This is an optimization exercise on Yosys and OpenROAD, whose aim is small area, a short achievable clock period and few clock cycles per item, not a production implementation.
RTL that was checked went through simulation tests only; none was proved equivalent to the original.
Some runs may be left out. An edit can pass the tests and still lose a function that they never use.
No functional check of the RTL was part of runs 1 to 6.

==> flow/design.v, too long to show whole: its modules and the start of the top module <==
// module aes_sbox_n: 161 lines
// module subbytes: 18 lines
// module shiftrows_addkey: 134 lines
// module mixcolumns_addkey: 593 lines
// module g_xor2: 1 lines
// module g_xnor2: 1 lines
// module g_nand2: 1 lines
// module g_nor2: 1 lines
// module g_nand2b: 1 lines
// module g_mux2i: 1 lines
// module g_inv: 1 lines
// module g_nand3: 1 lines
// module g_nand4: 1 lines
// module mux128_n: 135 lines
// module aes_inmux: 272 lines
// module aes_datapath: 12 lines
// module key_expansion: 246 lines
// module key_sbox: 6 lines
// module aes_controller: 14 lines
// module aes_top: 45 lines
module aes_top (
    input          clk,
    input          rst_n,
    input          start,
    input  [127:0] plaintext,
    input  [127:0] cipher_key,
    output [127:0] ciphertext,
    output         done
);
  // ...
==> flow/flow/run.sh <==
#!/bin/bash
# The standard layout (standard.sh) with two changes:
#  - every input and output port gets a buf_1 as its port buffer instead of
#    the default clkdlybuf4s50_1;
#  - no timing repair at floorplan (REMOVE_ABC_BUFFERS=1): its wire-load
#    estimates are pessimistic; timing is repaired after placement instead.
set -euo pipefail
bash standard.sh "BUFFER_PORTS_ARGS=-buffer_cell sky130_fd_sc_hd__buf_1" \
  REMOVE_ABC_BUFFERS=1 finish > layout.log 2>&1
==> flow/standard.sh <==
#!/bin/bash
# synth_recipe.tcl (not shown) runs the flow's synth.tcl, then flattens the netlist and writes it again
# the make line also repeats each setting of config.mk as NAME=value (left out here)
make -C /OpenROAD-flow-scripts/flow DESIGN_CONFIG=/design/flow/config.mk WORK_HOME=/design/flow/orfs CLKGATE_MAP_FILE= SYNTH_SCRIPT=/design/flow/synth_recipe.tcl "${@:-finish}"
==> flow/config.mk <==
export PLATFORM = sky130hd
export DESIGN_NAME = aes_top
export DESIGN_NICKNAME = aes_top
export VERILOG_FILES = /design/flow/design.v
export SDC_FILE = /design/flow/constraint.sdc
export NUM_CORES = 8
export LEC_CHECK = 0
export ABC_AREA = 0
export CAP_MARGIN = 20
export CORE_MARGIN = 2
export CORE_UTILIZATION = 40
export SETUP_SLACK_MARGIN = 0.75
export SLEW_MARGIN = 20
export SYNTH_HIERARCHICAL = 1
export SYNTH_MINIMUM_KEEP_SIZE = 0
==> flow/constraint.sdc <==
create_clock -name core_clock -period 7.0 [get_ports {clk}]
set_input_delay 1.4000 -clock core_clock [delete_from_list [all_inputs] [get_ports {clk}]]
set_output_delay 1.4000 -clock core_clock [all_outputs]
set_load 0.01 [all_outputs]
run_1/layer_met3.png
Scale bar: 100 um.
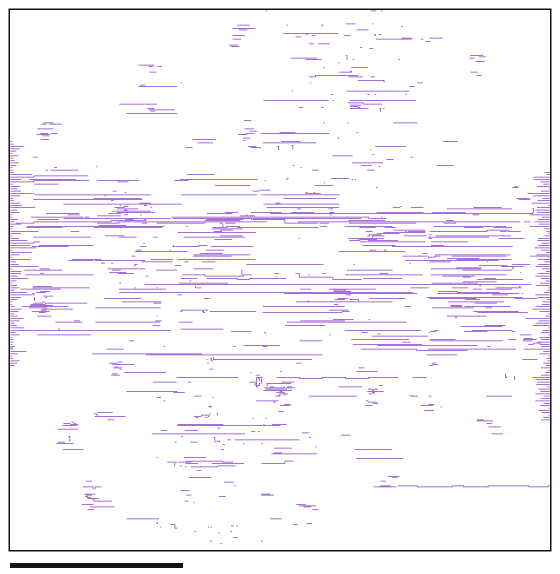
wire length on this layer: 10400 um
share of all routed wire: 7.3%
longest straight run: 223 um
main direction: horizontal
final WL: 142300 um
met3 Resource Use GR: 4.293%

run_1/layer_met1.png
Scale bar: 100 um.
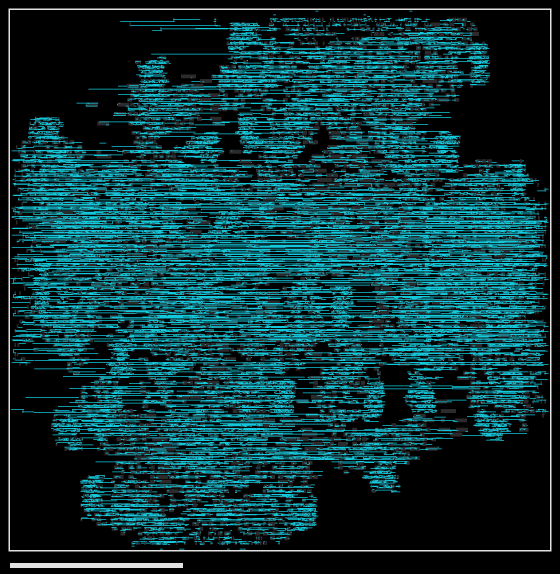
main direction: horizontal
wire length on this layer: 61.1 mm

run_1/metal_density.png
31 x 31 tiles, from dark blue (low) to red (high), scaled to the fullest tile. Values are wire area over tile area, all layers added.
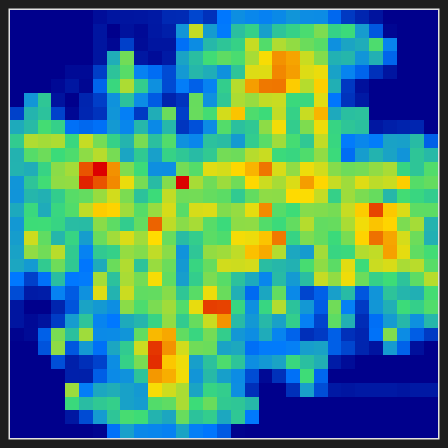
nearly empty tiles: 17%
mean over tiles: 0.24
emptiest ninth of the die: bottom right
fullest tile: 0.65
drt wl/cell: 22.26 um
routed vias: 33110

==> summary.txt, run 1 <==
most frequent cells in the layout: xor2_1 (2055), xnor2_1 (544), nand3_1 (480)
non-filler instance count after layout: 6395
Total Routing Usage GR: 28.04%
cell taking the most area after synthesis: xor2_1
dpl cells: 6328
nets: 5371
Max-area cell class: multi-input combinational cells
Post-synth top cells: xor2_1 (2084), xnor2_1 (547), nand3_1 (480)
startpoint types: flip-flop
insertion delay to the later sink of the worst-skew pair: 580 ps
Die Height: 311.6 um
wire length on met3: 10380 um
worst-case reg-to-reg path depth: 20
post-synthesis mux area share: 6.768%
status: timing/DRC/antenna clean
RSZ-0062 raised after global routing: no
worst path required time: 7490 ps
Post-Syn Instances: 4529
CP delay by family, top: XOR/XNOR gates
initial antenna violation count: 5
dpl ws: 509.8 ps
top cells by area, synth: xor2_1 (48%), dfxtp_1 (14%), xnor2_1 (13%)
CP peak stage delay: 900 ps
core area: 0.09361 mm2
Data buffer area share: 6.235%
Data arrival, critical path: 6470 ps
# rows: 112
FF+latch count: 266
commonest non-fill, non-tap cell in the layout: xor2_1
max_cap viols: 0
Synth-to-Final Area Change: 15.39%
buffers outside the clock class: 548
# clock sinks: 266
initial DRC count: 3132
multi-input gate count: 4180
post-synthesis compound-gate area fraction: 0.01983%
met1 Use GR: 36.92%
hold depth: 1
ClkCell Share: 2.947%
Cell Area, Placed: 0.04212 mm2
layout cell share with drive strength beyond 1: 5.157%
==> run 1 -> run 2 <==
--- a/flow/design.v
+++ b/flow/design.v
@@ -13,5 +13,5 @@
   wire n129, n130, n131, n132, n133, n134, n135, n136, n137, n138, n139;
-  g_xor2 un1 (.a(a[7]), .b(a[4]), .y(n1));
-  g_xor2 un2 (.a(a[7]), .b(a[2]), .y(n2));
-  g_xor2 un3 (.a(a[7]), .b(a[1]), .y(n3));
+  g_xnor2 un1 (.a(a[7]), .b(a[4]), .y(n1));
+  g_xnor2 un2 (.a(a[7]), .b(a[2]), .y(n2));
+  g_xnor2 un3 (.a(a[7]), .b(a[1]), .y(n3));
   g_xor2 un4 (.a(a[4]), .b(a[2]), .y(n4));
@@ -21,3 +21,3 @@
   g_xnor2 un8 (.a(a[0]), .b(n6), .y(n8));
-  g_xnor2 un9 (.a(a[0]), .b(n7), .y(n9));
+  g_xor2 un9 (.a(a[0]), .b(n7), .y(n9));
   g_xor2 un10 (.a(n6), .b(n7), .y(n10));
@@ -26,12 +26,12 @@
   g_xor2 un13 (.a(n3), .b(n4), .y(n13));
-  g_xor2 un14 (.a(n6), .b(n11), .y(n14));
-  g_xor2 un15 (.a(n5), .b(n11), .y(n15));
-  g_xor2 un16 (.a(n5), .b(n12), .y(n16));
-  g_xor2 un17 (.a(n9), .b(n16), .y(n17));
+  g_xnor2 un14 (.a(n6), .b(n11), .y(n14));
+  g_xnor2 un15 (.a(n5), .b(n11), .y(n15));
+  g_xnor2 un16 (.a(n5), .b(n12), .y(n16));
+  g_xnor2 un17 (.a(n9), .b(n16), .y(n17));
   g_xor2 un18 (.a(a[4]), .b(a[0]), .y(n18));
-  g_xor2 un19 (.a(n7), .b(n18), .y(n19));
-  g_xor2 un20 (.a(n1), .b(n19), .y(n20));
+  g_xnor2 un19 (.a(n7), .b(n18), .y(n19));
+  g_xnor2 un20 (.a(n1), .b(n19), .y(n20));
   g_xor2 un21 (.a(a[1]), .b(a[0]), .y(n21));
-  g_xor2 un22 (.a(n7), .b(n21), .y(n22));
-  g_xor2 un23 (.a(n2), .b(n22), .y(n23));
+  g_xnor2 un22 (.a(n7), .b(n21), .y(n22));
+  g_xnor2 un23 (.a(n2), .b(n22), .y(n23));
   g_xor2 un24 (.a(n2), .b(n10), .y(n24));
@@ -39,21 +39,21 @@
   g_xor2 un26 (.a(n3), .b(n16), .y(n26));
-  g_xor2 un27 (.a(n1), .b(n12), .y(n27));
-  g_nand2 un28 (.a(n13), .b(n6), .y(n28));
-  g_nand2 un29 (.a(n23), .b(n8), .y(n29));
-  g_xnor2 un30 (.a(n14), .b(n28), .y(n30));
-  g_nand2b un31 (.a(n19), .b(a[0]), .y(n31));
+  g_xnor2 un27 (.a(n1), .b(n12), .y(n27));
+  g_nor2 un28 (.a(n13), .b(n6), .y(n28));
+  g_nor2 un29 (.a(n23), .b(n8), .y(n29));
+  g_xor2 un30 (.a(n14), .b(n28), .y(n30));
+  g_nor2 un31 (.a(n19), .b(a[0]), .y(n31));
   g_xor2 un32 (.a(n31), .b(n28), .y(n32));
-  g_nand2 un33 (.a(n3), .b(n16), .y(n33));
-  g_nand2 un34 (.a(n22), .b(n9), .y(n34));
-  g_xnor2 un35 (.a(n26), .b(n33), .y(n35));
-  g_nand2 un36 (.a(n20), .b(n17), .y(n36));
+  g_nor2 un33 (.a(n3), .b(n16), .y(n33));
+  g_nor2 un34 (.a(n22), .b(n9), .y(n34));
+  g_xor2 un35 (.a(n26), .b(n33), .y(n35));
+  g_nor2 un36 (.a(n20), .b(n17), .y(n36));
   g_xor2 un37 (.a(n36), .b(n33), .y(n37));
-  g_nand2 un38 (.a(n1), .b(n15), .y(n38));
+  g_nor2 un38 (.a(n1), .b(n15), .y(n38));
   g_nand2 un39 (.a(n4), .b(n27), .y(n39));
-  g_xor2 un40 (.a(n39), .b(n38), .y(n40));
-  g_nand2 un41 (.a(n2), .b(n10), .y(n41));
+  g_xnor2 un40 (.a(n39), .b(n38), .y(n40));
+  g_nor2 un41 (.a(n2), .b(n10), .y(n41));
   g_xor2 un42 (.a(n41), .b(n38), .y(n42));
-  g_xnor2 un43 (.a(n30), .b(n29), .y(n43));
+  g_xor2 un43 (.a(n30), .b(n29), .y(n43));
   g_xor2 un44 (.a(n32), .b(n24), .y(n44));
-  g_xnor2 un45 (.a(n35), .b(n34), .y(n45));
+  g_xor2 un45 (.a(n35), .b(n34), .y(n45));
   g_xor2 un46 (.a(n37), .b(n42), .y(n46));
@@ -104,23 +104,23 @@
   g_nand4 un91 (.a(n56), .b(n74), .c(n67), .d(n76), .y(n91));
-  g_nand2b un92 (.a(n6), .b(n90), .y(n92));
-  g_nand2b un93 (.a(n8), .b(n72), .y(n93));
+  g_nor2 un92 (.a(n90), .b(n6), .y(n92));
+  g_nor2 un93 (.a(n72), .b(n8), .y(n93));
   g_nor2 un94 (.a(n68), .b(a[0]), .y(n94));
-  g_nand2b un95 (.a(n16), .b(n87), .y(n95));
-  g_nand2b un96 (.a(n9), .b(n63), .y(n96));
-  g_nand2b un97 (.a(n17), .b(n59), .y(n97));
-  g_nand2b un98 (.a(n15), .b(n84), .y(n98));
+  g_nor2 un95 (.a(n87), .b(n16), .y(n95));
+  g_nor2 un96 (.a(n63), .b(n9), .y(n96));
+  g_nor2 un97 (.a(n59), .b(n17), .y(n97));
+  g_nor2 un98 (.a(n84), .b(n15), .y(n98));
   g_nand2 un99 (.a(n91), .b(n27), .y(n99));
-  g_nand2b un100 (.a(n10), .b(n79), .y(n100));
-  g_nand2b un101 (.a(n13), .b(n90), .y(n101));
-  g_nand2b un102 (.a(n23), .b(n72), .y(n102));
-  g_nand2b un103 (.a(n19), .b(n68), .y(n103));
-  g_nand2b un104 (.a(n3), .b(n87), .y(n104));
-  g_nand2b un105 (.a(n22), .b(n63), .y(n105));
-  g_nand2b un106 (.a(n20), .b(n59), .y(n106));
-  g_nand2b un107 (.a(n1), .b(n84), .y(n107));
+  g_nor2 un100 (.a(n79), .b(n10), .y(n100));
+  g_nor2 un101 (.a(n90), .b(n13), .y(n101));
+  g_nor2 un102 (.a(n72), .b(n23), .y(n102));
+  g_nor2 un103 (.a(n68), .b(n19), .y(n103));
+  g_nor2 un104 (.a(n87), .b(n3), .y(n104));
+  g_nor2 un105 (.a(n63), .b(n22), .y(n105));
+  g_nor2 un106 (.a(n59), .b(n20), .y(n106));
+  g_nor2 un107 (.a(n84), .b(n1), .y(n107));
   g_nand2 un108 (.a(n91), .b(n4), .y(n108));
-  g_nand2b un109 (.a(n2), .b(n79), .y(n109));
-  g_xor2 un110 (.a(n107), .b(n108), .y(n110));
+  g_nor2 un109 (.a(n79), .b(n2), .y(n109));
+  g_xnor2 un110 (.a(n107), .b(n108), .y(n110));
   g_xor2 un111 (.a(n96), .b(n102), .y(n111));
-  g_xnor2 un112 (.a(n92), .b(n94), .y(n112));
+  g_xor2 un112 (.a(n92), .b(n94), .y(n112));
   g_xor2 un113 (.a(n93), .b(n101), .y(n113));
@@ -129,15 +129,15 @@
   g_xnor2 un116 (.a(n108), .b(n115), .y(n116));
-  g_xnor2 un117 (.a(n92), .b(n113), .y(n117));
+  g_xor2 un117 (.a(n92), .b(n113), .y(n117));
   g_xor2 un118 (.a(n97), .b(n105), .y(n118));
-  g_xor2 un119 (.a(n98), .b(n99), .y(n119));
+  g_xnor2 un119 (.a(n98), .b(n99), .y(n119));
   g_xnor2 un120 (.a(n99), .b(n114), .y(n120));
-  g_xnor2 un121 (.a(n106), .b(n112), .y(n121));
-  g_xnor2 un122 (.a(n94), .b(n97), .y(n122));
-  g_xnor2 un123 (.a(n96), .b(n110), .y(n123));
+  g_xor2 un121 (.a(n106), .b(n112), .y(n121));
+  g_xor2 un122 (.a(n94), .b(n97), .y(n122));
+  g_xor2 un123 (.a(n96), .b(n110), .y(n123));
   g_xor2 un124 (.a(n98), .b(n107), .y(n124));
-  g_xnor2 un125 (.a(n101), .b(n111), .y(n125));
-  g_xnor2 un126 (.a(n102), .b(n110), .y(n126));
-  g_xnor2 un127 (.a(n103), .b(n111), .y(n127));
-  g_xnor2 un128 (.a(n104), .b(n118), .y(n128));
-  g_xnor2 un129 (.a(n109), .b(n114), .y(n129));
+  g_xor2 un125 (.a(n101), .b(n111), .y(n125));
+  g_xor2 un126 (.a(n102), .b(n110), .y(n126));
+  g_xor2 un127 (.a(n103), .b(n111), .y(n127));
+  g_xor2 un128 (.a(n104), .b(n118), .y(n128));
+  g_xor2 un129 (.a(n109), .b(n114), .y(n129));
   g_xor2 un130 (.a(n110), .b(n111), .y(n130));
--- a/flow/config.mk
+++ b/flow/config.mk
@@ -11,3 +11,3 @@
 export CORE_UTILIZATION = 40
-export SETUP_SLACK_MARGIN = 0.75
+export SETUP_SLACK_MARGIN = 1.25
 export SLEW_MARGIN = 20
run_2/layer_met3.png
Scale bar: 100 um.
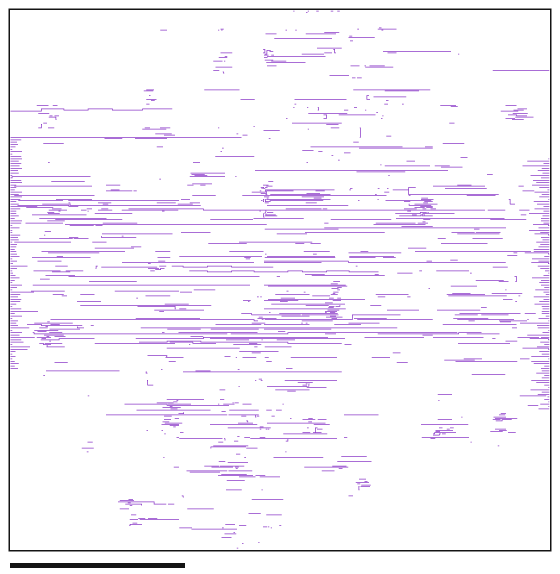
share of all routed wire: 7.9%
longest straight run: 161 um
wire length on this layer: 11400 um

run_2/layer_met1.png
Scale bar: 100 um.
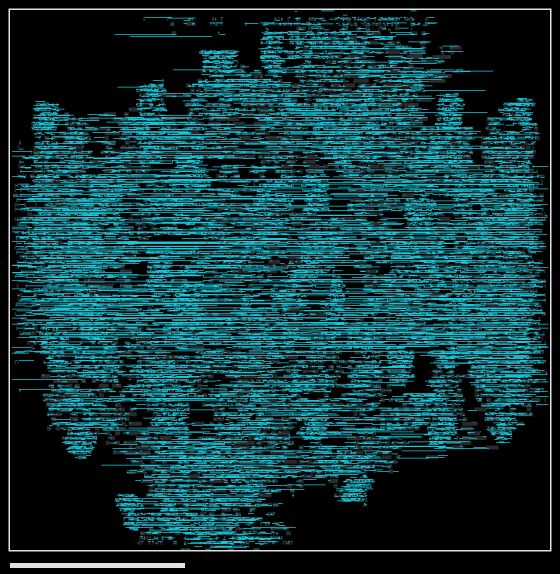
nets with wire on the layer: 5048
longest straight run: 121 um
main direction: horizontal
share of all routed wire: 43%
wire length on this layer: 61.7 mm

run_2/routing.png
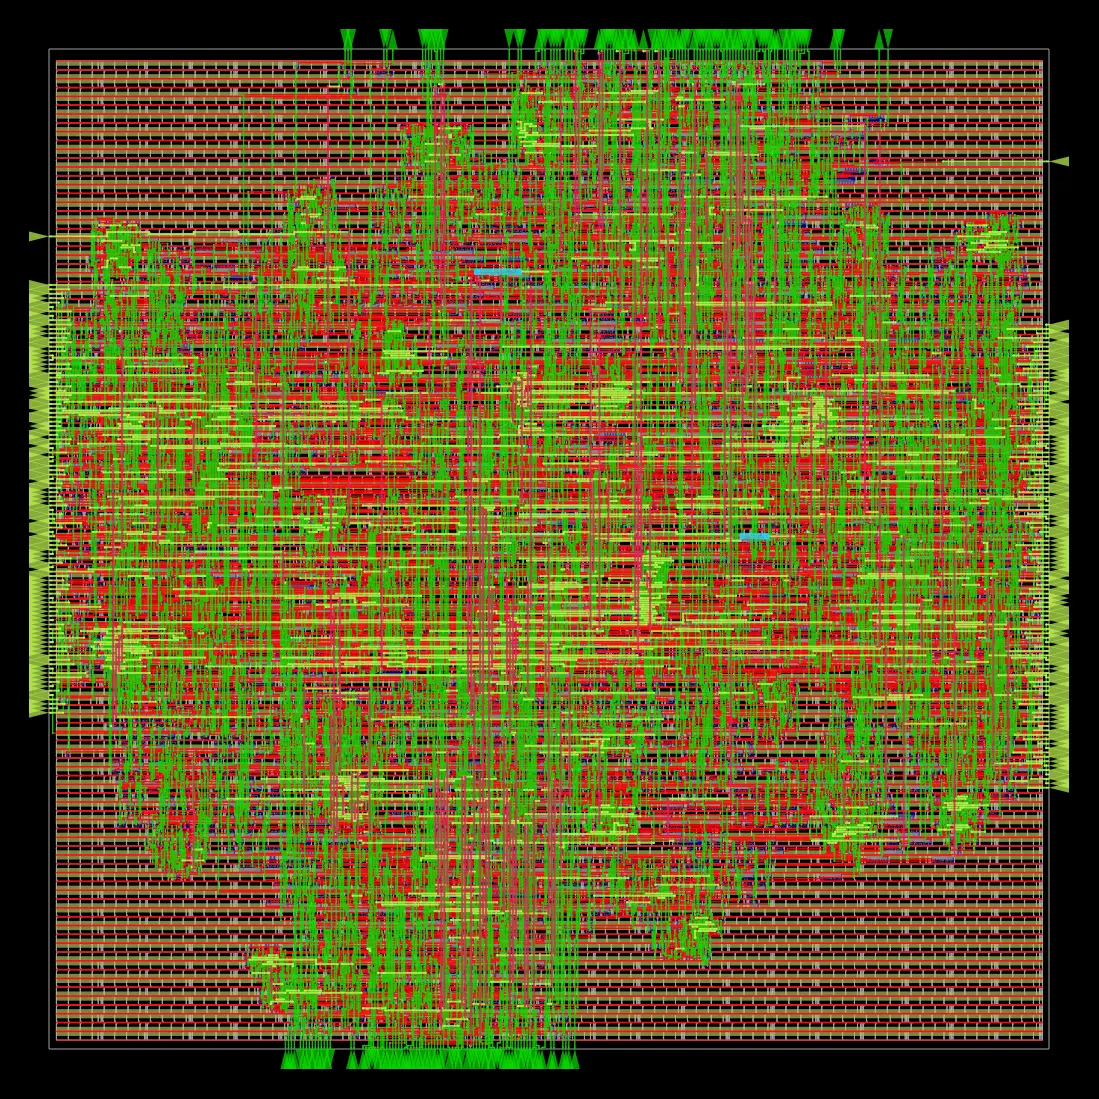
wire length on met3: 11360 um
met1 WL: 61660 um
wire length on met2: 63070 um
routed vias: 33340
Total Routing Usage GR: 28.63%

==> summary.txt, run 2 <==
core area: 0.09180 mm2 (-1.9%)
Post-synth top cells: xor2_1 (2084), xnor2_1 (547), nor2_1 (520)
drt wl/cell: 22.28 um (+0.11%)
FF+latch count: 266 (unchanged)
worst path required time: 7500 ps (about the same)
Max-area cell class: multi-input combinational cells
startpoint types: input pin
dpl ws: 376.8 ps (-133.1 ps)
final WL: 143000 um (+0.47%)
top cells by area, synth: xor2_1 (49%), dfxtp_1 (14%), xnor2_1 (13%)
post-synthesis mux area share: 6.915% (+0.15 points)
ClkCell Share: 2.690% (-0.26 points)
met3 Resource Use GR: 4.219% (-0.073 points)
RSZ-0062 raised after global routing: yes
CP delay by family, top: XOR/XNOR gates
commonest non-fill, non-tap cell in the layout: xor2_1
insertion delay to the later sink of the worst-skew pair: 560 ps (-20 ps)
layout cell share with drive strength beyond 1: 9.033% (+3.9 points)
max_cap viols: 0 (unchanged)
Synth-to-Final Area Change: 19.85%
Data buffer area share: 6.846% (+0.61 points)
dpl cells: 6323 (-0.079%)
Post-Syn Instances: 4529 (unchanged)
initial antenna violation count: 5 (unchanged)
met1 Use GR: 38.90% (+2.0 points)
status: timing/DRC/antenna clean
Data arrival, critical path: 6190 ps (-280 ps)
## Run 3: large edit since run 2, in outline
flow/design.v: 1645 -> 1651 lines; modules unchanged: 14
  aes_sbox_n: edited, 161 -> 161 lines
  mux128_n: edited, 135 -> 135 lines
  aes_inmux: edited, 272 -> 272 lines
  aes_datapath: edited, 12 -> 12 lines
  aes_controller: edited, 14 -> 19 lines
  aes_top: edited, 45 -> 46 lines
==> module aes_controller as of run 3 <==
module aes_controller(
    input  [15:0] idle,
    input         done,
    input         start,
    input  [7:0]  rc,
    output [15:0] idle_next,
    output        done_next,
    output [7:0]  rc_next
);
    genvar i;
    generate
        for (i = 0; i < 16; i = i + 1) begin : g_idle
            assign idle_next[i] = idle[i] ? ~start : done;
        end
    endgenerate
    assign done_next = ~idle[0] & (rc == 8'h36);
    assign rc_next   = ((idle[0] & ~start) | done) ? 8'h01
                     : {rc[6:0], 1'b0} ^ (rc[7] ? 8'h1b : 8'h00);
endmodule
==> module aes_datapath as of run 3 <==
module aes_datapath(
    input  [15:0]  idle,
    input  [127:0] r,
    input  [127:0] k,
    input  [127:0] plaintext,
    input  [127:0] cipher_key,
    output [127:0] x_n
);
    wire [127:0] mck;
    mixcolumns_addkey u_mc (.r(r), .k(k), .y(mck));
    aes_inmux u_mx (.idle(idle), .mck(mck), .plaintext(plaintext), .cipher_key(cipher_key), .x_n(x_n));
endmodule
==> module aes_top as of run 3 <==
module aes_top (
    input          clk,
    input          rst_n,
    input          start,
    input  [127:0] plaintext,
    input  [127:0] cipher_key,
    output [127:0] ciphertext,
    output         done
);
    reg  [15:0]  idle;      
    reg          done_q;    
    reg  [7:0]   rc;        
    reg  [127:0] r_q;       
    reg  [127:0] k_q;       
    wire [15:0]  idle_next;
    wire         done_next;
    wire [7:0]   rc_next;
    wire [127:0] kin_n, k_next, x_n, sb;
    wire [31:0]  s;
    aes_controller u_ctrl (.idle(idle), .done(done_q), .start(start), .rc(rc),
                           .idle_next(idle_next), .done_next(done_next),
                           .rc_next(rc_next));
    assign done = done_q;
    mux128_n      u_km (.s(idle), .a(k_q), .b(cipher_key), .y_n(kin_n));
    key_sbox      u_ks (.w_n(kin_n[31:0]), .s(s));
    key_expansion u_kx (.kin_n(kin_n), .s(s), .rc(rc), .k_next(k_next));
    aes_datapath  u_dp (.idle(idle), .r(r_q), .k(k_q), .plaintext(plaintext),
                        .cipher_key(cipher_key), .x_n(x_n));
    subbytes      u_sb (.x_n(x_n), .y(sb));
    shiftrows_addkey u_ct (.r(r_q), .k(k_q), .y(ciphertext));
    always @(posedge clk) begin
        r_q <= sb;
        k_q <= k_next;
    end
    always @(posedge clk or negedge rst_n) begin
        if (!rst_n) begin
            idle   <= 16'hffff;
            done_q <= 1'b0;
            rc     <= 8'h01;
        end else begin
            idle   <= idle_next;
            done_q <= done_next;
            rc     <= rc_next;
        end
    end
endmodule
==> module mux128_n as of run 3 <==
module mux128_n(
    input [15:0] s,
    input [127:0] a,
    input [127:0] b,
    output [127:0] y_n
);
  g_mux2i uq1 (.a(a[0]), .b(b[0]), .s(s[0]), .y(y_n[0]));
  g_mux2i uq2 (.a(a[1]), .b(b[1]), .s(s[0]), .y(y_n[1]));
  g_mux2i uq3 (.a(a[2]), .b(b[2]), .s(s[0]), .y(y_n[2]));
  g_mux2i uq4 (.a(a[3]), .b(b[3]), .s(s[0]), .y(y_n[3]));
  g_mux2i uq5 (.a(a[4]), .b(b[4]), .s(s[0]), .y(y_n[4]));
  g_mux2i uq6 (.a(a[5]), .b(b[5]), .s(s[0]), .y(y_n[5]));
  g_mux2i uq7 (.a(a[6]), .b(b[6]), .s(s[0]), .y(y_n[6]));
  g_mux2i uq8 (.a(a[7]), .b(b[7]), .s(s[0]), .y(y_n[7]));
  g_mux2i uq9 (.a(a[8]), .b(b[8]), .s(s[1]), .y(y_n[8]));
  g_mux2i uq10 (.a(a[9]), .b(b[9]), .s(s[1]), .y(y_n[9]));
  g_mux2i uq11 (.a(a[10]), .b(b[10]), .s(s[1]), .y(y_n[10]));
  g_mux2i uq12 (.a(a[11]), .b(b[11]), .s(s[1]), .y(y_n[11]));
  g_mux2i uq13 (.a(a[12]), .b(b[12]), .s(s[1]), .y(y_n[12]));
  g_mux2i uq14 (.a(a[13]), .b(b[13]), .s(s[1]), .y(y_n[13]));
  g_mux2i uq15 (.a(a[14]), .b(b[14]), .s(s[1]), .y(y_n[14]));
  g_mux2i uq16 (.a(a[15]), .b(b[15]), .s(s[1]), .y(y_n[15]));
  g_mux2i uq17 (.a(a[16]), .b(b[16]), .s(s[2]), .y(y_n[16]));
  g_mux2i uq18 (.a(a[17]), .b(b[17]), .s(s[2]), .y(y_n[17]));
  g_mux2i uq19 (.a(a[18]), .b(b[18]), .s(s[2]), .y(y_n[18]));
  g_mux2i uq20 (.a(a[19]), .b(b[19]), .s(s[2]), .y(y_n[19]));
  g_mux2i uq21 (.a(a[20]), .b(b[20]), .s(s[2]), .y(y_n[20]));
  g_mux2i uq22 (.a(a[21]), .b(b[21]), .s(s[2]), .y(y_n[21]));
  g_mux2i uq23 (.a(a[22]), .b(b[22]), .s(s[2]), .y(y_n[22]));
  g_mux2i uq24 (.a(a[23]), .b(b[23]), .s(s[2]), .y(y_n[23]));
  g_mux2i uq25 (.a(a[24]), .b(b[24]), .s(s[3]), .y(y_n[24]));
  g_mux2i uq26 (.a(a[25]), .b(b[25]), .s(s[3]), .y(y_n[25]));
  g_mux2i uq27 (.a(a[26]), .b(b[26]), .s(s[3]), .y(y_n[26]));
  g_mux2i uq28 (.a(a[27]), .b(b[27]), .s(s[3]), .y(y_n[27]));
  g_mux2i uq29 (.a(a[28]), .b(b[28]), .s(s[3]), .y(y_n[28]));
  g_mux2i uq30 (.a(a[29]), .b(b[29]), .s(s[3]), .y(y_n[29]));
  g_mux2i uq31 (.a(a[30]), .b(b[30]), .s(s[3]), .y(y_n[30]));
  g_mux2i uq32 (.a(a[31]), .b(b[31]), .s(s[3]), .y(y_n[31]));
  g_mux2i uq33 (.a(a[32]), .b(b[32]), .s(s[4]), .y(y_n[32]));
  g_mux2i uq34 (.a(a[33]), .b(b[33]), .s(s[4]), .y(y_n[33]));
  g_mux2i uq35 (.a(a[34]), .b(b[34]), .s(s[4]), .y(y_n[34]));
  g_mux2i uq36 (.a(a[35]), .b(b[35]), .s(s[4]), .y(y_n[35]));
  g_mux2i uq37 (.a(a[36]), .b(b[36]), .s(s[4]), .y(y_n[36]));
  g_mux2i uq38 (.a(a[37]), .b(b[37]), .s(s[4]), .y(y_n[37]));
  g_mux2i uq39 (.a(a[38]), .b(b[38]), .s(s[4]), .y(y_n[38]));
  g_mux2i uq40 (.a(a[39]), .b(b[39]), .s(s[4]), .y(y_n[39]));
  g_mux2i uq41 (.a(a[40]), .b(b[40]), .s(s[5]), .y(y_n[40]));
  g_mux2i uq42 (.a(a[41]), .b(b[41]), .s(s[5]), .y(y_n[41]));
  g_mux2i uq43 (.a(a[42]), .b(b[42]), .s(s[5]), .y(y_n[42]));
  g_mux2i uq44 (.a(a[43]), .b(b[43]), .s(s[5]), .y(y_n[43]));
  g_mux2i uq45 (.a(a[44]), .b(b[44]), .s(s[5]), .y(y_n[44]));
  g_mux2i uq46 (.a(a[45]), .b(b[45]), .s(s[5]), .y(y_n[45]));
  g_mux2i uq47 (.a(a[46]), .b(b[46]), .s(s[5]), .y(y_n[46]));
  g_mux2i uq48 (.a(a[47]), .b(b[47]), .s(s[5]), .y(y_n[47]));
  g_mux2i uq49 (.a(a[48]), .b(b[48]), .s(s[6]), .y(y_n[48]));
  g_mux2i uq50 (.a(a[49]), .b(b[49]), .s(s[6]), .y(y_n[49]));
  g_mux2i uq51 (.a(a[50]), .b(b[50]), .s(s[6]), .y(y_n[50]));
  g_mux2i uq52 (.a(a[51]), .b(b[51]), .s(s[6]), .y(y_n[51]));
  g_mux2i uq53 (.a(a[52]), .b(b[52]), .s(s[6]), .y(y_n[52]));
  g_mux2i uq54 (.a(a[53]), .b(b[53]), .s(s[6]), .y(y_n[53]));
  g_mux2i uq55 (.a(a[54]), .b(b[54]), .s(s[6]), .y(y_n[54]));
  g_mux2i uq56 (.a(a[55]), .b(b[55]), .s(s[6]), .y(y_n[55]));
  g_mux2i uq57 (.a(a[56]), .b(b[56]), .s(s[7]), .y(y_n[56]));
  g_mux2i uq58 (.a(a[57]), .b(b[57]), .s(s[7]), .y(y_n[57]));
  g_mux2i uq59 (.a(a[58]), .b(b[58]), .s(s[7]), .y(y_n[58]));
  g_mux2i uq60 (.a(a[59]), .b(b[59]), .s(s[7]), .y(y_n[59]));
  g_mux2i uq61 (.a(a[60]), .b(b[60]), .s(s[7]), .y(y_n[60]));
  g_mux2i uq62 (.a(a[61]), .b(b[61]), .s(s[7]), .y(y_n[61]));
  g_mux2i uq63 (.a(a[62]), .b(b[62]), .s(s[7]), .y(y_n[62]));
  g_mux2i uq64 (.a(a[63]), .b(b[63]), .s(s[7]), .y(y_n[63]));
  g_mux2i uq65 (.a(a[64]), .b(b[64]), .s(s[8]), .y(y_n[64]));
  g_mux2i uq66 (.a(a[65]), .b(b[65]), .s(s[8]), .y(y_n[65]));
  g_mux2i uq67 (.a(a[66]), .b(b[66]), .s(s[8]), .y(y_n[66]));
  g_mux2i uq68 (.a(a[67]), .b(b[67]), .s(s[8]), .y(y_n[67]));
  g_mux2i uq69 (.a(a[68]), .b(b[68]), .s(s[8]), .y(y_n[68]));
  g_mux2i uq70 (.a(a[69]), .b(b[69]), .s(s[8]), .y(y_n[69]));
  g_mux2i uq71 (.a(a[70]), .b(b[70]), .s(s[8]), .y(y_n[70]));
  g_mux2i uq72 (.a(a[71]), .b(b[71]), .s(s[8]), .y(y_n[71]));
  g_mux2i uq73 (.a(a[72]), .b(b[72]), .s(s[9]), .y(y_n[72]));
  g_mux2i uq74 (.a(a[73]), .b(b[73]), .s(s[9]), .y(y_n[73]));
  g_mux2i uq75 (.a(a[74]), .b(b[74]), .s(s[9]), .y(y_n[74]));
  g_mux2i uq76 (.a(a[75]), .b(b[75]), .s(s[9]), .y(y_n[75]));
  g_mux2i uq77 (.a(a[76]), .b(b[76]), .s(s[9]), .y(y_n[76]));
  g_mux2i uq78 (.a(a[77]), .b(b[77]), .s(s[9]), .y(y_n[77]));
  g_mux2i uq79 (.a(a[78]), .b(b[78]), .s(s[9]), .y(y_n[78]));
  g_mux2i uq80 (.a(a[79]), .b(b[79]), .s(s[9]), .y(y_n[79]));
  g_mux2i uq81 (.a(a[80]), .b(b[80]), .s(s[10]), .y(y_n[80]));
  g_mux2i uq82 (.a(a[81]), .b(b[81]), .s(s[10]), .y(y_n[81]));
  g_mux2i uq83 (.a(a[82]), .b(b[82]), .s(s[10]), .y(y_n[82]));
  g_mux2i uq84 (.a(a[83]), .b(b[83]), .s(s[10]), .y(y_n[83]));
  g_mux2i uq85 (.a(a[84]), .b(b[84]), .s(s[10]), .y(y_n[84]));
  g_mux2i uq86 (.a(a[85]), .b(b[85]), .s(s[10]), .y(y_n[85]));
  g_mux2i uq87 (.a(a[86]), .b(b[86]), .s(s[10]), .y(y_n[86]));
  g_mux2i uq88 (.a(a[87]), .b(b[87]), .s(s[10]), .y(y_n[87]));
  g_mux2i uq89 (.a(a[88]), .b(b[88]), .s(s[11]), .y(y_n[88]));
  g_mux2i uq90 (.a(a[89]), .b(b[89]), .s(s[11]), .y(y_n[89]));
  g_mux2i uq91 (.a(a[90]), .b(b[90]), .s(s[11]), .y(y_n[90]));
  g_mux2i uq92 (.a(a[91]), .b(b[91]), .s(s[11]), .y(y_n[91]));
  g_mux2i uq93 (.a(a[92]), .b(b[92]), .s(s[11]), .y(y_n[92]));
  g_mux2i uq94 (.a(a[93]), .b(b[93]), .s(s[11]), .y(y_n[93]));
  g_mux2i uq95 (.a(a[94]), .b(b[94]), .s(s[11]), .y(y_n[94]));
  g_mux2i uq96 (.a(a[95]), .b(b[95]), .s(s[11]), .y(y_n[95]));
  g_mux2i uq97 (.a(a[96]), .b(b[96]), .s(s[12]), .y(y_n[96]));
  g_mux2i uq98 (.a(a[97]), .b(b[97]), .s(s[12]), .y(y_n[97]));
  g_mux2i uq99 (.a(a[98]), .b(b[98]), .s(s[12]), .y(y_n[98]));
  g_mux2i uq100 (.a(a[99]), .b(b[99]), .s(s[12]), .y(y_n[99]));
  g_mux2i uq101 (.a(a[100]), .b(b[100]), .s(s[12]), .y(y_n[100]));
  g_mux2i uq102 (.a(a[101]), .b(b[101]), .s(s[12]), .y(y_n[101]));
  g_mux2i uq103 (.a(a[102]), .b(b[102]), .s(s[12]), .y(y_n[102]));
  g_mux2i uq104 (.a(a[103]), .b(b[103]), .s(s[12]), .y(y_n[103]));
  g_mux2i uq105 (.a(a[104]), .b(b[104]), .s(s[13]), .y(y_n[104]));
  g_mux2i uq106 (.a(a[105]), .b(b[105]), .s(s[13]), .y(y_n[105]));
  g_mux2i uq107 (.a(a[106]), .b(b[106]), .s(s[13]), .y(y_n[106]));
  g_mux2i uq108 (.a(a[107]), .b(b[107]), .s(s[13]), .y(y_n[107]));
  g_mux2i uq109 (.a(a[108]), .b(b[108]), .s(s[13]), .y(y_n[108]));
  g_mux2i uq110 (.a(a[109]), .b(b[109]), .s(s[13]), .y(y_n[109]));
  g_mux2i uq111 (.a(a[110]), .b(b[110]), .s(s[13]), .y(y_n[110]));
  g_mux2i uq112 (.a(a[111]), .b(b[111]), .s(s[13]), .y(y_n[111]));
  g_mux2i uq113 (.a(a[112]), .b(b[112]), .s(s[14]), .y(y_n[112]));
  g_mux2i uq114 (.a(a[113]), .b(b[113]), .s(s[14]), .y(y_n[113]));
  g_mux2i uq115 (.a(a[114]), .b(b[114]), .s(s[14]), .y(y_n[114]));
  g_mux2i uq116 (.a(a[115]), .b(b[115]), .s(s[14]), .y(y_n[115]));
  g_mux2i uq117 (.a(a[116]), .b(b[116]), .s(s[14]), .y(y_n[116]));
  g_mux2i uq118 (.a(a[117]), .b(b[117]), .s(s[14]), .y(y_n[117]));
  g_mux2i uq119 (.a(a[118]), .b(b[118]), .s(s[14]), .y(y_n[118]));
  g_mux2i uq120 (.a(a[119]), .b(b[119]), .s(s[14]), .y(y_n[119]));
  g_mux2i uq121 (.a(a[120]), .b(b[120]), .s(s[15]), .y(y_n[120]));
  g_mux2i uq122 (.a(a[121]), .b(b[121]), .s(s[15]), .y(y_n[121]));
  g_mux2i uq123 (.a(a[122]), .b(b[122]), .s(s[15]), .y(y_n[122]));
  g_mux2i uq124 (.a(a[123]), .b(b[123]), .s(s[15]), .y(y_n[123]));
  g_mux2i uq125 (.a(a[124]), .b(b[124]), .s(s[15]), .y(y_n[124]));
  g_mux2i uq126 (.a(a[125]), .b(b[125]), .s(s[15]), .y(y_n[125]));
  g_mux2i uq127 (.a(a[126]), .b(b[126]), .s(s[15]), .y(y_n[126]));
  g_mux2i uq128 (.a(a[127]), .b(b[127]), .s(s[15]), .y(y_n[127]));
endmodule
--- a/flow/config.mk
+++ b/flow/config.mk
@@ -10,5 +10,5 @@
 export CORE_MARGIN = 2
 export CORE_UTILIZATION = 40
-export SETUP_SLACK_MARGIN = 1.25
+export SETUP_SLACK_MARGIN = 0.75
 export SLEW_MARGIN = 20
 export SYNTH_HIERARCHICAL = 1
run_3/layer_met1.png
Scale bar: 100 um.
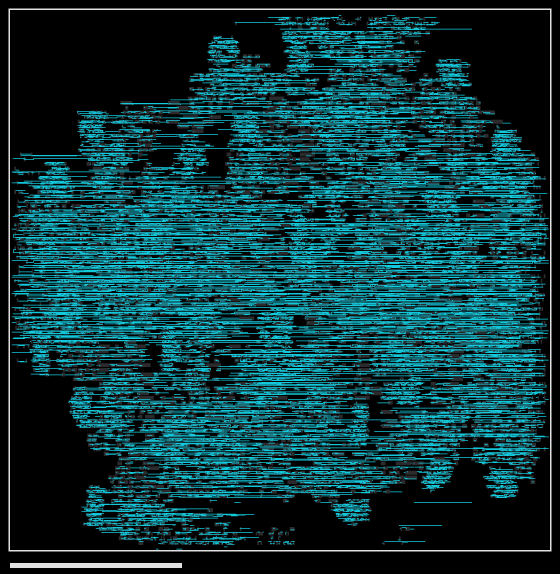
nets with wire on the layer: 5036
longest straight run: 183 um
main direction: horizontal
wire length on this layer: 64.7 mm
share of all routed wire: 44%

run_3/flops_by_reg.png
Scale bar: 100 um. Other sequential cells in the stronger grey, the rest of the logic in the fainter grey.
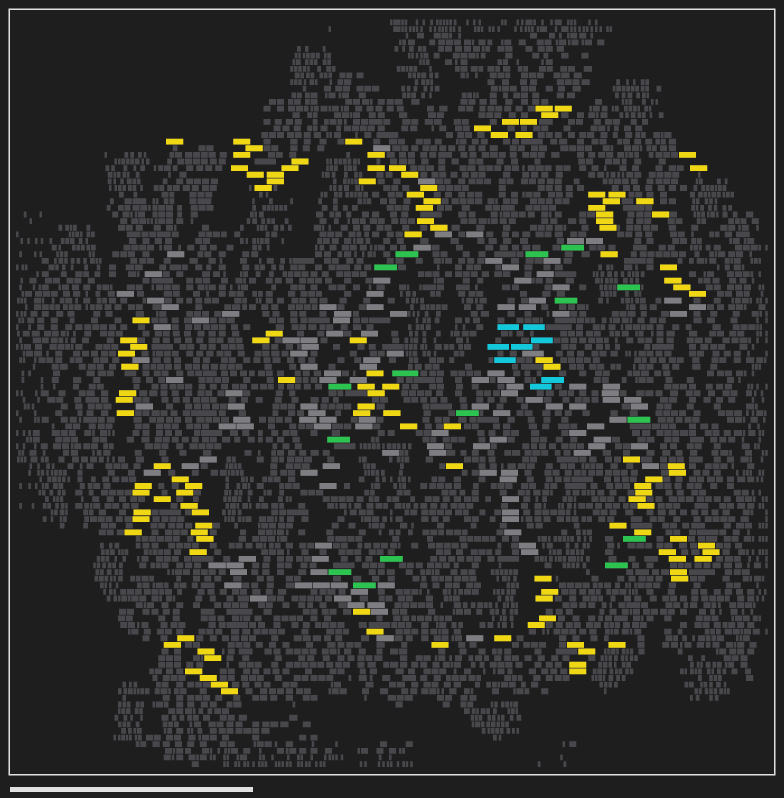
legend:
  cyan:
    name_in_the_netlist: `rc`
    flops: 8
  yellow:
    name_in_the_netlist: `r_q`
    flops: 128
    where: spread over the die
  green:
    name_in_the_netlist: `idle`
    flops: 16
Final Util: 46.34%
FF/Latch Area: 0.005776 mm2

==> summary.txt, run 3 <==
wire length on met3: 11550 um (+1.6%)
met1 Use GR: 39.09% (+0.19 points)
Synth-to-Final Area Change: 14.67%
Post-synth top cells: xor2_1 (2084), xnor2_1 (547), nand3_1 (480)
Max-area cell class: multi-input combinational cells
initial DRC count: 3433
ClkCell Share: 2.805% (+0.11 points)
startpoint types: flip-flop
grt total ovfl: 0
Data buffer area share: 5.893% (-0.95 points)
nets: 5393
CP endpoint kind: flip-flop
insertion delay to the later sink of the worst-skew pair: 560 ps (about the same)
status: timing/DRC/antenna clean
met3 Resource Use GR: 4.163% (-0.056 points)
die area: 0.09850 mm2
worst path required time: 7430 ps (-70 ps)
worst-case reg-to-reg path depth: 19
wire length on met2: 64280 um (+1.9%)
dpl ws: 494.1 ps (+117.3 ps)
commonest non-fill, non-tap cell in the layout: xor2_1
max-slew violation count: 0
nonclk inv count: 81
DPL Wire Length: 125300 um
multi-input gate count: 4195
initial antenna violation count: 6 (+1)
Starting Density: 40.42%
Post-Syn Instances: 4561 (+0.71%)
top cells by area, synth: xor2_1 (48%), dfxtp_1 (13%), xnor2_1 (12%)
layout cell share with drive strength beyond 1: 5.097% (-3.9 points)
FF+latch count: 281 (+5.6%)
post-synthesis mux area share: 7.064% (+0.15 points)
CP delay by family, top: XOR/XNOR gates
RSZ-0062 raised after global routing: no
final WL: 146400 um (+2.4%)
most used standard cell by instance count after synthesis: xor2_1
core area: 0.09501 mm2 (+3.5%)
Final Hold Vio Count: 0
dpl cells: 6361 (+0.60%)
number of hold buffers added after CTS: 0
Total Routing Usage GR: 28.35% (-0.29 points)
combinational family with the most area after synthesis: XOR/XNOR gates
met1 WL: 64730 um (+5.0%)
Data arrival, critical path: 6400 ps (+210 ps)
area fraction of the dominant cell type after synthesis: 47.53%
hold depth: 1
max_cap viols: 0 (unchanged)
routed vias: 33320 (-0.051%)
CP Max Fanout: 10
drt wl/cell: 22.77 um (+2.2%)
run_3/layer_met3.png
Scale bar: 100 um.
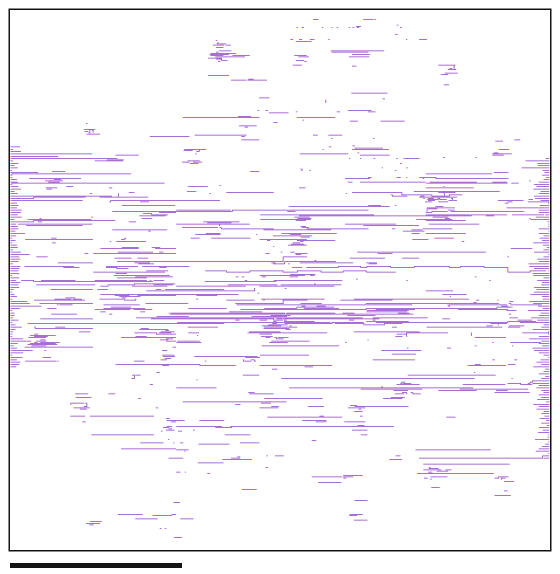
share of all routed wire: 7.9%
wire length on this layer: 11500 um
nets with wire on the layer: 731

==> run 3 -> run 4 <==
--- a/flow/config.mk
+++ b/flow/config.mk
@@ -11,3 +11,3 @@
 export CORE_UTILIZATION = 40
-export SETUP_SLACK_MARGIN = 0.75
+export SETUP_SLACK_MARGIN = 1.25
 export SLEW_MARGIN = 20
==> summary.txt, run 4 <==
DPL Wire Length: 125300 um (unchanged)
initial antenna violation count: 10 (+4)
insertion delay to the later sink of the worst-skew pair: 570 ps (about the same)
initial DRC count: 3367 (-1.9%)
commonest non-fill, non-tap cell in the layout: xor2_1
post-synthesis mux area share: 7.064% (unchanged)
area fraction of the dominant cell type after synthesis: 47.53% (unchanged)
status: timing/DRC/antenna clean
wire length on met3: 11820 um (+2.3%)
core area: 0.09501 mm2 (unchanged)
FF+latch count: 281 (unchanged)
number of hold buffers added after CTS: 0 (unchanged)
Starting Density: 40.42% (unchanged)
Total Routing Usage GR: 28.41% (+0.063 points)
Data arrival, critical path: 6020 ps (-380 ps)
combinational family with the most area after synthesis: XOR/XNOR gates
CP delay by family, top: XOR/XNOR gates
FF/Latch Area: 0.005813 mm2 (+0.65%)
met3 Resource Use GR: 4.315% (+0.15 points)
hold depth: 1 (unchanged)
Final Util: 47.63% (+1.3 points)
dpl cells: 6361 (unchanged)
nets: 5415 (+0.41%)
multi-input gate count: 4195 (unchanged)
run_4/routing.png
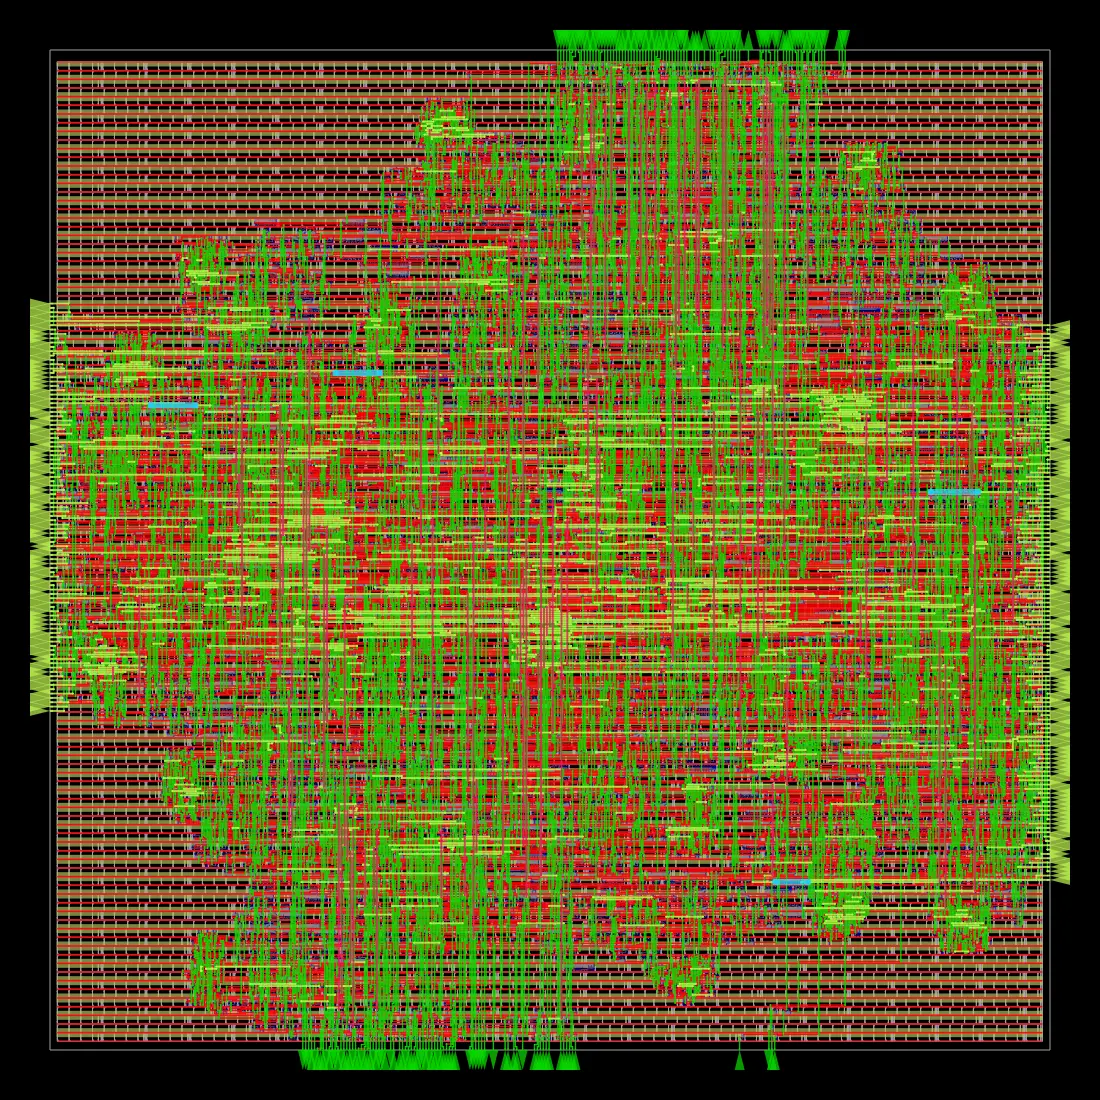
routed vias: 33560
final WL: 147800 um
wire length on met2: 65600 um
met1 WL: 64740 um
drt wl/cell: 22.91 um

run_4/layer_met3.png
Scale bar: 100 um.
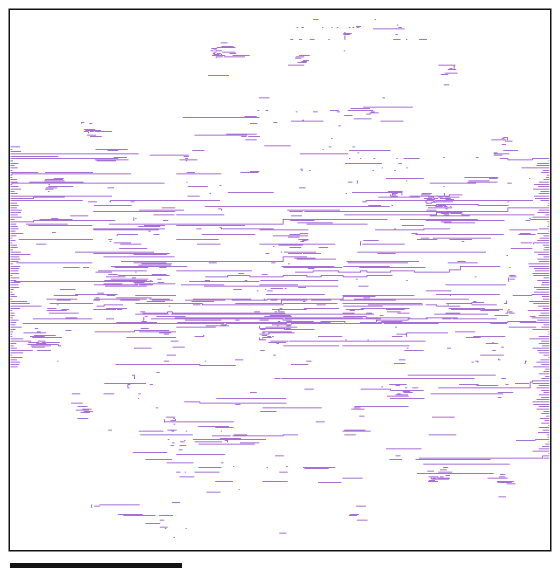
share of all routed wire: 8.0%
nets with wire on the layer: 747
main direction: horizontal

run_4/layer_met1.png
Scale bar: 100 um.
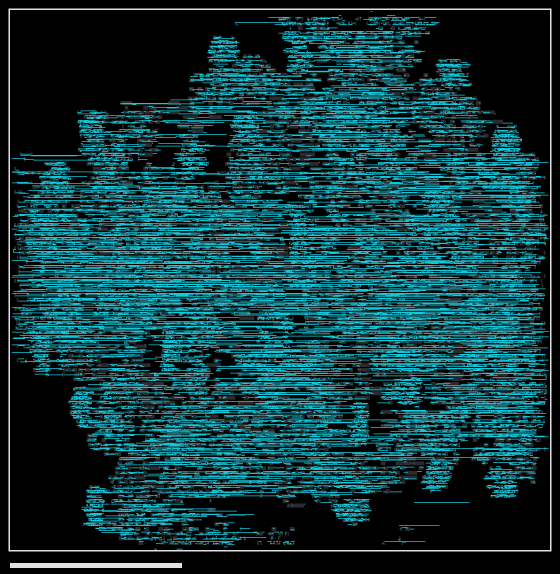
main direction: horizontal
share of all routed wire: 44%
longest straight run: 135 um
nets with wire on the layer: 5077
met1 Use GR: 39.13%

run_4/flops_by_reg.png
Scale bar: 100 um. Other sequential cells in the stronger grey, the rest of the logic in the fainter grey.
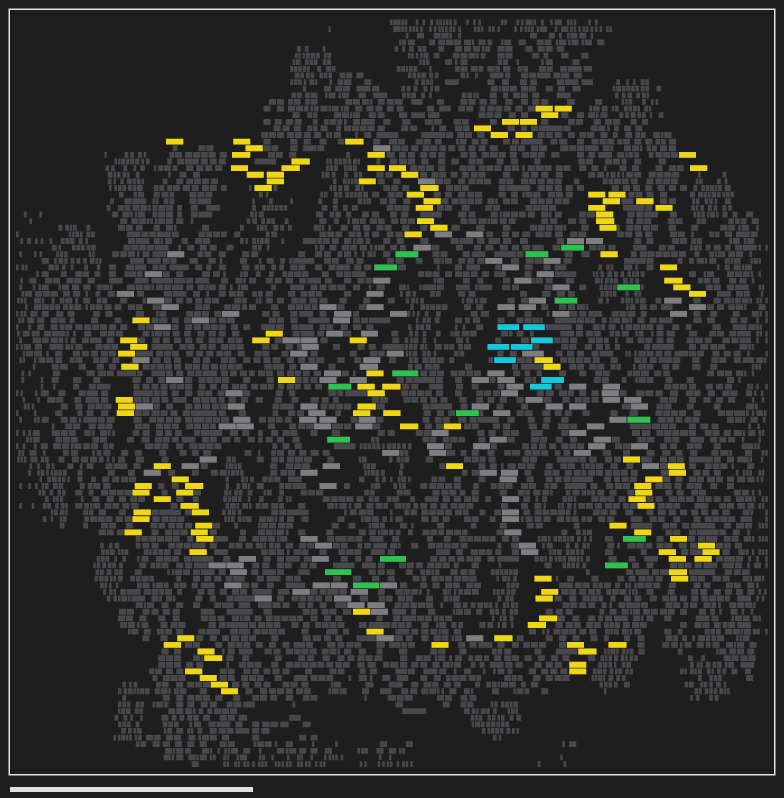

==> run 4 -> run 5 <==
--- a/flow/config.mk
+++ b/flow/config.mk
@@ -11,3 +11,3 @@
 export CORE_UTILIZATION = 40
-export SETUP_SLACK_MARGIN = 1.25
+export SETUP_SLACK_MARGIN = 1.5
 export SLEW_MARGIN = 20
run_5/flops_by_reg.png
Scale bar: 100 um. Other sequential cells in the stronger grey, the rest of the logic in the fainter grey.
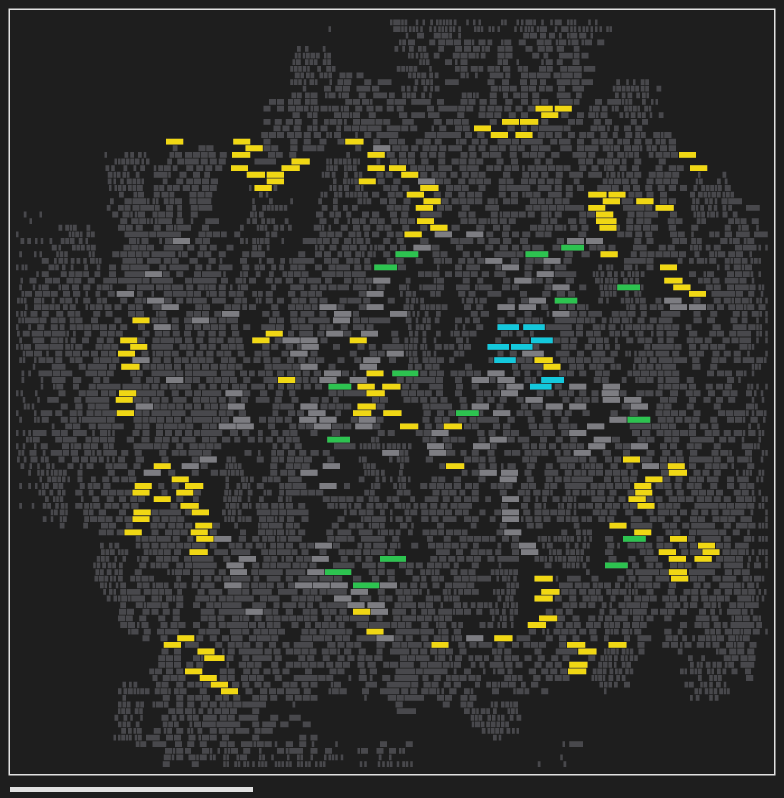
legend:
  yellow:
    name_in_the_netlist: `r_q`
    flops: 128
    where: spread over the die
  cyan:
    name_in_the_netlist: `rc`
    flops: 8
  green:
    name_in_the_netlist: `idle`
    flops: 16
not coloured: 129

run_5/layer_met1.png
Scale bar: 100 um.
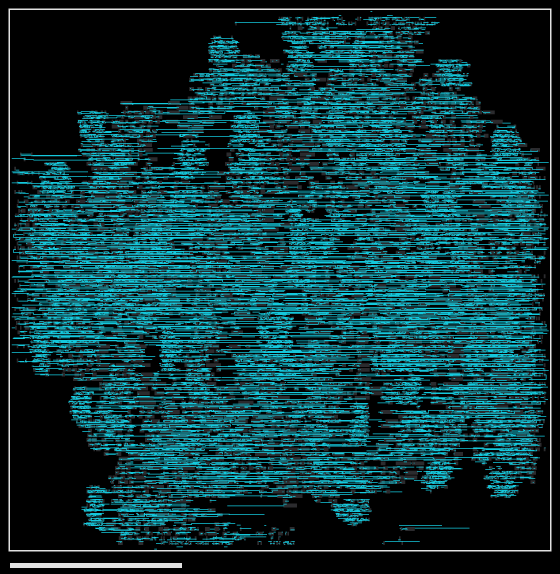
longest straight run: 110 um
wire length on this layer: 64.1 mm
main direction: horizontal
met1 Use GR: 39.00%
routed vias: 33920
final WL: 149800 um

run_5/routing.png
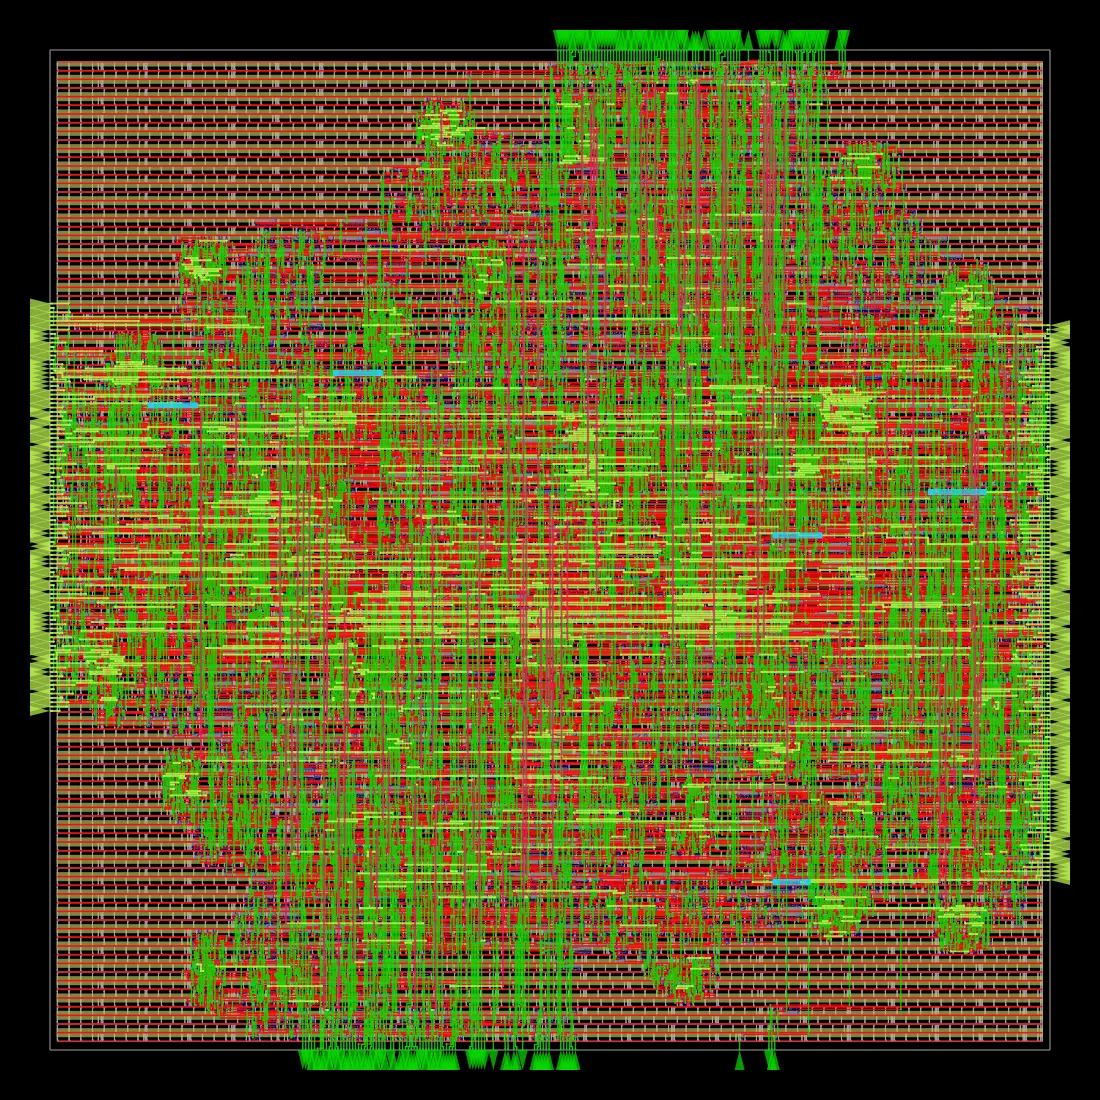
wire length on met3: 12860 um
drt wl/cell: 22.98 um
Top Metal Used: met5

==> summary.txt, run 5 <==
status: timing/DRC/antenna clean
final worst slack: 1602 ps
Data buffer area share: 6.896%
CP delay by family, top: XOR/XNOR gates
insertion delay to the later sink of the worst-skew pair: 560 ps (about the same)
combinational family with the most area after synthesis: XOR/XNOR gates
initial antenna violation count: 10 (unchanged)
initial DRC count: 3487 (+3.6%)
commonest non-fill, non-tap cell in the layout: xor2_1
core area: 0.09501 mm2 (unchanged)
Starting Density: 40.42% (unchanged)
nets: 5480 (+1.2%)
Total Routing Usage GR: 28.51% (+0.098 points)
FF+latch count: 281 (unchanged)
area fraction of the dominant cell type after synthesis: 47.53% (unchanged)
wire length on met2: 67070 um (+2.2%)
dpl cells: 6361 (unchanged)
DPL Wire Length: 125300 um (unchanged)
met3 Resource Use GR: 4.545% (+0.23 points)
post-synthesis mux area share: 7.064% (unchanged)
FF/Latch Area: 0.005839 mm2 (+0.45%)
Final Util: 49.82% (+2.2 points)
number of hold buffers added after CTS: 0 (unchanged)
Ys Warns: 7
hold depth: 1 (unchanged)
Data arrival, critical path: 5790 ps (-230 ps)
worst path required time: 7390 ps
run_5/layer_met3.png
Scale bar: 100 um.
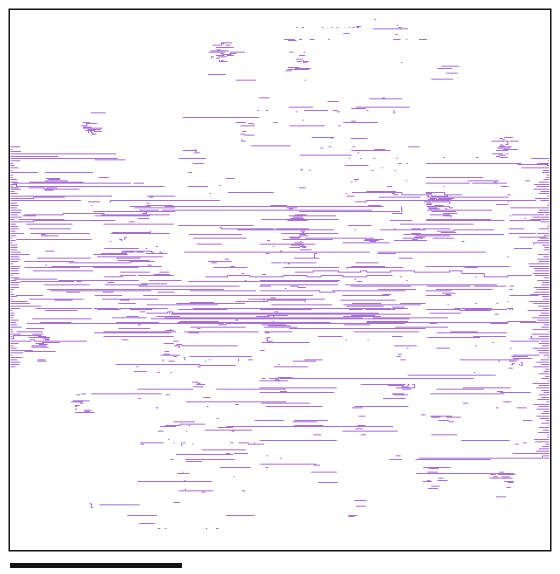

==> run 5 -> run 6 <==
--- a/flow/config.mk
+++ b/flow/config.mk
@@ -11,3 +11,3 @@
 export CORE_UTILIZATION = 40
-export SETUP_SLACK_MARGIN = 1.5
+export SETUP_SLACK_MARGIN = 1.75
 export SLEW_MARGIN = 20
run_6/layer_met3.png
Scale bar: 100 um.
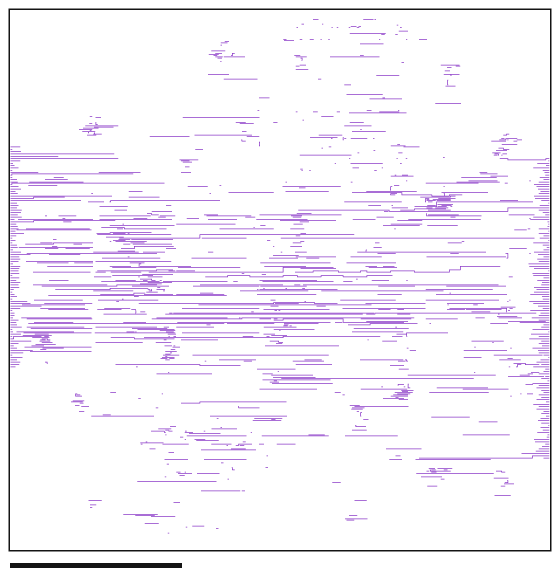
wire length on this layer: 12800 um
nets with wire on the layer: 780
share of all routed wire: 8.4%
met3 Resource Use GR: 4.592%
final WL: 152700 um

run_6/metal_density.png
31 x 31 tiles, from dark blue (low) to red (high), scaled to the fullest tile. Values are wire area over tile area, all layers added.
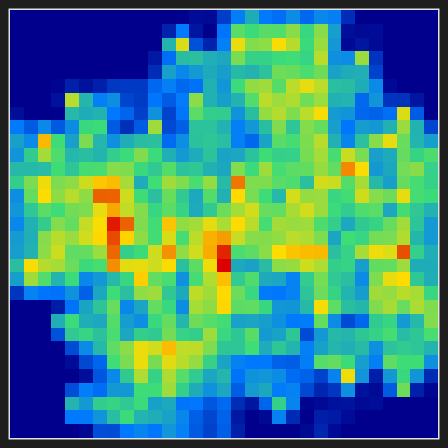
nearly empty tiles: 18%
fullest tile: 0.70
tiles over half the peak: 33%
mean over tiles: 0.26
emptiest ninth of the die: top left
drt wl/cell: 23.19 um
routed vias: 34450

==> summary.txt, run 6 <==
final worst slack: 1822 ps (+219.6 ps)
number of hold buffers added after CTS: 0 (unchanged)
Final Hold Vio Count: 0
met1 Use GR: 39.25% (+0.25 points)
initial antenna violation count: 8 (-2)
core area: 0.09501 mm2 (unchanged)
grt total ovfl: 0
insertion delay to the later sink of the worst-skew pair: 570 ps (about the same)
initial DRC count: 3580 (+2.7%)
DPL Wire Length: 125300 um (unchanged)
die area: 0.09850 mm2
Data buffer area share: 7.620% (+0.72 points)
area fraction of the dominant cell type after synthesis: 47.53% (unchanged)
max_cap viols: 0
post-synthesis mux area share: 7.064% (unchanged)
Top Metal Used: met5
Final Util: 52.74% (+2.9 points)
Starting Density: 40.42% (unchanged)
Hold WS: 570.1 ps
CP delay by family, top: XOR/XNOR gates
hold depth: 1 (unchanged)
EDFF count, synth: 0
commonest non-fill, non-tap cell in the layout: xor2_1
Ys Warns: 7 (unchanged)
combinational family with the most area after synthesis: XOR/XNOR gates
FF/Latch Area: 0.005909 mm2 (+1.2%)
buffers outside the clock class: 696
ClkCell Share: 2.464%
nets: 5550 (+1.3%)
status: timing/DRC/antenna clean
FF+latch count: 281 (unchanged)
worst path required time: 7490 ps (+100 ps)
Data arrival, critical path: 5660 ps (-130 ps)
dpl cells: 6361 (unchanged)
worst-path cell chain: xor2_1 -> xor2_1 -> xor2_2 -> mux2i_2 -> buf_4 -> xor2_4 -> xor2_2 -> xor2_2 -> nand2_1 -> xor2_2 -> xor2_1 -> xor2_1 -> buf_4 -> inv_1 -> nand3_1 -> nand3_1 -> nor2_1 -> nand2b_4 -> xor2_1 -> xnor2_1 -> buf_4 -> xor2_1 -> xor2_1
run_6/routing.png
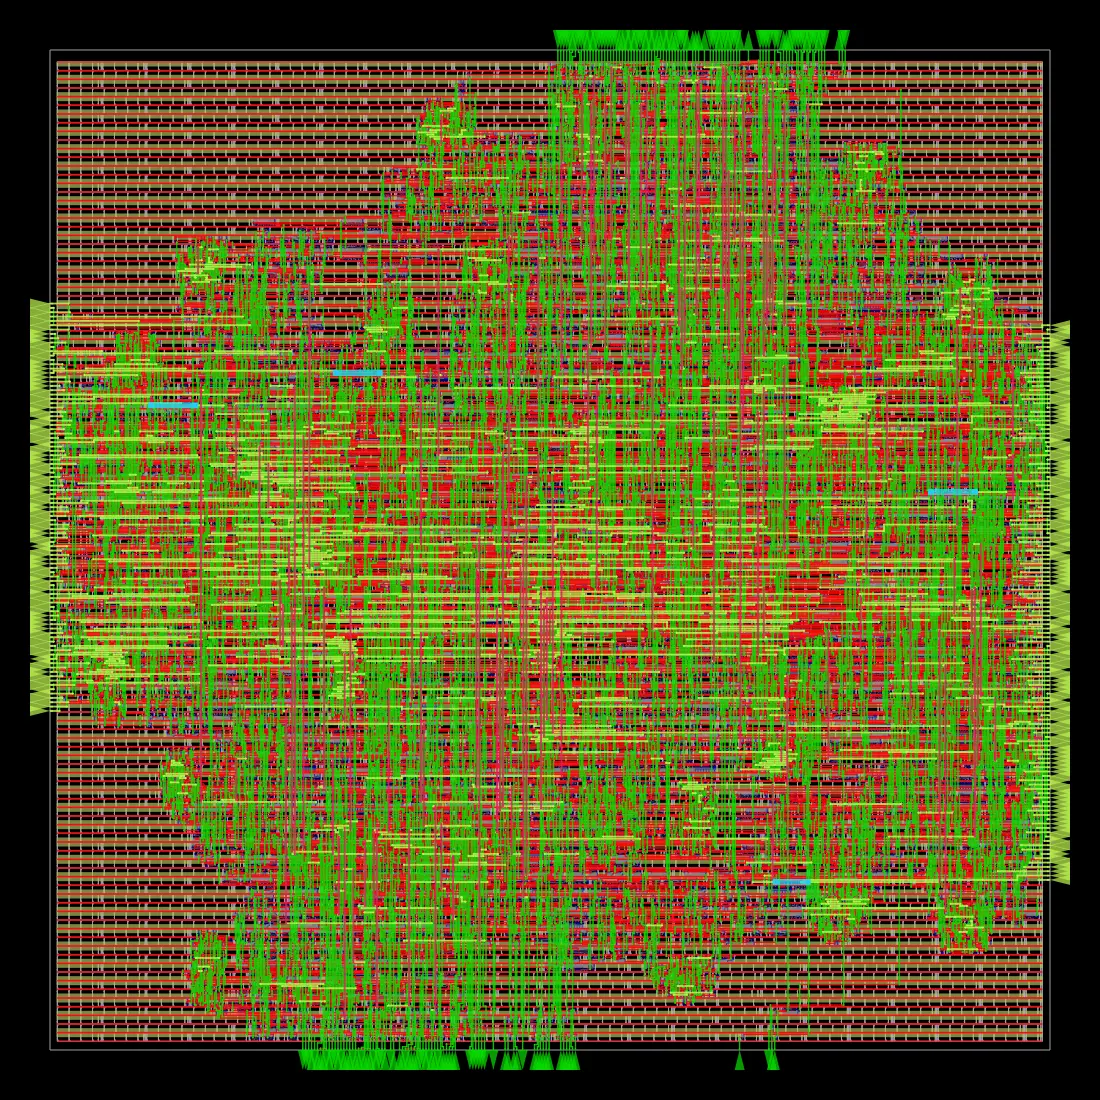
wire length on met3: 12780 um
met1 WL: 64500 um
wire length on met2: 69380 um
Total Routing Usage GR: 28.74%

==> run 6 -> run 7 <==
--- a/flow/design.v
+++ b/flow/design.v
@@ -13,5 +13,5 @@
   wire n129, n130, n131, n132, n133, n134, n135, n136, n137, n138, n139;
-  g_xor2 un1 (.a(a[7]), .b(a[4]), .y(n1));
-  g_xor2 un2 (.a(a[7]), .b(a[2]), .y(n2));
-  g_xor2 un3 (.a(a[7]), .b(a[1]), .y(n3));
+  g_xnor2 un1 (.a(a[7]), .b(a[4]), .y(n1));
+  g_xnor2 un2 (.a(a[7]), .b(a[2]), .y(n2));
+  g_xnor2 un3 (.a(a[7]), .b(a[1]), .y(n3));
   g_xor2 un4 (.a(a[4]), .b(a[2]), .y(n4));
@@ -21,3 +21,3 @@
   g_xnor2 un8 (.a(a[0]), .b(n6), .y(n8));
-  g_xnor2 un9 (.a(a[0]), .b(n7), .y(n9));
+  g_xor2 un9 (.a(a[0]), .b(n7), .y(n9));
   g_xor2 un10 (.a(n6), .b(n7), .y(n10));
@@ -26,12 +26,12 @@
   g_xor2 un13 (.a(n3), .b(n4), .y(n13));
-  g_xor2 un14 (.a(n6), .b(n11), .y(n14));
-  g_xor2 un15 (.a(n5), .b(n11), .y(n15));
-  g_xor2 un16 (.a(n5), .b(n12), .y(n16));
-  g_xor2 un17 (.a(n9), .b(n16), .y(n17));
+  g_xnor2 un14 (.a(n6), .b(n11), .y(n14));
+  g_xnor2 un15 (.a(n5), .b(n11), .y(n15));
+  g_xnor2 un16 (.a(n5), .b(n12), .y(n16));
+  g_xnor2 un17 (.a(n9), .b(n16), .y(n17));
   g_xor2 un18 (.a(a[4]), .b(a[0]), .y(n18));
-  g_xor2 un19 (.a(n7), .b(n18), .y(n19));
-  g_xor2 un20 (.a(n1), .b(n19), .y(n20));
+  g_xnor2 un19 (.a(n7), .b(n18), .y(n19));
+  g_xnor2 un20 (.a(n1), .b(n19), .y(n20));
   g_xor2 un21 (.a(a[1]), .b(a[0]), .y(n21));
-  g_xor2 un22 (.a(n7), .b(n21), .y(n22));
-  g_xor2 un23 (.a(n2), .b(n22), .y(n23));
+  g_xnor2 un22 (.a(n7), .b(n21), .y(n22));
+  g_xnor2 un23 (.a(n2), .b(n22), .y(n23));
   g_xor2 un24 (.a(n2), .b(n10), .y(n24));
@@ -39,21 +39,21 @@
   g_xor2 un26 (.a(n3), .b(n16), .y(n26));
-  g_xor2 un27 (.a(n1), .b(n12), .y(n27));
-  g_nand2 un28 (.a(n13), .b(n6), .y(n28));
-  g_nand2 un29 (.a(n23), .b(n8), .y(n29));
-  g_xnor2 un30 (.a(n14), .b(n28), .y(n30));
-  g_nand2b un31 (.a(n19), .b(a[0]), .y(n31));
+  g_xnor2 un27 (.a(n1), .b(n12), .y(n27));
+  g_nor2 un28 (.a(n13), .b(n6), .y(n28));
+  g_nor2 un29 (.a(n23), .b(n8), .y(n29));
+  g_xor2 un30 (.a(n14), .b(n28), .y(n30));
+  g_nor2 un31 (.a(n19), .b(a[0]), .y(n31));
   g_xor2 un32 (.a(n31), .b(n28), .y(n32));
-  g_nand2 un33 (.a(n3), .b(n16), .y(n33));
-  g_nand2 un34 (.a(n22), .b(n9), .y(n34));
-  g_xnor2 un35 (.a(n26), .b(n33), .y(n35));
-  g_nand2 un36 (.a(n20), .b(n17), .y(n36));
+  g_nor2 un33 (.a(n3), .b(n16), .y(n33));
+  g_nor2 un34 (.a(n22), .b(n9), .y(n34));
+  g_xor2 un35 (.a(n26), .b(n33), .y(n35));
+  g_nor2 un36 (.a(n20), .b(n17), .y(n36));
   g_xor2 un37 (.a(n36), .b(n33), .y(n37));
-  g_nand2 un38 (.a(n1), .b(n15), .y(n38));
+  g_nor2 un38 (.a(n1), .b(n15), .y(n38));
   g_nand2 un39 (.a(n4), .b(n27), .y(n39));
-  g_xor2 un40 (.a(n39), .b(n38), .y(n40));
-  g_nand2 un41 (.a(n2), .b(n10), .y(n41));
+  g_xnor2 un40 (.a(n39), .b(n38), .y(n40));
+  g_nor2 un41 (.a(n2), .b(n10), .y(n41));
   g_xor2 un42 (.a(n41), .b(n38), .y(n42));
-  g_xnor2 un43 (.a(n30), .b(n29), .y(n43));
+  g_xor2 un43 (.a(n30), .b(n29), .y(n43));
   g_xor2 un44 (.a(n32), .b(n24), .y(n44));
-  g_xnor2 un45 (.a(n35), .b(n34), .y(n45));
+  g_xor2 un45 (.a(n35), .b(n34), .y(n45));
   g_xor2 un46 (.a(n37), .b(n42), .y(n46));
@@ -104,23 +104,23 @@
   g_nand4 un91 (.a(n56), .b(n74), .c(n67), .d(n76), .y(n91));
-  g_nand2b un92 (.a(n6), .b(n90), .y(n92));
-  g_nand2b un93 (.a(n8), .b(n72), .y(n93));
+  g_nor2 un92 (.a(n90), .b(n6), .y(n92));
+  g_nor2 un93 (.a(n72), .b(n8), .y(n93));
   g_nor2 un94 (.a(n68), .b(a[0]), .y(n94));
-  g_nand2b un95 (.a(n16), .b(n87), .y(n95));
-  g_nand2b un96 (.a(n9), .b(n63), .y(n96));
-  g_nand2b un97 (.a(n17), .b(n59), .y(n97));
-  g_nand2b un98 (.a(n15), .b(n84), .y(n98));
+  g_nor2 un95 (.a(n87), .b(n16), .y(n95));
+  g_nor2 un96 (.a(n63), .b(n9), .y(n96));
+  g_nor2 un97 (.a(n59), .b(n17), .y(n97));
+  g_nor2 un98 (.a(n84), .b(n15), .y(n98));
   g_nand2 un99 (.a(n91), .b(n27), .y(n99));
-  g_nand2b un100 (.a(n10), .b(n79), .y(n100));
-  g_nand2b un101 (.a(n13), .b(n90), .y(n101));
-  g_nand2b un102 (.a(n23), .b(n72), .y(n102));
-  g_nand2b un103 (.a(n19), .b(n68), .y(n103));
-  g_nand2b un104 (.a(n3), .b(n87), .y(n104));
-  g_nand2b un105 (.a(n22), .b(n63), .y(n105));
-  g_nand2b un106 (.a(n20), .b(n59), .y(n106));
-  g_nand2b un107 (.a(n1), .b(n84), .y(n107));
+  g_nor2 un100 (.a(n79), .b(n10), .y(n100));
+  g_nor2 un101 (.a(n90), .b(n13), .y(n101));
+  g_nor2 un102 (.a(n72), .b(n23), .y(n102));
+  g_nor2 un103 (.a(n68), .b(n19), .y(n103));
+  g_nor2 un104 (.a(n87), .b(n3), .y(n104));
+  g_nor2 un105 (.a(n63), .b(n22), .y(n105));
+  g_nor2 un106 (.a(n59), .b(n20), .y(n106));
+  g_nor2 un107 (.a(n84), .b(n1), .y(n107));
   g_nand2 un108 (.a(n91), .b(n4), .y(n108));
-  g_nand2b un109 (.a(n2), .b(n79), .y(n109));
-  g_xor2 un110 (.a(n107), .b(n108), .y(n110));
+  g_nor2 un109 (.a(n79), .b(n2), .y(n109));
+  g_xnor2 un110 (.a(n107), .b(n108), .y(n110));
   g_xor2 un111 (.a(n96), .b(n102), .y(n111));
-  g_xnor2 un112 (.a(n92), .b(n94), .y(n112));
+  g_xor2 un112 (.a(n92), .b(n94), .y(n112));
   g_xor2 un113 (.a(n93), .b(n101), .y(n113));
@@ -129,15 +129,15 @@
   g_xnor2 un116 (.a(n108), .b(n115), .y(n116));
-  g_xnor2 un117 (.a(n92), .b(n113), .y(n117));
+  g_xor2 un117 (.a(n92), .b(n113), .y(n117));
   g_xor2 un118 (.a(n97), .b(n105), .y(n118));
-  g_xor2 un119 (.a(n98), .b(n99), .y(n119));
+  g_xnor2 un119 (.a(n98), .b(n99), .y(n119));
   g_xnor2 un120 (.a(n99), .b(n114), .y(n120));
-  g_xnor2 un121 (.a(n106), .b(n112), .y(n121));
-  g_xnor2 un122 (.a(n94), .b(n97), .y(n122));
-  g_xnor2 un123 (.a(n96), .b(n110), .y(n123));
+  g_xor2 un121 (.a(n106), .b(n112), .y(n121));
+  g_xor2 un122 (.a(n94), .b(n97), .y(n122));
+  g_xor2 un123 (.a(n96), .b(n110), .y(n123));
   g_xor2 un124 (.a(n98), .b(n107), .y(n124));
-  g_xnor2 un125 (.a(n101), .b(n111), .y(n125));
-  g_xnor2 un126 (.a(n102), .b(n110), .y(n126));
-  g_xnor2 un127 (.a(n103), .b(n111), .y(n127));
-  g_xnor2 un128 (.a(n104), .b(n118), .y(n128));
-  g_xnor2 un129 (.a(n109), .b(n114), .y(n129));
+  g_xor2 un125 (.a(n101), .b(n111), .y(n125));
+  g_xor2 un126 (.a(n102), .b(n110), .y(n126));
+  g_xor2 un127 (.a(n103), .b(n111), .y(n127));
+  g_xor2 un128 (.a(n104), .b(n118), .y(n128));
+  g_xor2 un129 (.a(n109), .b(n114), .y(n129));
   g_xor2 un130 (.a(n110), .b(n111), .y(n130));
--- a/flow/config.mk
+++ b/flow/config.mk
@@ -11,3 +11,3 @@
 export CORE_UTILIZATION = 40
-export SETUP_SLACK_MARGIN = 1.75
+export SETUP_SLACK_MARGIN = 1.25
 export SLEW_MARGIN = 20
run_7/routing.png
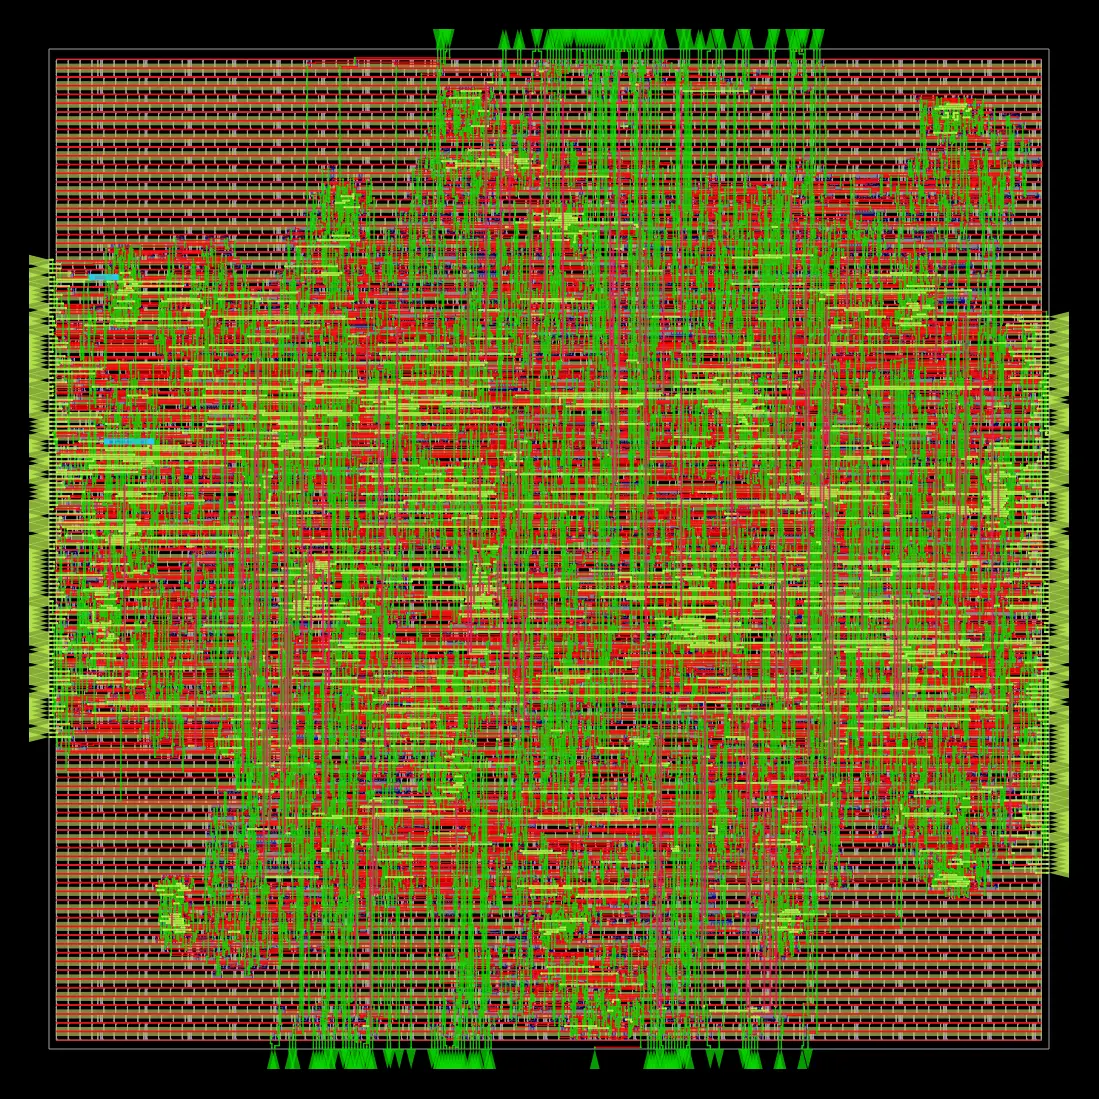
wire length on met3: 12850 um
met1 WL: 64310 um
Total Routing Usage GR: 29.27%

run_7/flops_by_reg.png
Scale bar: 100 um. Other sequential cells in the stronger grey, the rest of the logic in the fainter grey.
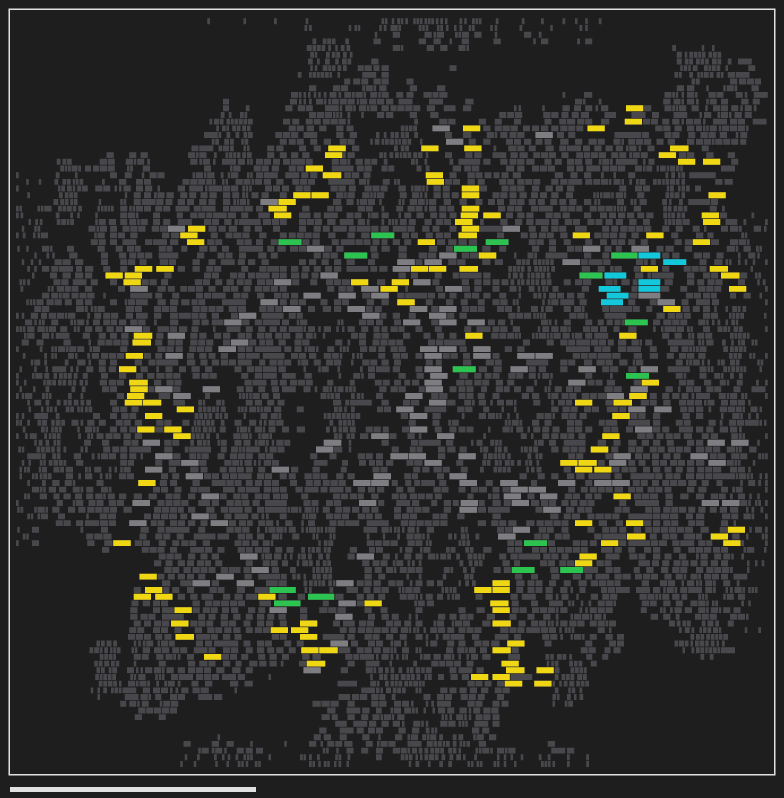
legend:
  cyan:
    name_in_the_netlist: `rc`
    flops: 8
  yellow:
    name_in_the_netlist: `r_q`
    flops: 128
    where: spread over the die
  green:
    name_in_the_netlist: `idle`
    flops: 16

run_7/layer_met1.png
Scale bar: 100 um.
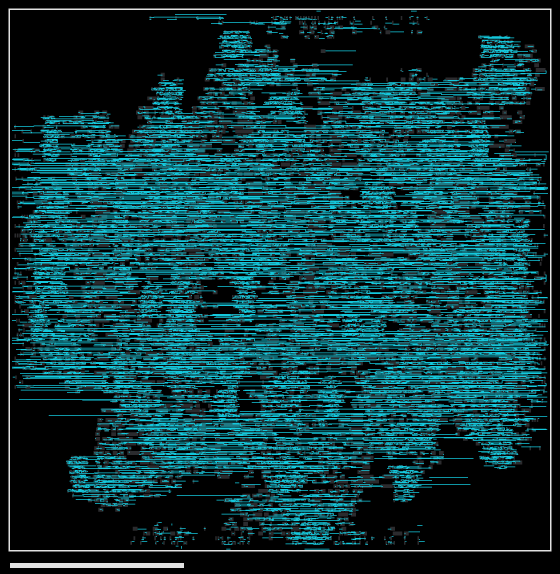
longest straight run: 98.0 um
share of all routed wire: 43%
main direction: horizontal
wire length on this layer: 64.3 mm
final WL: 148400 um
routed vias: 33940
met1 Use GR: 40.55%

==> summary.txt, run 7 <==
Data buffer area share: 5.993% (-1.6 points)
area fraction of the dominant cell type after synthesis: 48.54% (+1.0 points)
insertion delay to the later sink of the worst-skew pair: 580 ps (about the same)
nets: 5404 (-2.6%)
Ys Warns: 7 (unchanged)
Final Hold Vio Count: 0 (unchanged)
global routing met2 resource utilization: 45.84%
wire length on met2: 65290 um (-5.9%)
final worst slack: 1357 ps (-464.8 ps)
EDFF count, synth: 0 (unchanged)
Finish-stage setup viols: 0
hold depth: 1 (unchanged)
nonclk inv count: 81
combinational family with the most area after synthesis: XOR/XNOR gates
worst hold path class: flip-flop to flip-flop
core area: 0.09319 mm2 (-1.9%)
Data arrival, critical path: 6120 ps (+460 ps)
status: timing/DRC/antenna clean
FF+latch count: 281 (unchanged)
number of diodes: 2
grt total ovfl: 0 (unchanged)
ClkCell Share: 3.036% (+0.57 points)
DPL Wire Length: 125800 um (+0.39%)
startpoint types: input pin
setup bufs post-CTS: 0
Top Metal Used: met5
adder-cell area share of the yosys netlist: 0%
critical path depth: 18
die area: 0.09647 mm2 (-2.1%)
initial antenna violation count: 4 (-4)
post-synthesis mux area share: 7.214% (+0.15 points)
Reg clk slew, reported paths: 60 ps
CP delay by family, top: XOR/XNOR gates
met3 Resource Use GR: 4.765% (+0.17 points)
Starting Density: 40.35% (-0.069 points)
worst path required time: 7480 ps (about the same)
commonest non-fill, non-tap cell in the layout: xor2_1
max_cap viols: 0 (unchanged)
dpl cells: 6341 (-0.31%)
drt wl/cell: 23.08 um (-0.48%)
FF/Latch Area: 0.005813 mm2 (-1.6%)
number of hold buffers added after CTS: 0 (unchanged)
worst-path cell chain: buf_1 -> mux2i_2 -> xor2_2 -> xor2_2 -> xor2_1 -> nor2_1 -> xor2_1 -> xor2_1 -> xor2_1 -> inv_1 -> nand3_1 -> nand4_1 -> nor2_1 -> xor2_2 -> xor2_1 -> xor2_1 -> xor2_2 -> xor2_1
Hold WS: 581.1 ps (+10.92 ps)
buffers outside the clock class: 548 (-21%)
initial DRC count: 3696 (+3.2%)
Testbench counts for the RTL of run 7, summed over its fixed seeds: cycles 5,632, blocks 512.
run_7/layer_met3.png
Scale bar: 100 um.
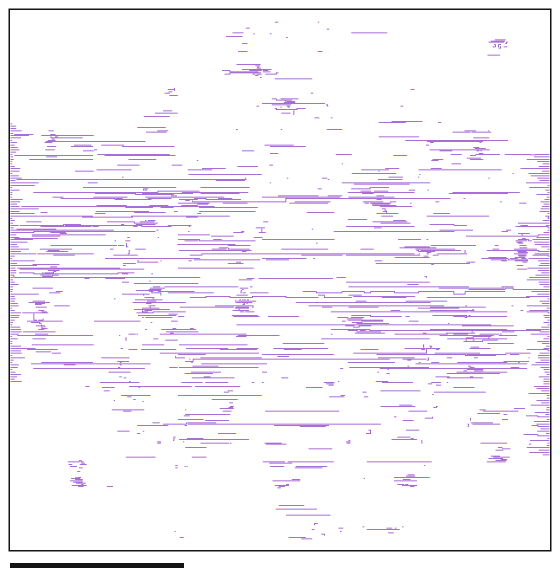

==> run 7 -> run 8 <==
--- a/flow/config.mk
+++ b/flow/config.mk
@@ -10,3 +10,4 @@
 export CORE_MARGIN = 2
-export CORE_UTILIZATION = 40
+export CORE_UTILIZATION = 55
+export PLACE_DENSITY = 0.75
 export SETUP_SLACK_MARGIN = 1.25
run_8/layer_met3.png
Scale bar: 100 um.
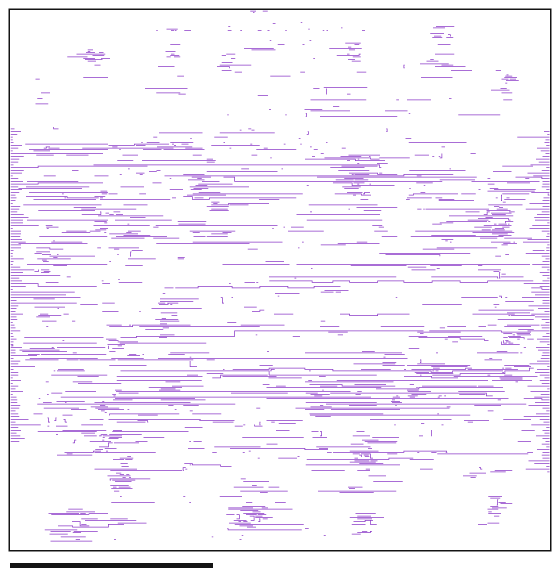
longest straight run: 152 um
share of all routed wire: 9.4%

run_8/flops_by_reg.png
Scale bar: 100 um. Other sequential cells in the stronger grey, the rest of the logic in the fainter grey.
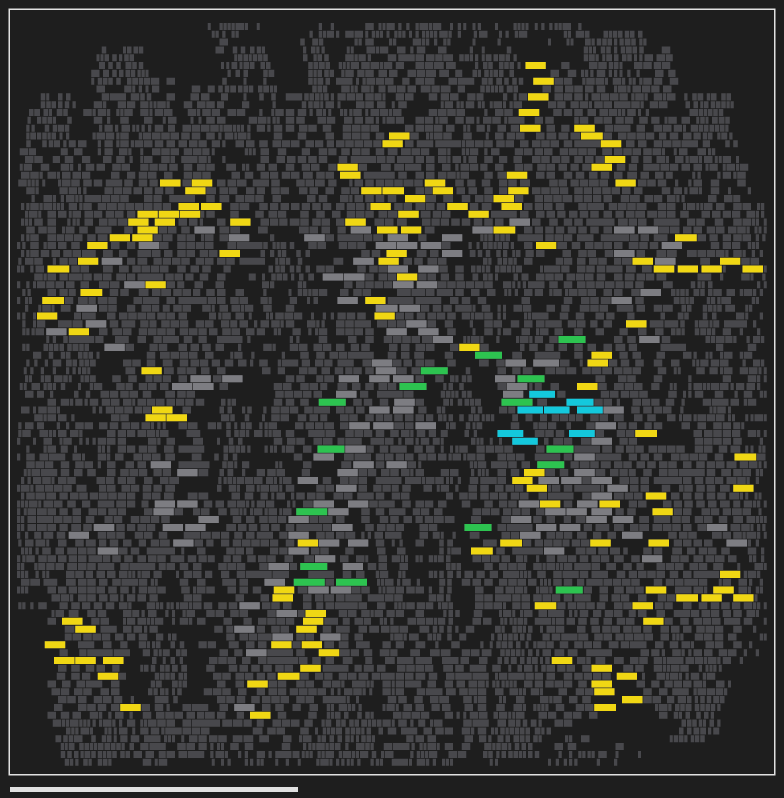
legend:
  green:
    name_in_the_netlist: `idle`
    flops: 16
  yellow:
    name_in_the_netlist: `r_q`
    flops: 128
    where: spread over the die
  cyan:
    name_in_the_netlist: `rc`
    flops: 8
not coloured: 129
Seq area share: 13.34%
Final Util: 64.61%
FF/Latch Area: 0.005807 mm2

run_8/routing.png
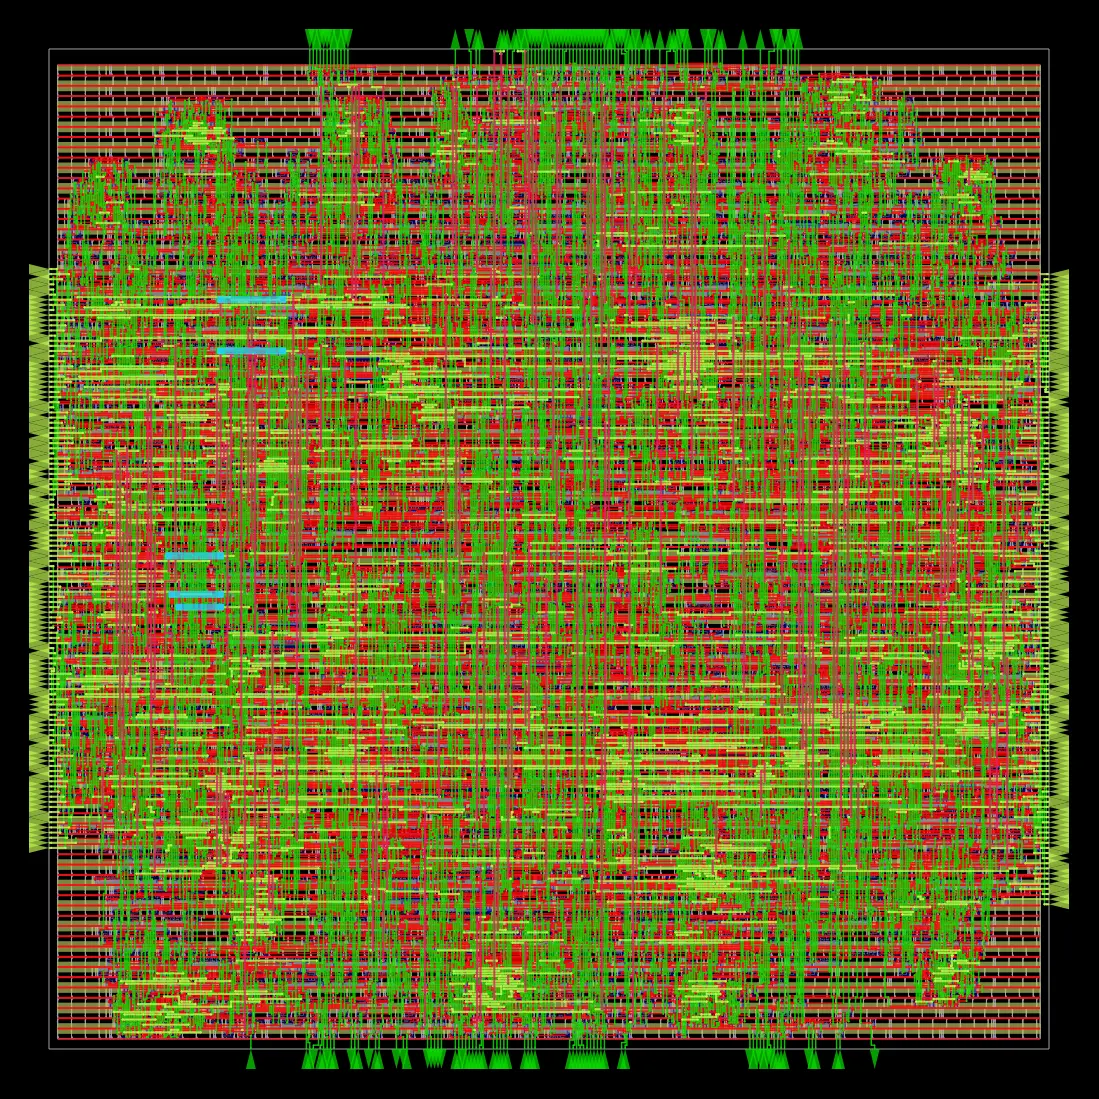
wire length on met2: 61620 um
routed vias: 34370
Total Routing Usage GR: 37.59%
final WL: 139800 um
met1 WL: 57000 um

==> summary.txt, run 8 <==
Hold WS: 574.1 ps (-6.913 ps)
drt wl/cell: 23.15 um (+0.30%)
Ys Warns: 7 (unchanged)
Data buffer area share: 6.046% (+0.053 points)
commonest non-fill, non-tap cell in the layout: xor2_1
nonclk inv count: 81 (unchanged)
ClkCell Share: 2.853% (-0.18 points)
met1 Use GR: 49.04% (+8.5 points)
global routing met2 resource utilization: 59.74% (+14 points)
critical path depth: 20 (+2)
number of diodes: 0 (-2)
number of hold buffers added after CTS: 0 (unchanged)
Starting Density: 55.79% (+15 points)
worst-path cell chain: xor2_1 -> xor2_1 -> xor2_1 -> mux2i_1 -> xor2_2 -> xor2_2 -> xor2_1 -> nor2_1 -> xor2_1 -> xor2_1 -> xor2_1 -> buf_4 -> inv_1 -> nand3_1 -> nand4_1 -> nor2_1 -> xor2_1 -> xor2_1 -> xor2_1 -> xor2_1
worst path required time: 7490 ps (about the same)
adder-cell area share of the yosys netlist: 0% (unchanged)
DPL Wire Length: 117200 um (-6.9%)
Data arrival, critical path: 6130 ps (about the same)
dpl cells: 5962 (-6.0%)
status: timing/DRC/antenna clean
Top Metal Used: met5
initial DRC count: 3943 (+6.7%)
CP delay by family, top: XOR/XNOR gates
Final Hold Vio Count: 0 (unchanged)
hold depth: 1 (unchanged)
grt total ovfl: 0 (unchanged)
Reg clk slew, reported paths: 70 ps (about the same)
startpoint types: flip-flop
worst hold path class: flip-flop to flip-flop
EDFF count, synth: 0 (unchanged)
nets: 5397 (-0.13%)
core area: 0.06740 mm2 (-28%)
FF+latch count: 281 (unchanged)
area fraction of the dominant cell type after synthesis: 48.54% (unchanged)
Finish-stage setup viols: 0 (unchanged)
die area: 0.07047 mm2 (-27%)
combinational family with the most area after synthesis: XOR/XNOR gates
max_cap viols: 0 (unchanged)
==> run 8 -> run 9 <==
--- a/flow/config.mk
+++ b/flow/config.mk
@@ -11,3 +11,3 @@
 export CORE_UTILIZATION = 55
-export PLACE_DENSITY = 0.75
+export PLACE_DENSITY = 0.8
 export SETUP_SLACK_MARGIN = 1.25
run_9/metal_density.png
27 x 27 tiles, from dark blue (low) to red (high), scaled to the fullest tile. Values are wire area over tile area, all layers added.
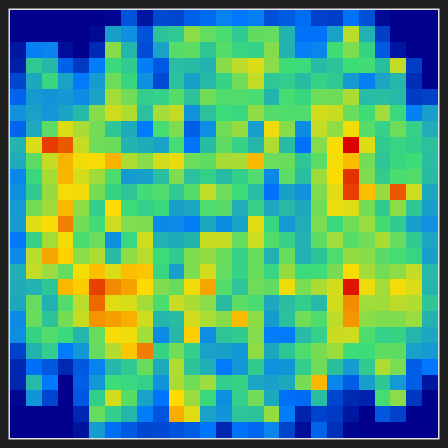
mean over tiles: 0.34
fullest tile: 0.76
nearly empty tiles: 6.0%
emptiest ninth of the die: top left
tiles over half the peak: 43%
routed vias: 34460
drt wl/cell: 23.00 um
Total Routing Usage GR: 37.47%

run_9/layer_met1.png
Scale bar: 100 um.
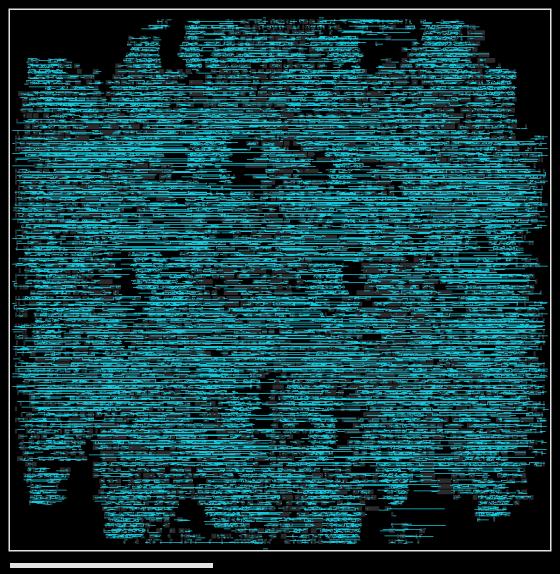
main direction: horizontal
longest straight run: 110 um
wire length on this layer: 56.6 mm
share of all routed wire: 41%

run_9/layer_met3.png
Scale bar: 100 um.
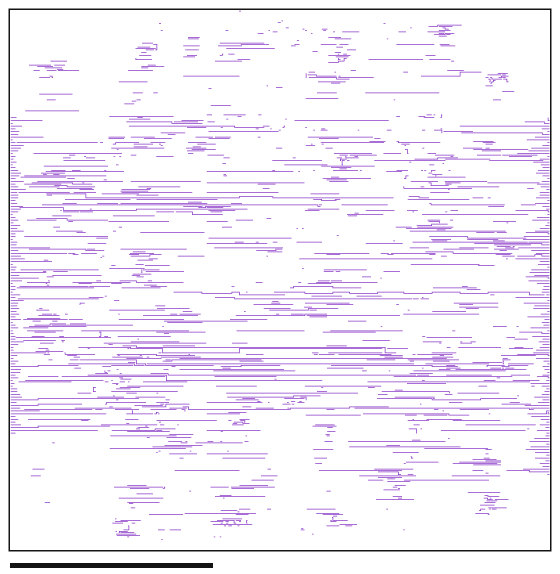
share of all routed wire: 9.9%
main direction: horizontal
longest straight run: 136 um

==> summary.txt, run 9 <==
status: timing/DRC/antenna clean
Finish-stage setup viols: 0 (unchanged)
Starting Density: 55.79% (unchanged)
Final Hold Vio Count: 0 (unchanged)
commonest non-fill, non-tap cell in the layout: xor2_1
nets: 5405 (+0.15%)
initial DRC count: 3777 (-4.2%)
global routing met2 resource utilization: 57.87% (-1.9 points)
Ys Warns: 7 (unchanged)
combinational family with the most area after synthesis: XOR/XNOR gates
Data buffer area share: 6.172% (+0.13 points)
startpoint types: flip-flop
nonclk inv count: 81 (unchanged)
Hold WS: 577.4 ps (+3.271 ps)
dpl cells: 5962 (unchanged)
worst path required time: 7440 ps (-50 ps)
worst-path cell chain: xor2_1 -> xor2_1 -> xor2_1 -> mux2i_1 -> xnor2_2 -> buf_4 -> xor2_4 -> xor2_1 -> nor2_1 -> xor2_1 -> xor2_1 -> xor2_2 -> inv_1 -> nand2_1 -> nand3_1 -> nor2_1 -> xor2_1 -> xor2_1 -> xor2_1 -> xnor2_1
met1 WL: 56620 um (-0.67%)
wire length on met2: 60010 um (-2.6%)
met1 Use GR: 48.88% (-0.17 points)
DPL Wire Length: 116300 um (-0.73%)
grt total ovfl: 0 (unchanged)
critical path depth: 20 (unchanged)
ClkCell Share: 2.799% (-0.054 points)
hold depth: 1 (unchanged)
CP delay by family, top: XOR/XNOR gates
Reg clk slew, reported paths: 60 ps (about the same)
number of diodes: 2 (+2)
area fraction of the dominant cell type after synthesis: 48.54% (unchanged)
EDFF count, synth: 0 (unchanged)
==> run 9 -> run 10 <==
--- a/flow/config.mk
+++ b/flow/config.mk
@@ -10,3 +10,4 @@
 export CORE_MARGIN = 2
-export CORE_UTILIZATION = 55
+export CORE_UTILIZATION = 40
+export GPL_ROUTABILITY_DRIVEN = 0
 export PLACE_DENSITY = 0.8
run_10/routing.png
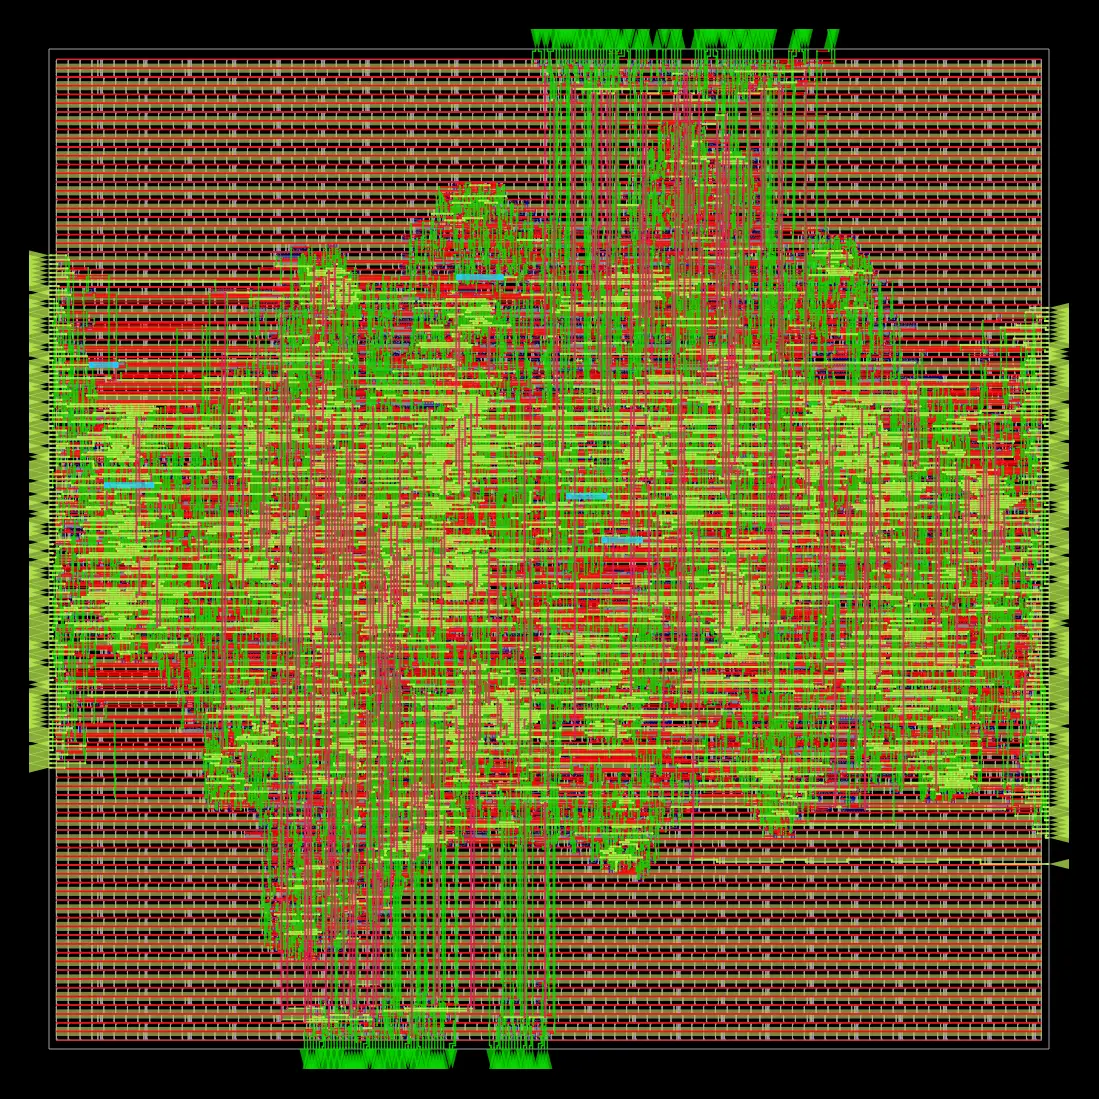
met1 WL: 54230 um
wire length on met2: 62800 um
final WL: 151700 um

run_10/metal_density.png
31 x 31 tiles, from dark blue (low) to red (high), scaled to the fullest tile. Values are wire area over tile area, all layers added.
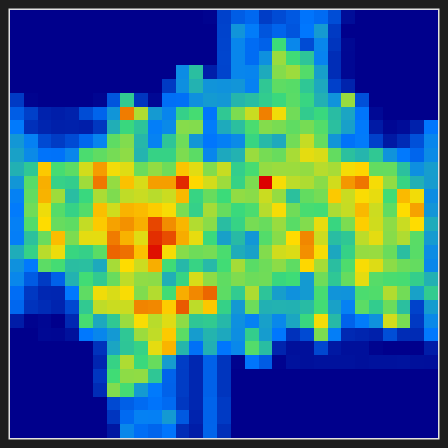
tiles over half the peak: 32%
fullest tile: 0.91
emptiest ninth of the die: top left
nearly empty tiles: 28%
Total Routing Usage GR: 28.33%
drt wl/cell: 23.79 um
routed vias: 36180

==> summary.txt, run 10 <==
dpl ws: 344.7 ps
GR peak layer: met2
nets: 5353 (-0.96%)
relative slew slack: 23.35%
area fraction of the dominant cell type after synthesis: 48.54% (unchanged)
Ys Warns: 7 (unchanged)
commonest non-fill, non-tap cell in the layout: xor2_1
worst path required time: 7390 ps (-50 ps)
CP delay by family, top: XOR/XNOR gates
worst-path cell chain: buf_1 -> mux2i_2 -> xor2_1 -> xnor2_2 -> nor2_1 -> xor2_1 -> xor2_1 -> xor2_2 -> inv_1 -> nand3_1 -> nand3_1 -> nor2_1 -> nor2_1 -> xor2_1 -> xnor2_1 -> xor2_1 -> xnor2_2 -> xor2_1
Min Clock Period, post-route: 5895 ps
startpoint types: input pin
status: timing/DRC/antenna clean
insertion delay to the later sink of the worst-skew pair: 560 ps
Longest Clk Path Bufs: 3
number of iterations in the first detailed-routing pass: 10
critical path depth: 18 (-10%)
Final Hold Vio Count: 0 (unchanged)
Data buffer area share: 5.212% (-0.96 points)
hold depth: 1 (unchanged)
Starting Density: 40.35% (-15 points)
ClkCell Share: 2.590% (-0.21 points)
initial DRC count: 5567 (+47%)
EDFF count, synth: 0 (unchanged)
met1 Use GR: 35.26% (-14 points)
largest net degree at the start of global routing: 26
Tightest Pin Transition: 1149 ps
dpl cells: 6285 (+5.4%)
crit share post-route: 84.21%
nonclk inv count: 81 (unchanged)
setup bufs post-CTS: 0
Hold WS: 572.5 ps (-4.873 ps)
CP Max Fanout: 9
number of diodes: 2 (unchanged)
grt total ovfl: 0 (unchanged)
Resize count post-CTS: 54
Post-synth top cells: xor2_1 (2084), xnor2_1 (547), nor2_1 (520)
Finish-stage setup viols: 0 (unchanged)
CP peak stage delay: 650 ps
CTS root buf: clkbuf_16
Reg clk slew, reported paths: 70 ps (about the same)
number of hold buffers added after CTS: 0
combinational family with the most area after synthesis: XOR/XNOR gates
ys async rst share: 8.897%
DPL Wire Length: 119900 um (+3.1%)
run_10/flops_by_reg.png
Scale bar: 100 um. Other sequential cells in the stronger grey, the rest of the logic in the fainter grey.
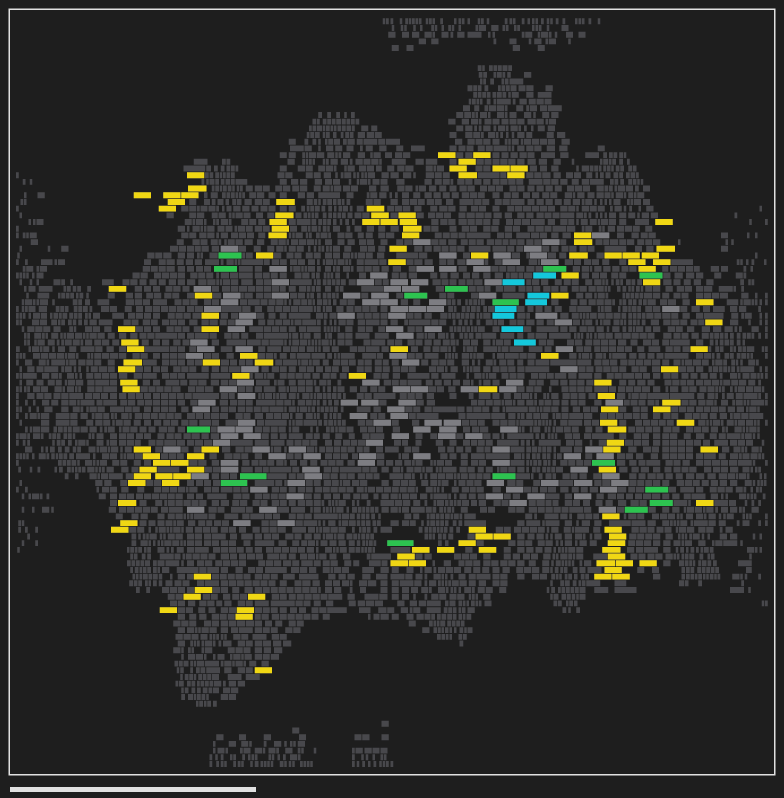
legend:
  yellow:
    name_in_the_netlist: `r_q`
    flops: 128
  cyan:
    name_in_the_netlist: `rc`
    flops: 8
  green:
    name_in_the_netlist: `idle`
    flops: 16
Seq area share: 13.09%
Final Util: 47.63%
FF/Latch Area: 0.005809 mm2

==> run 10 -> run 11 <==
--- a/flow/config.mk
+++ b/flow/config.mk
@@ -11,3 +11,2 @@
 export CORE_UTILIZATION = 40
-export GPL_ROUTABILITY_DRIVEN = 0
 export PLACE_DENSITY = 0.8
==> summary.txt, run 11 <==
CP peak stage delay: 540 ps (-110 ps)
Reg clk slew, reported paths: 60 ps (about the same)
EDFF count, synth: 0 (unchanged)
Post-synth top cells: xor2_1 (2084), xnor2_1 (547), nor2_1 (520)
grt total ovfl: 0 (unchanged)
Final Hold Vio Count: 0 (unchanged)
GR peak layer: met2
FF/Latch Area: 0.005802 mm2 (-0.13%)
Hold WS: 578.8 ps (+6.281 ps)
Resize count post-CTS: 30 (-44%)
nonclk inv count: 81 (unchanged)
met1 Use GR: 38.09% (+2.8 points)
number of hold buffers added after CTS: 0 (unchanged)
Tightest Pin Transition: 1081 ps (-67.30 ps)
dpl ws: 625.5 ps (+280.8 ps)
status: timing/DRC/antenna clean
Seq area share: 13.14% (+0.057 points)
worst-path cell chain: buf_1 -> xor2_1 -> mux2i_1 -> xor2_1 -> xnor2_1 -> xnor2_1 -> nor2_1 -> xor2_1 -> xor2_1 -> xor2_1 -> buf_4 -> inv_1 -> nand3_1 -> nand3_1 -> nor2_1 -> nor2_1 -> xor2_1 -> xnor2_1 -> xor2_1 -> xnor2_1
insertion delay to the later sink of the worst-skew pair: 580 ps (+20 ps)
CP delay by family, top: XOR/XNOR gates
DPL Wire Length: 121700 um (+1.5%)
commonest non-fill, non-tap cell in the layout: xor2_1
nets: 5385 (+0.60%)
Ys Warns: 7 (unchanged)
number of diodes: 1 (-1)
Finish-stage setup viols: 0 (unchanged)
CTS root buf: clkbuf_16
Min Clock Period, post-route: 5708 ps (-186.6 ps)
crit share post-route: 81.55% (-2.7 points)
number of iterations in the first detailed-routing pass: 10 (unchanged)
ClkCell Share: 2.835% (+0.24 points)
hold depth: 1 (unchanged)
largest net degree at the start of global routing: 26 (unchanged)
dpl cells: 6333 (+0.76%)
relative slew slack: 27.92% (+4.6 points)
startpoint types: input pin
area fraction of the dominant cell type after synthesis: 48.54% (unchanged)
initial DRC count: 3620 (-35%)
Data buffer area share: 5.789% (+0.58 points)
Longest Clk Path Bufs: 3 (unchanged)
setup bufs post-CTS: 0 (unchanged)
worst path required time: 7410 ps (+20 ps)
run_11/flops_by_reg.png
Scale bar: 100 um. Other sequential cells in the stronger grey, the rest of the logic in the fainter grey.
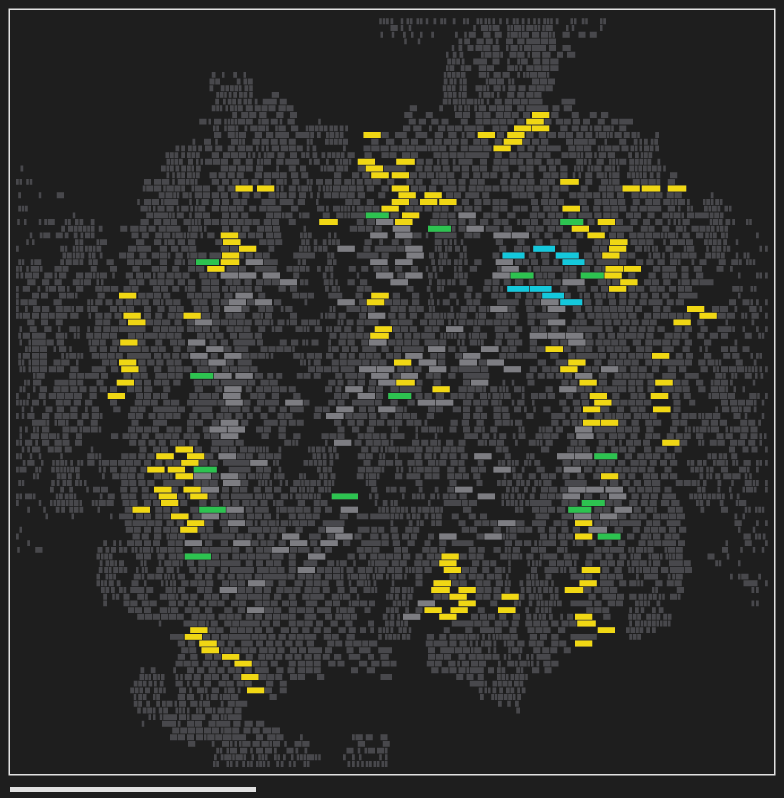
legend:
  cyan:
    name_in_the_netlist: `rc`
    flops: 8
  green:
    name_in_the_netlist: `idle`
    flops: 16
  yellow:
    name_in_the_netlist: `r_q`
    flops: 128
not coloured: 129
Final Util: 47.36%

run_11/layer_met3.png
Scale bar: 100 um.
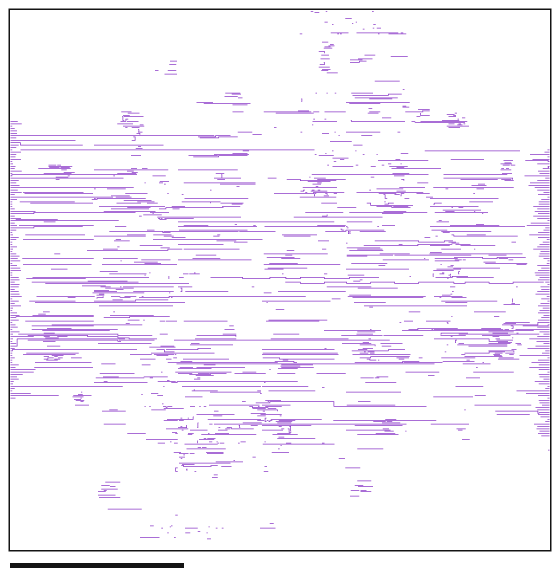
wire length on this layer: 14100 um
main direction: horizontal
routed vias: 34280
final WL: 145600 um
met3 Resource Use GR: 5.499%

run_11/routing.png
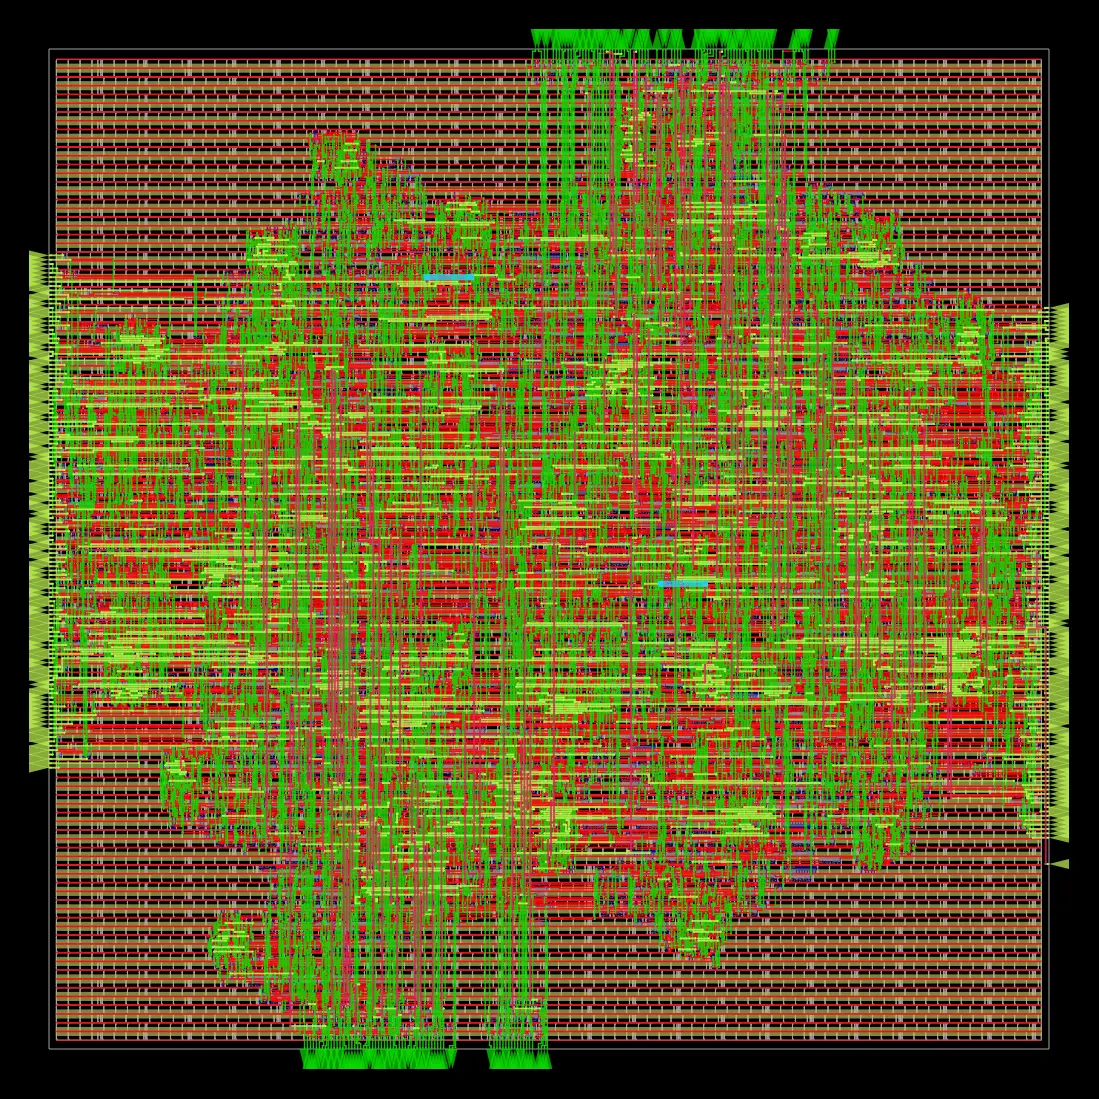
met1 WL: 60680 um
wire length on met3: 14110 um
Total Routing Usage GR: 28.42%
drt wl/cell: 22.73 um
wire length on met2: 63050 um


==> notes/layouts.md <==
Pictures saved along the way, in no particular order.

Where the registers sit.
Scale bar: 100 um. Other sequential cells in the stronger grey, the rest of the logic in the fainter grey.
shot_01.png
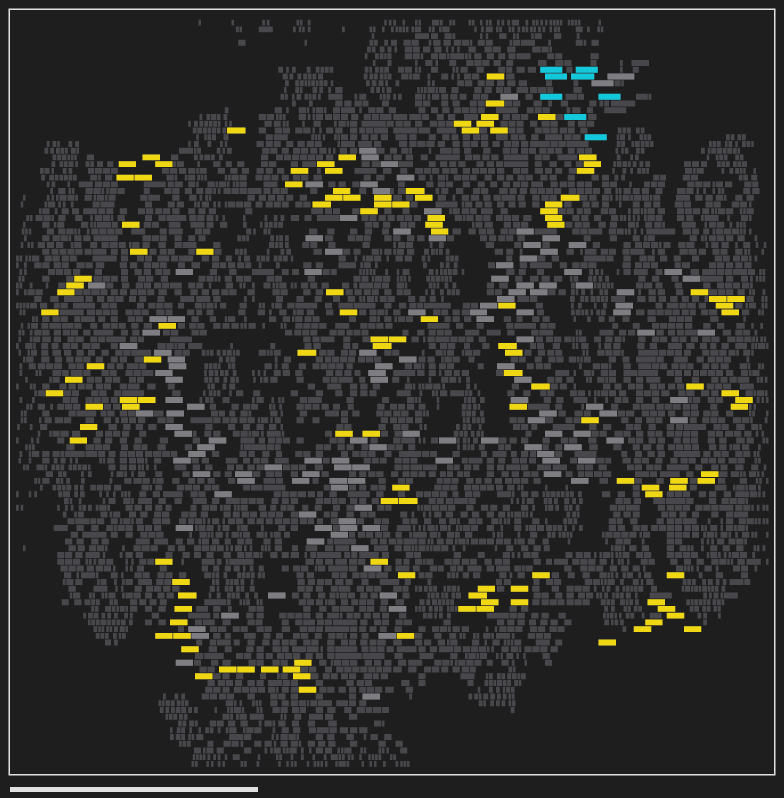
shot_02.png
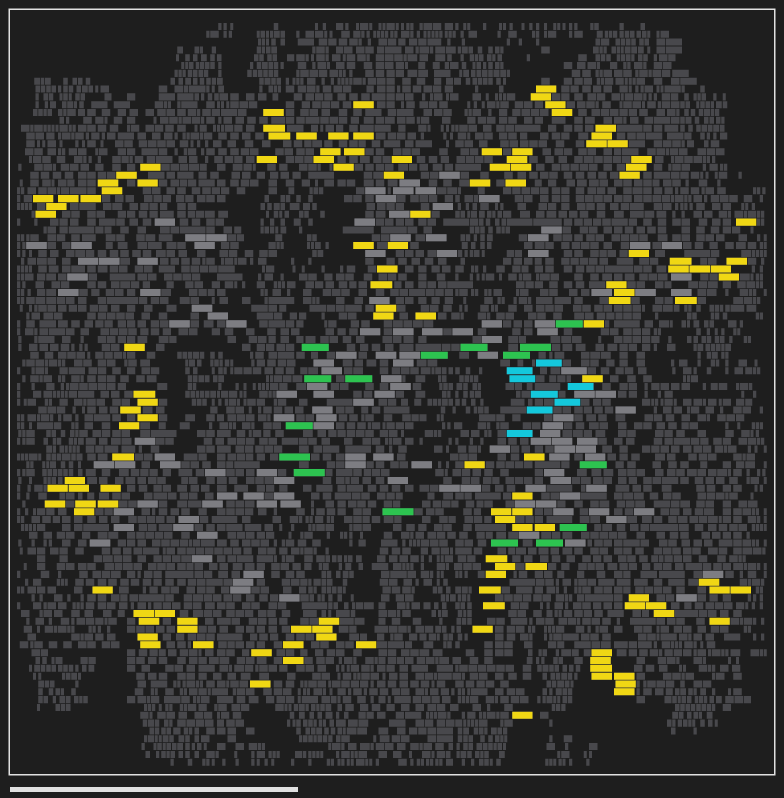
shot_03.png
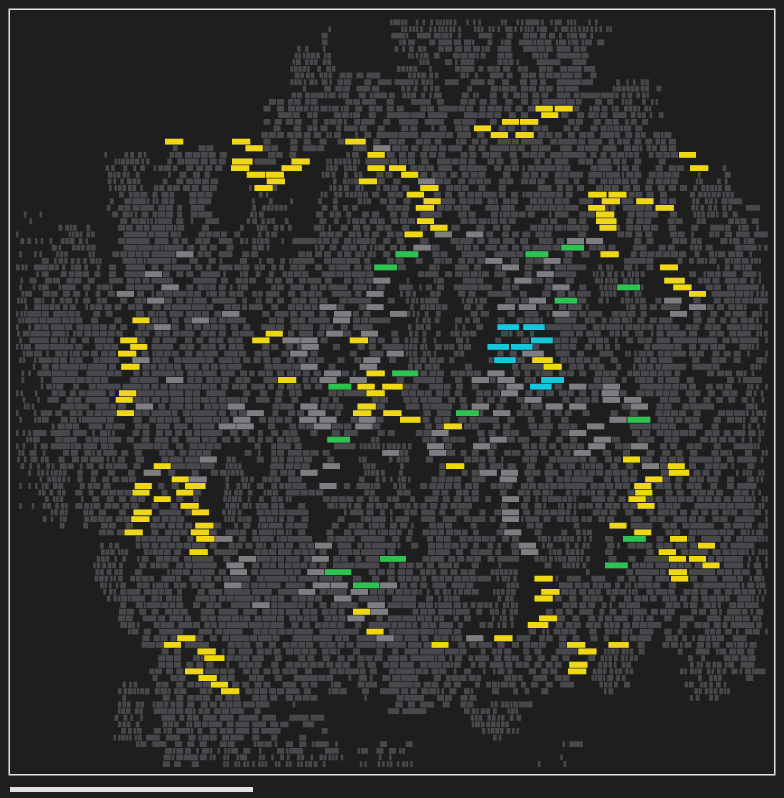
shot_04.png
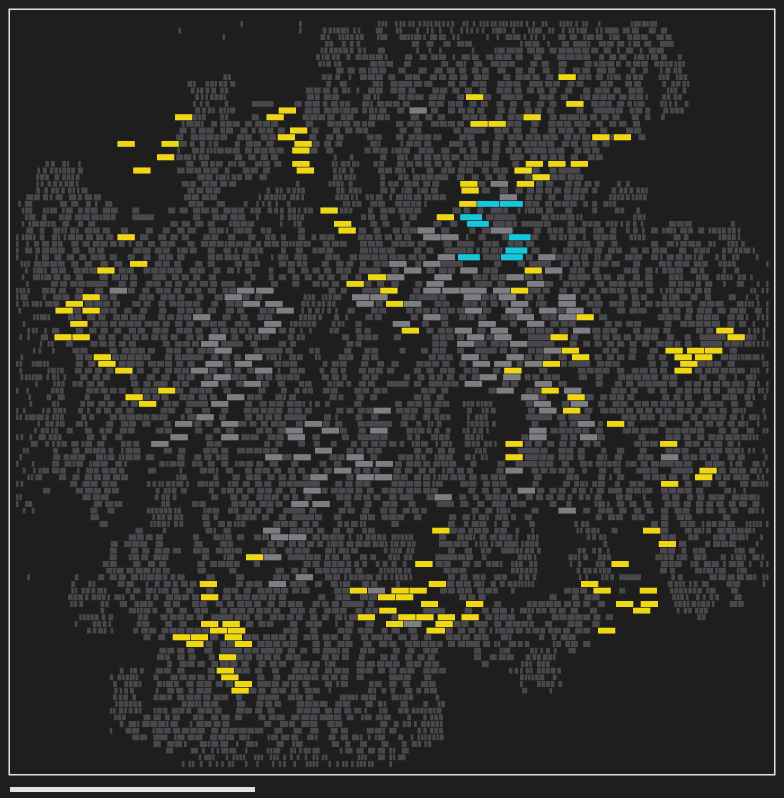
Of these, smallest die: shot_02.png
shot_03.png comes from run 6.
shot_04.png comes from run 1.
shot_01.png comes from run 2.
shot_02.png comes from run 9.


==> notes/layouts.md <==
Pictures saved along the way, in no particular order.

Met1 routing.
Scale bar: 100 um.
panel A
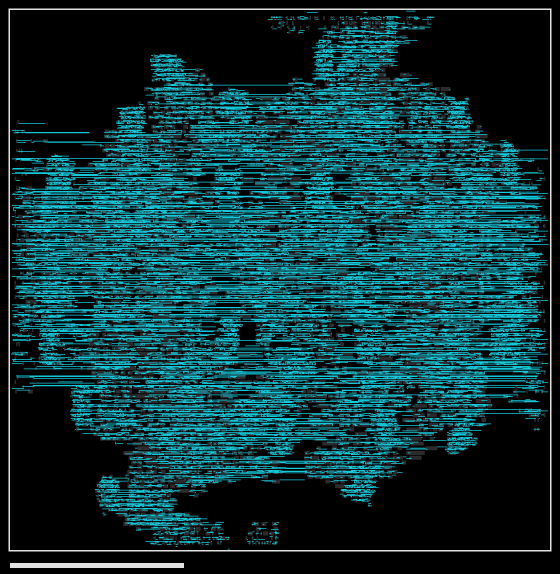
panel B
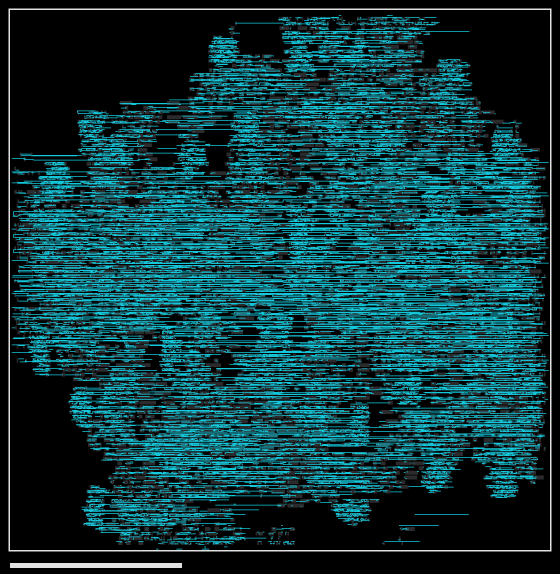
panel C
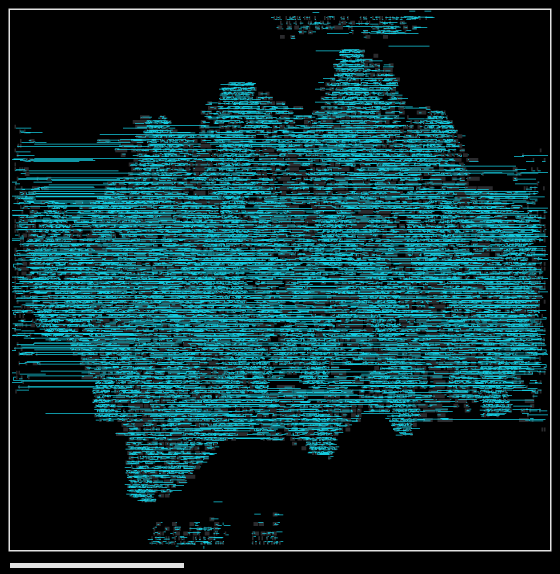
panel D
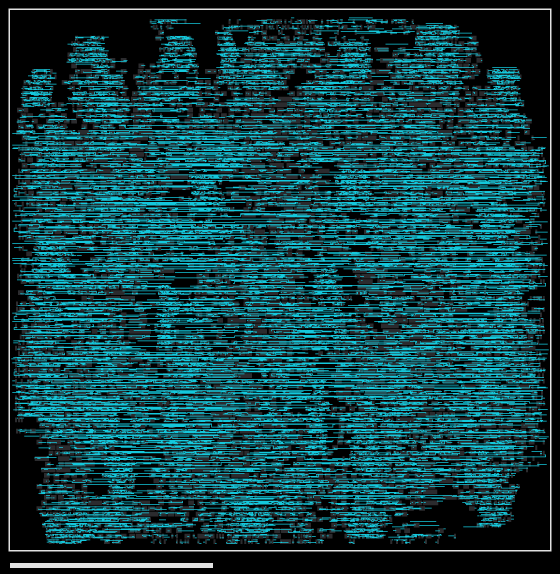
- run 6 = panel B
- run 8 = panel D
- run 10 = panel C
- run 11 = panel A
The one with the smallest die is panel D.

afterwards: timing with drivers on the ports:
The results above use ideal ports. As a check the final layouts listed here were re-extracted and re-timed, cells and wires unchanged.
Step 1, drivers: a clkbuf_16 drives clk and a buf_2 each remaining input, both assumed.
Step 2 adds t to the input delays and takes it off the output delays; t is the mean of the earliest and latest rising clock arrival at the registers after step 1. Input paths then give back, and output paths get back, about the clock's delay inside the block.
a / b / c = ideal / step 1 / step 2; a / b = the first two.
run	t, ns	slack for setup (ns)	hold WS [ns]
run 1	0.629	1.017 / 1.017 / 0.661	0.571 / 0.571 / 0.571
run 2	0.617	1.306 / 1.317 / 0.727	0.597 / 0.597 / 0.597
run 3	0.617	1.029 / 1.029 / 0.484	0.575 / 0.575 / 0.575
run 4	0.617	1.399 / 1.438 / 0.821	0.573 / 0.573 / 0.573
run 5	0.620	1.602 / 1.639 / 1.019	0.571 / 0.571 / 0.571
run 6	0.618	1.822 / 1.822 / 1.270	0.570 / 0.570 / 0.570
run 7	0.633	1.357 / 1.401 / 0.768	0.581 / 0.581 / 0.581
run 8	0.611	1.361 / 1.361 / 0.837	0.574 / 0.574 / 0.574
run 9	0.615	1.334 / 1.334 / 0.801	0.577 / 0.577 / 0.577
run 10	0.599	1.105 / 1.147 / 0.548	0.573 / 0.573 / 0.573
run 11	0.629	1.292 / 1.329 / 0.699	0.579 / 0.579 / 0.579
After both steps every run listed still meets setup and hold. The setup slack of run 11, which loses most, moves by +0.037 ns with the drivers and by -0.593 ns with both steps.
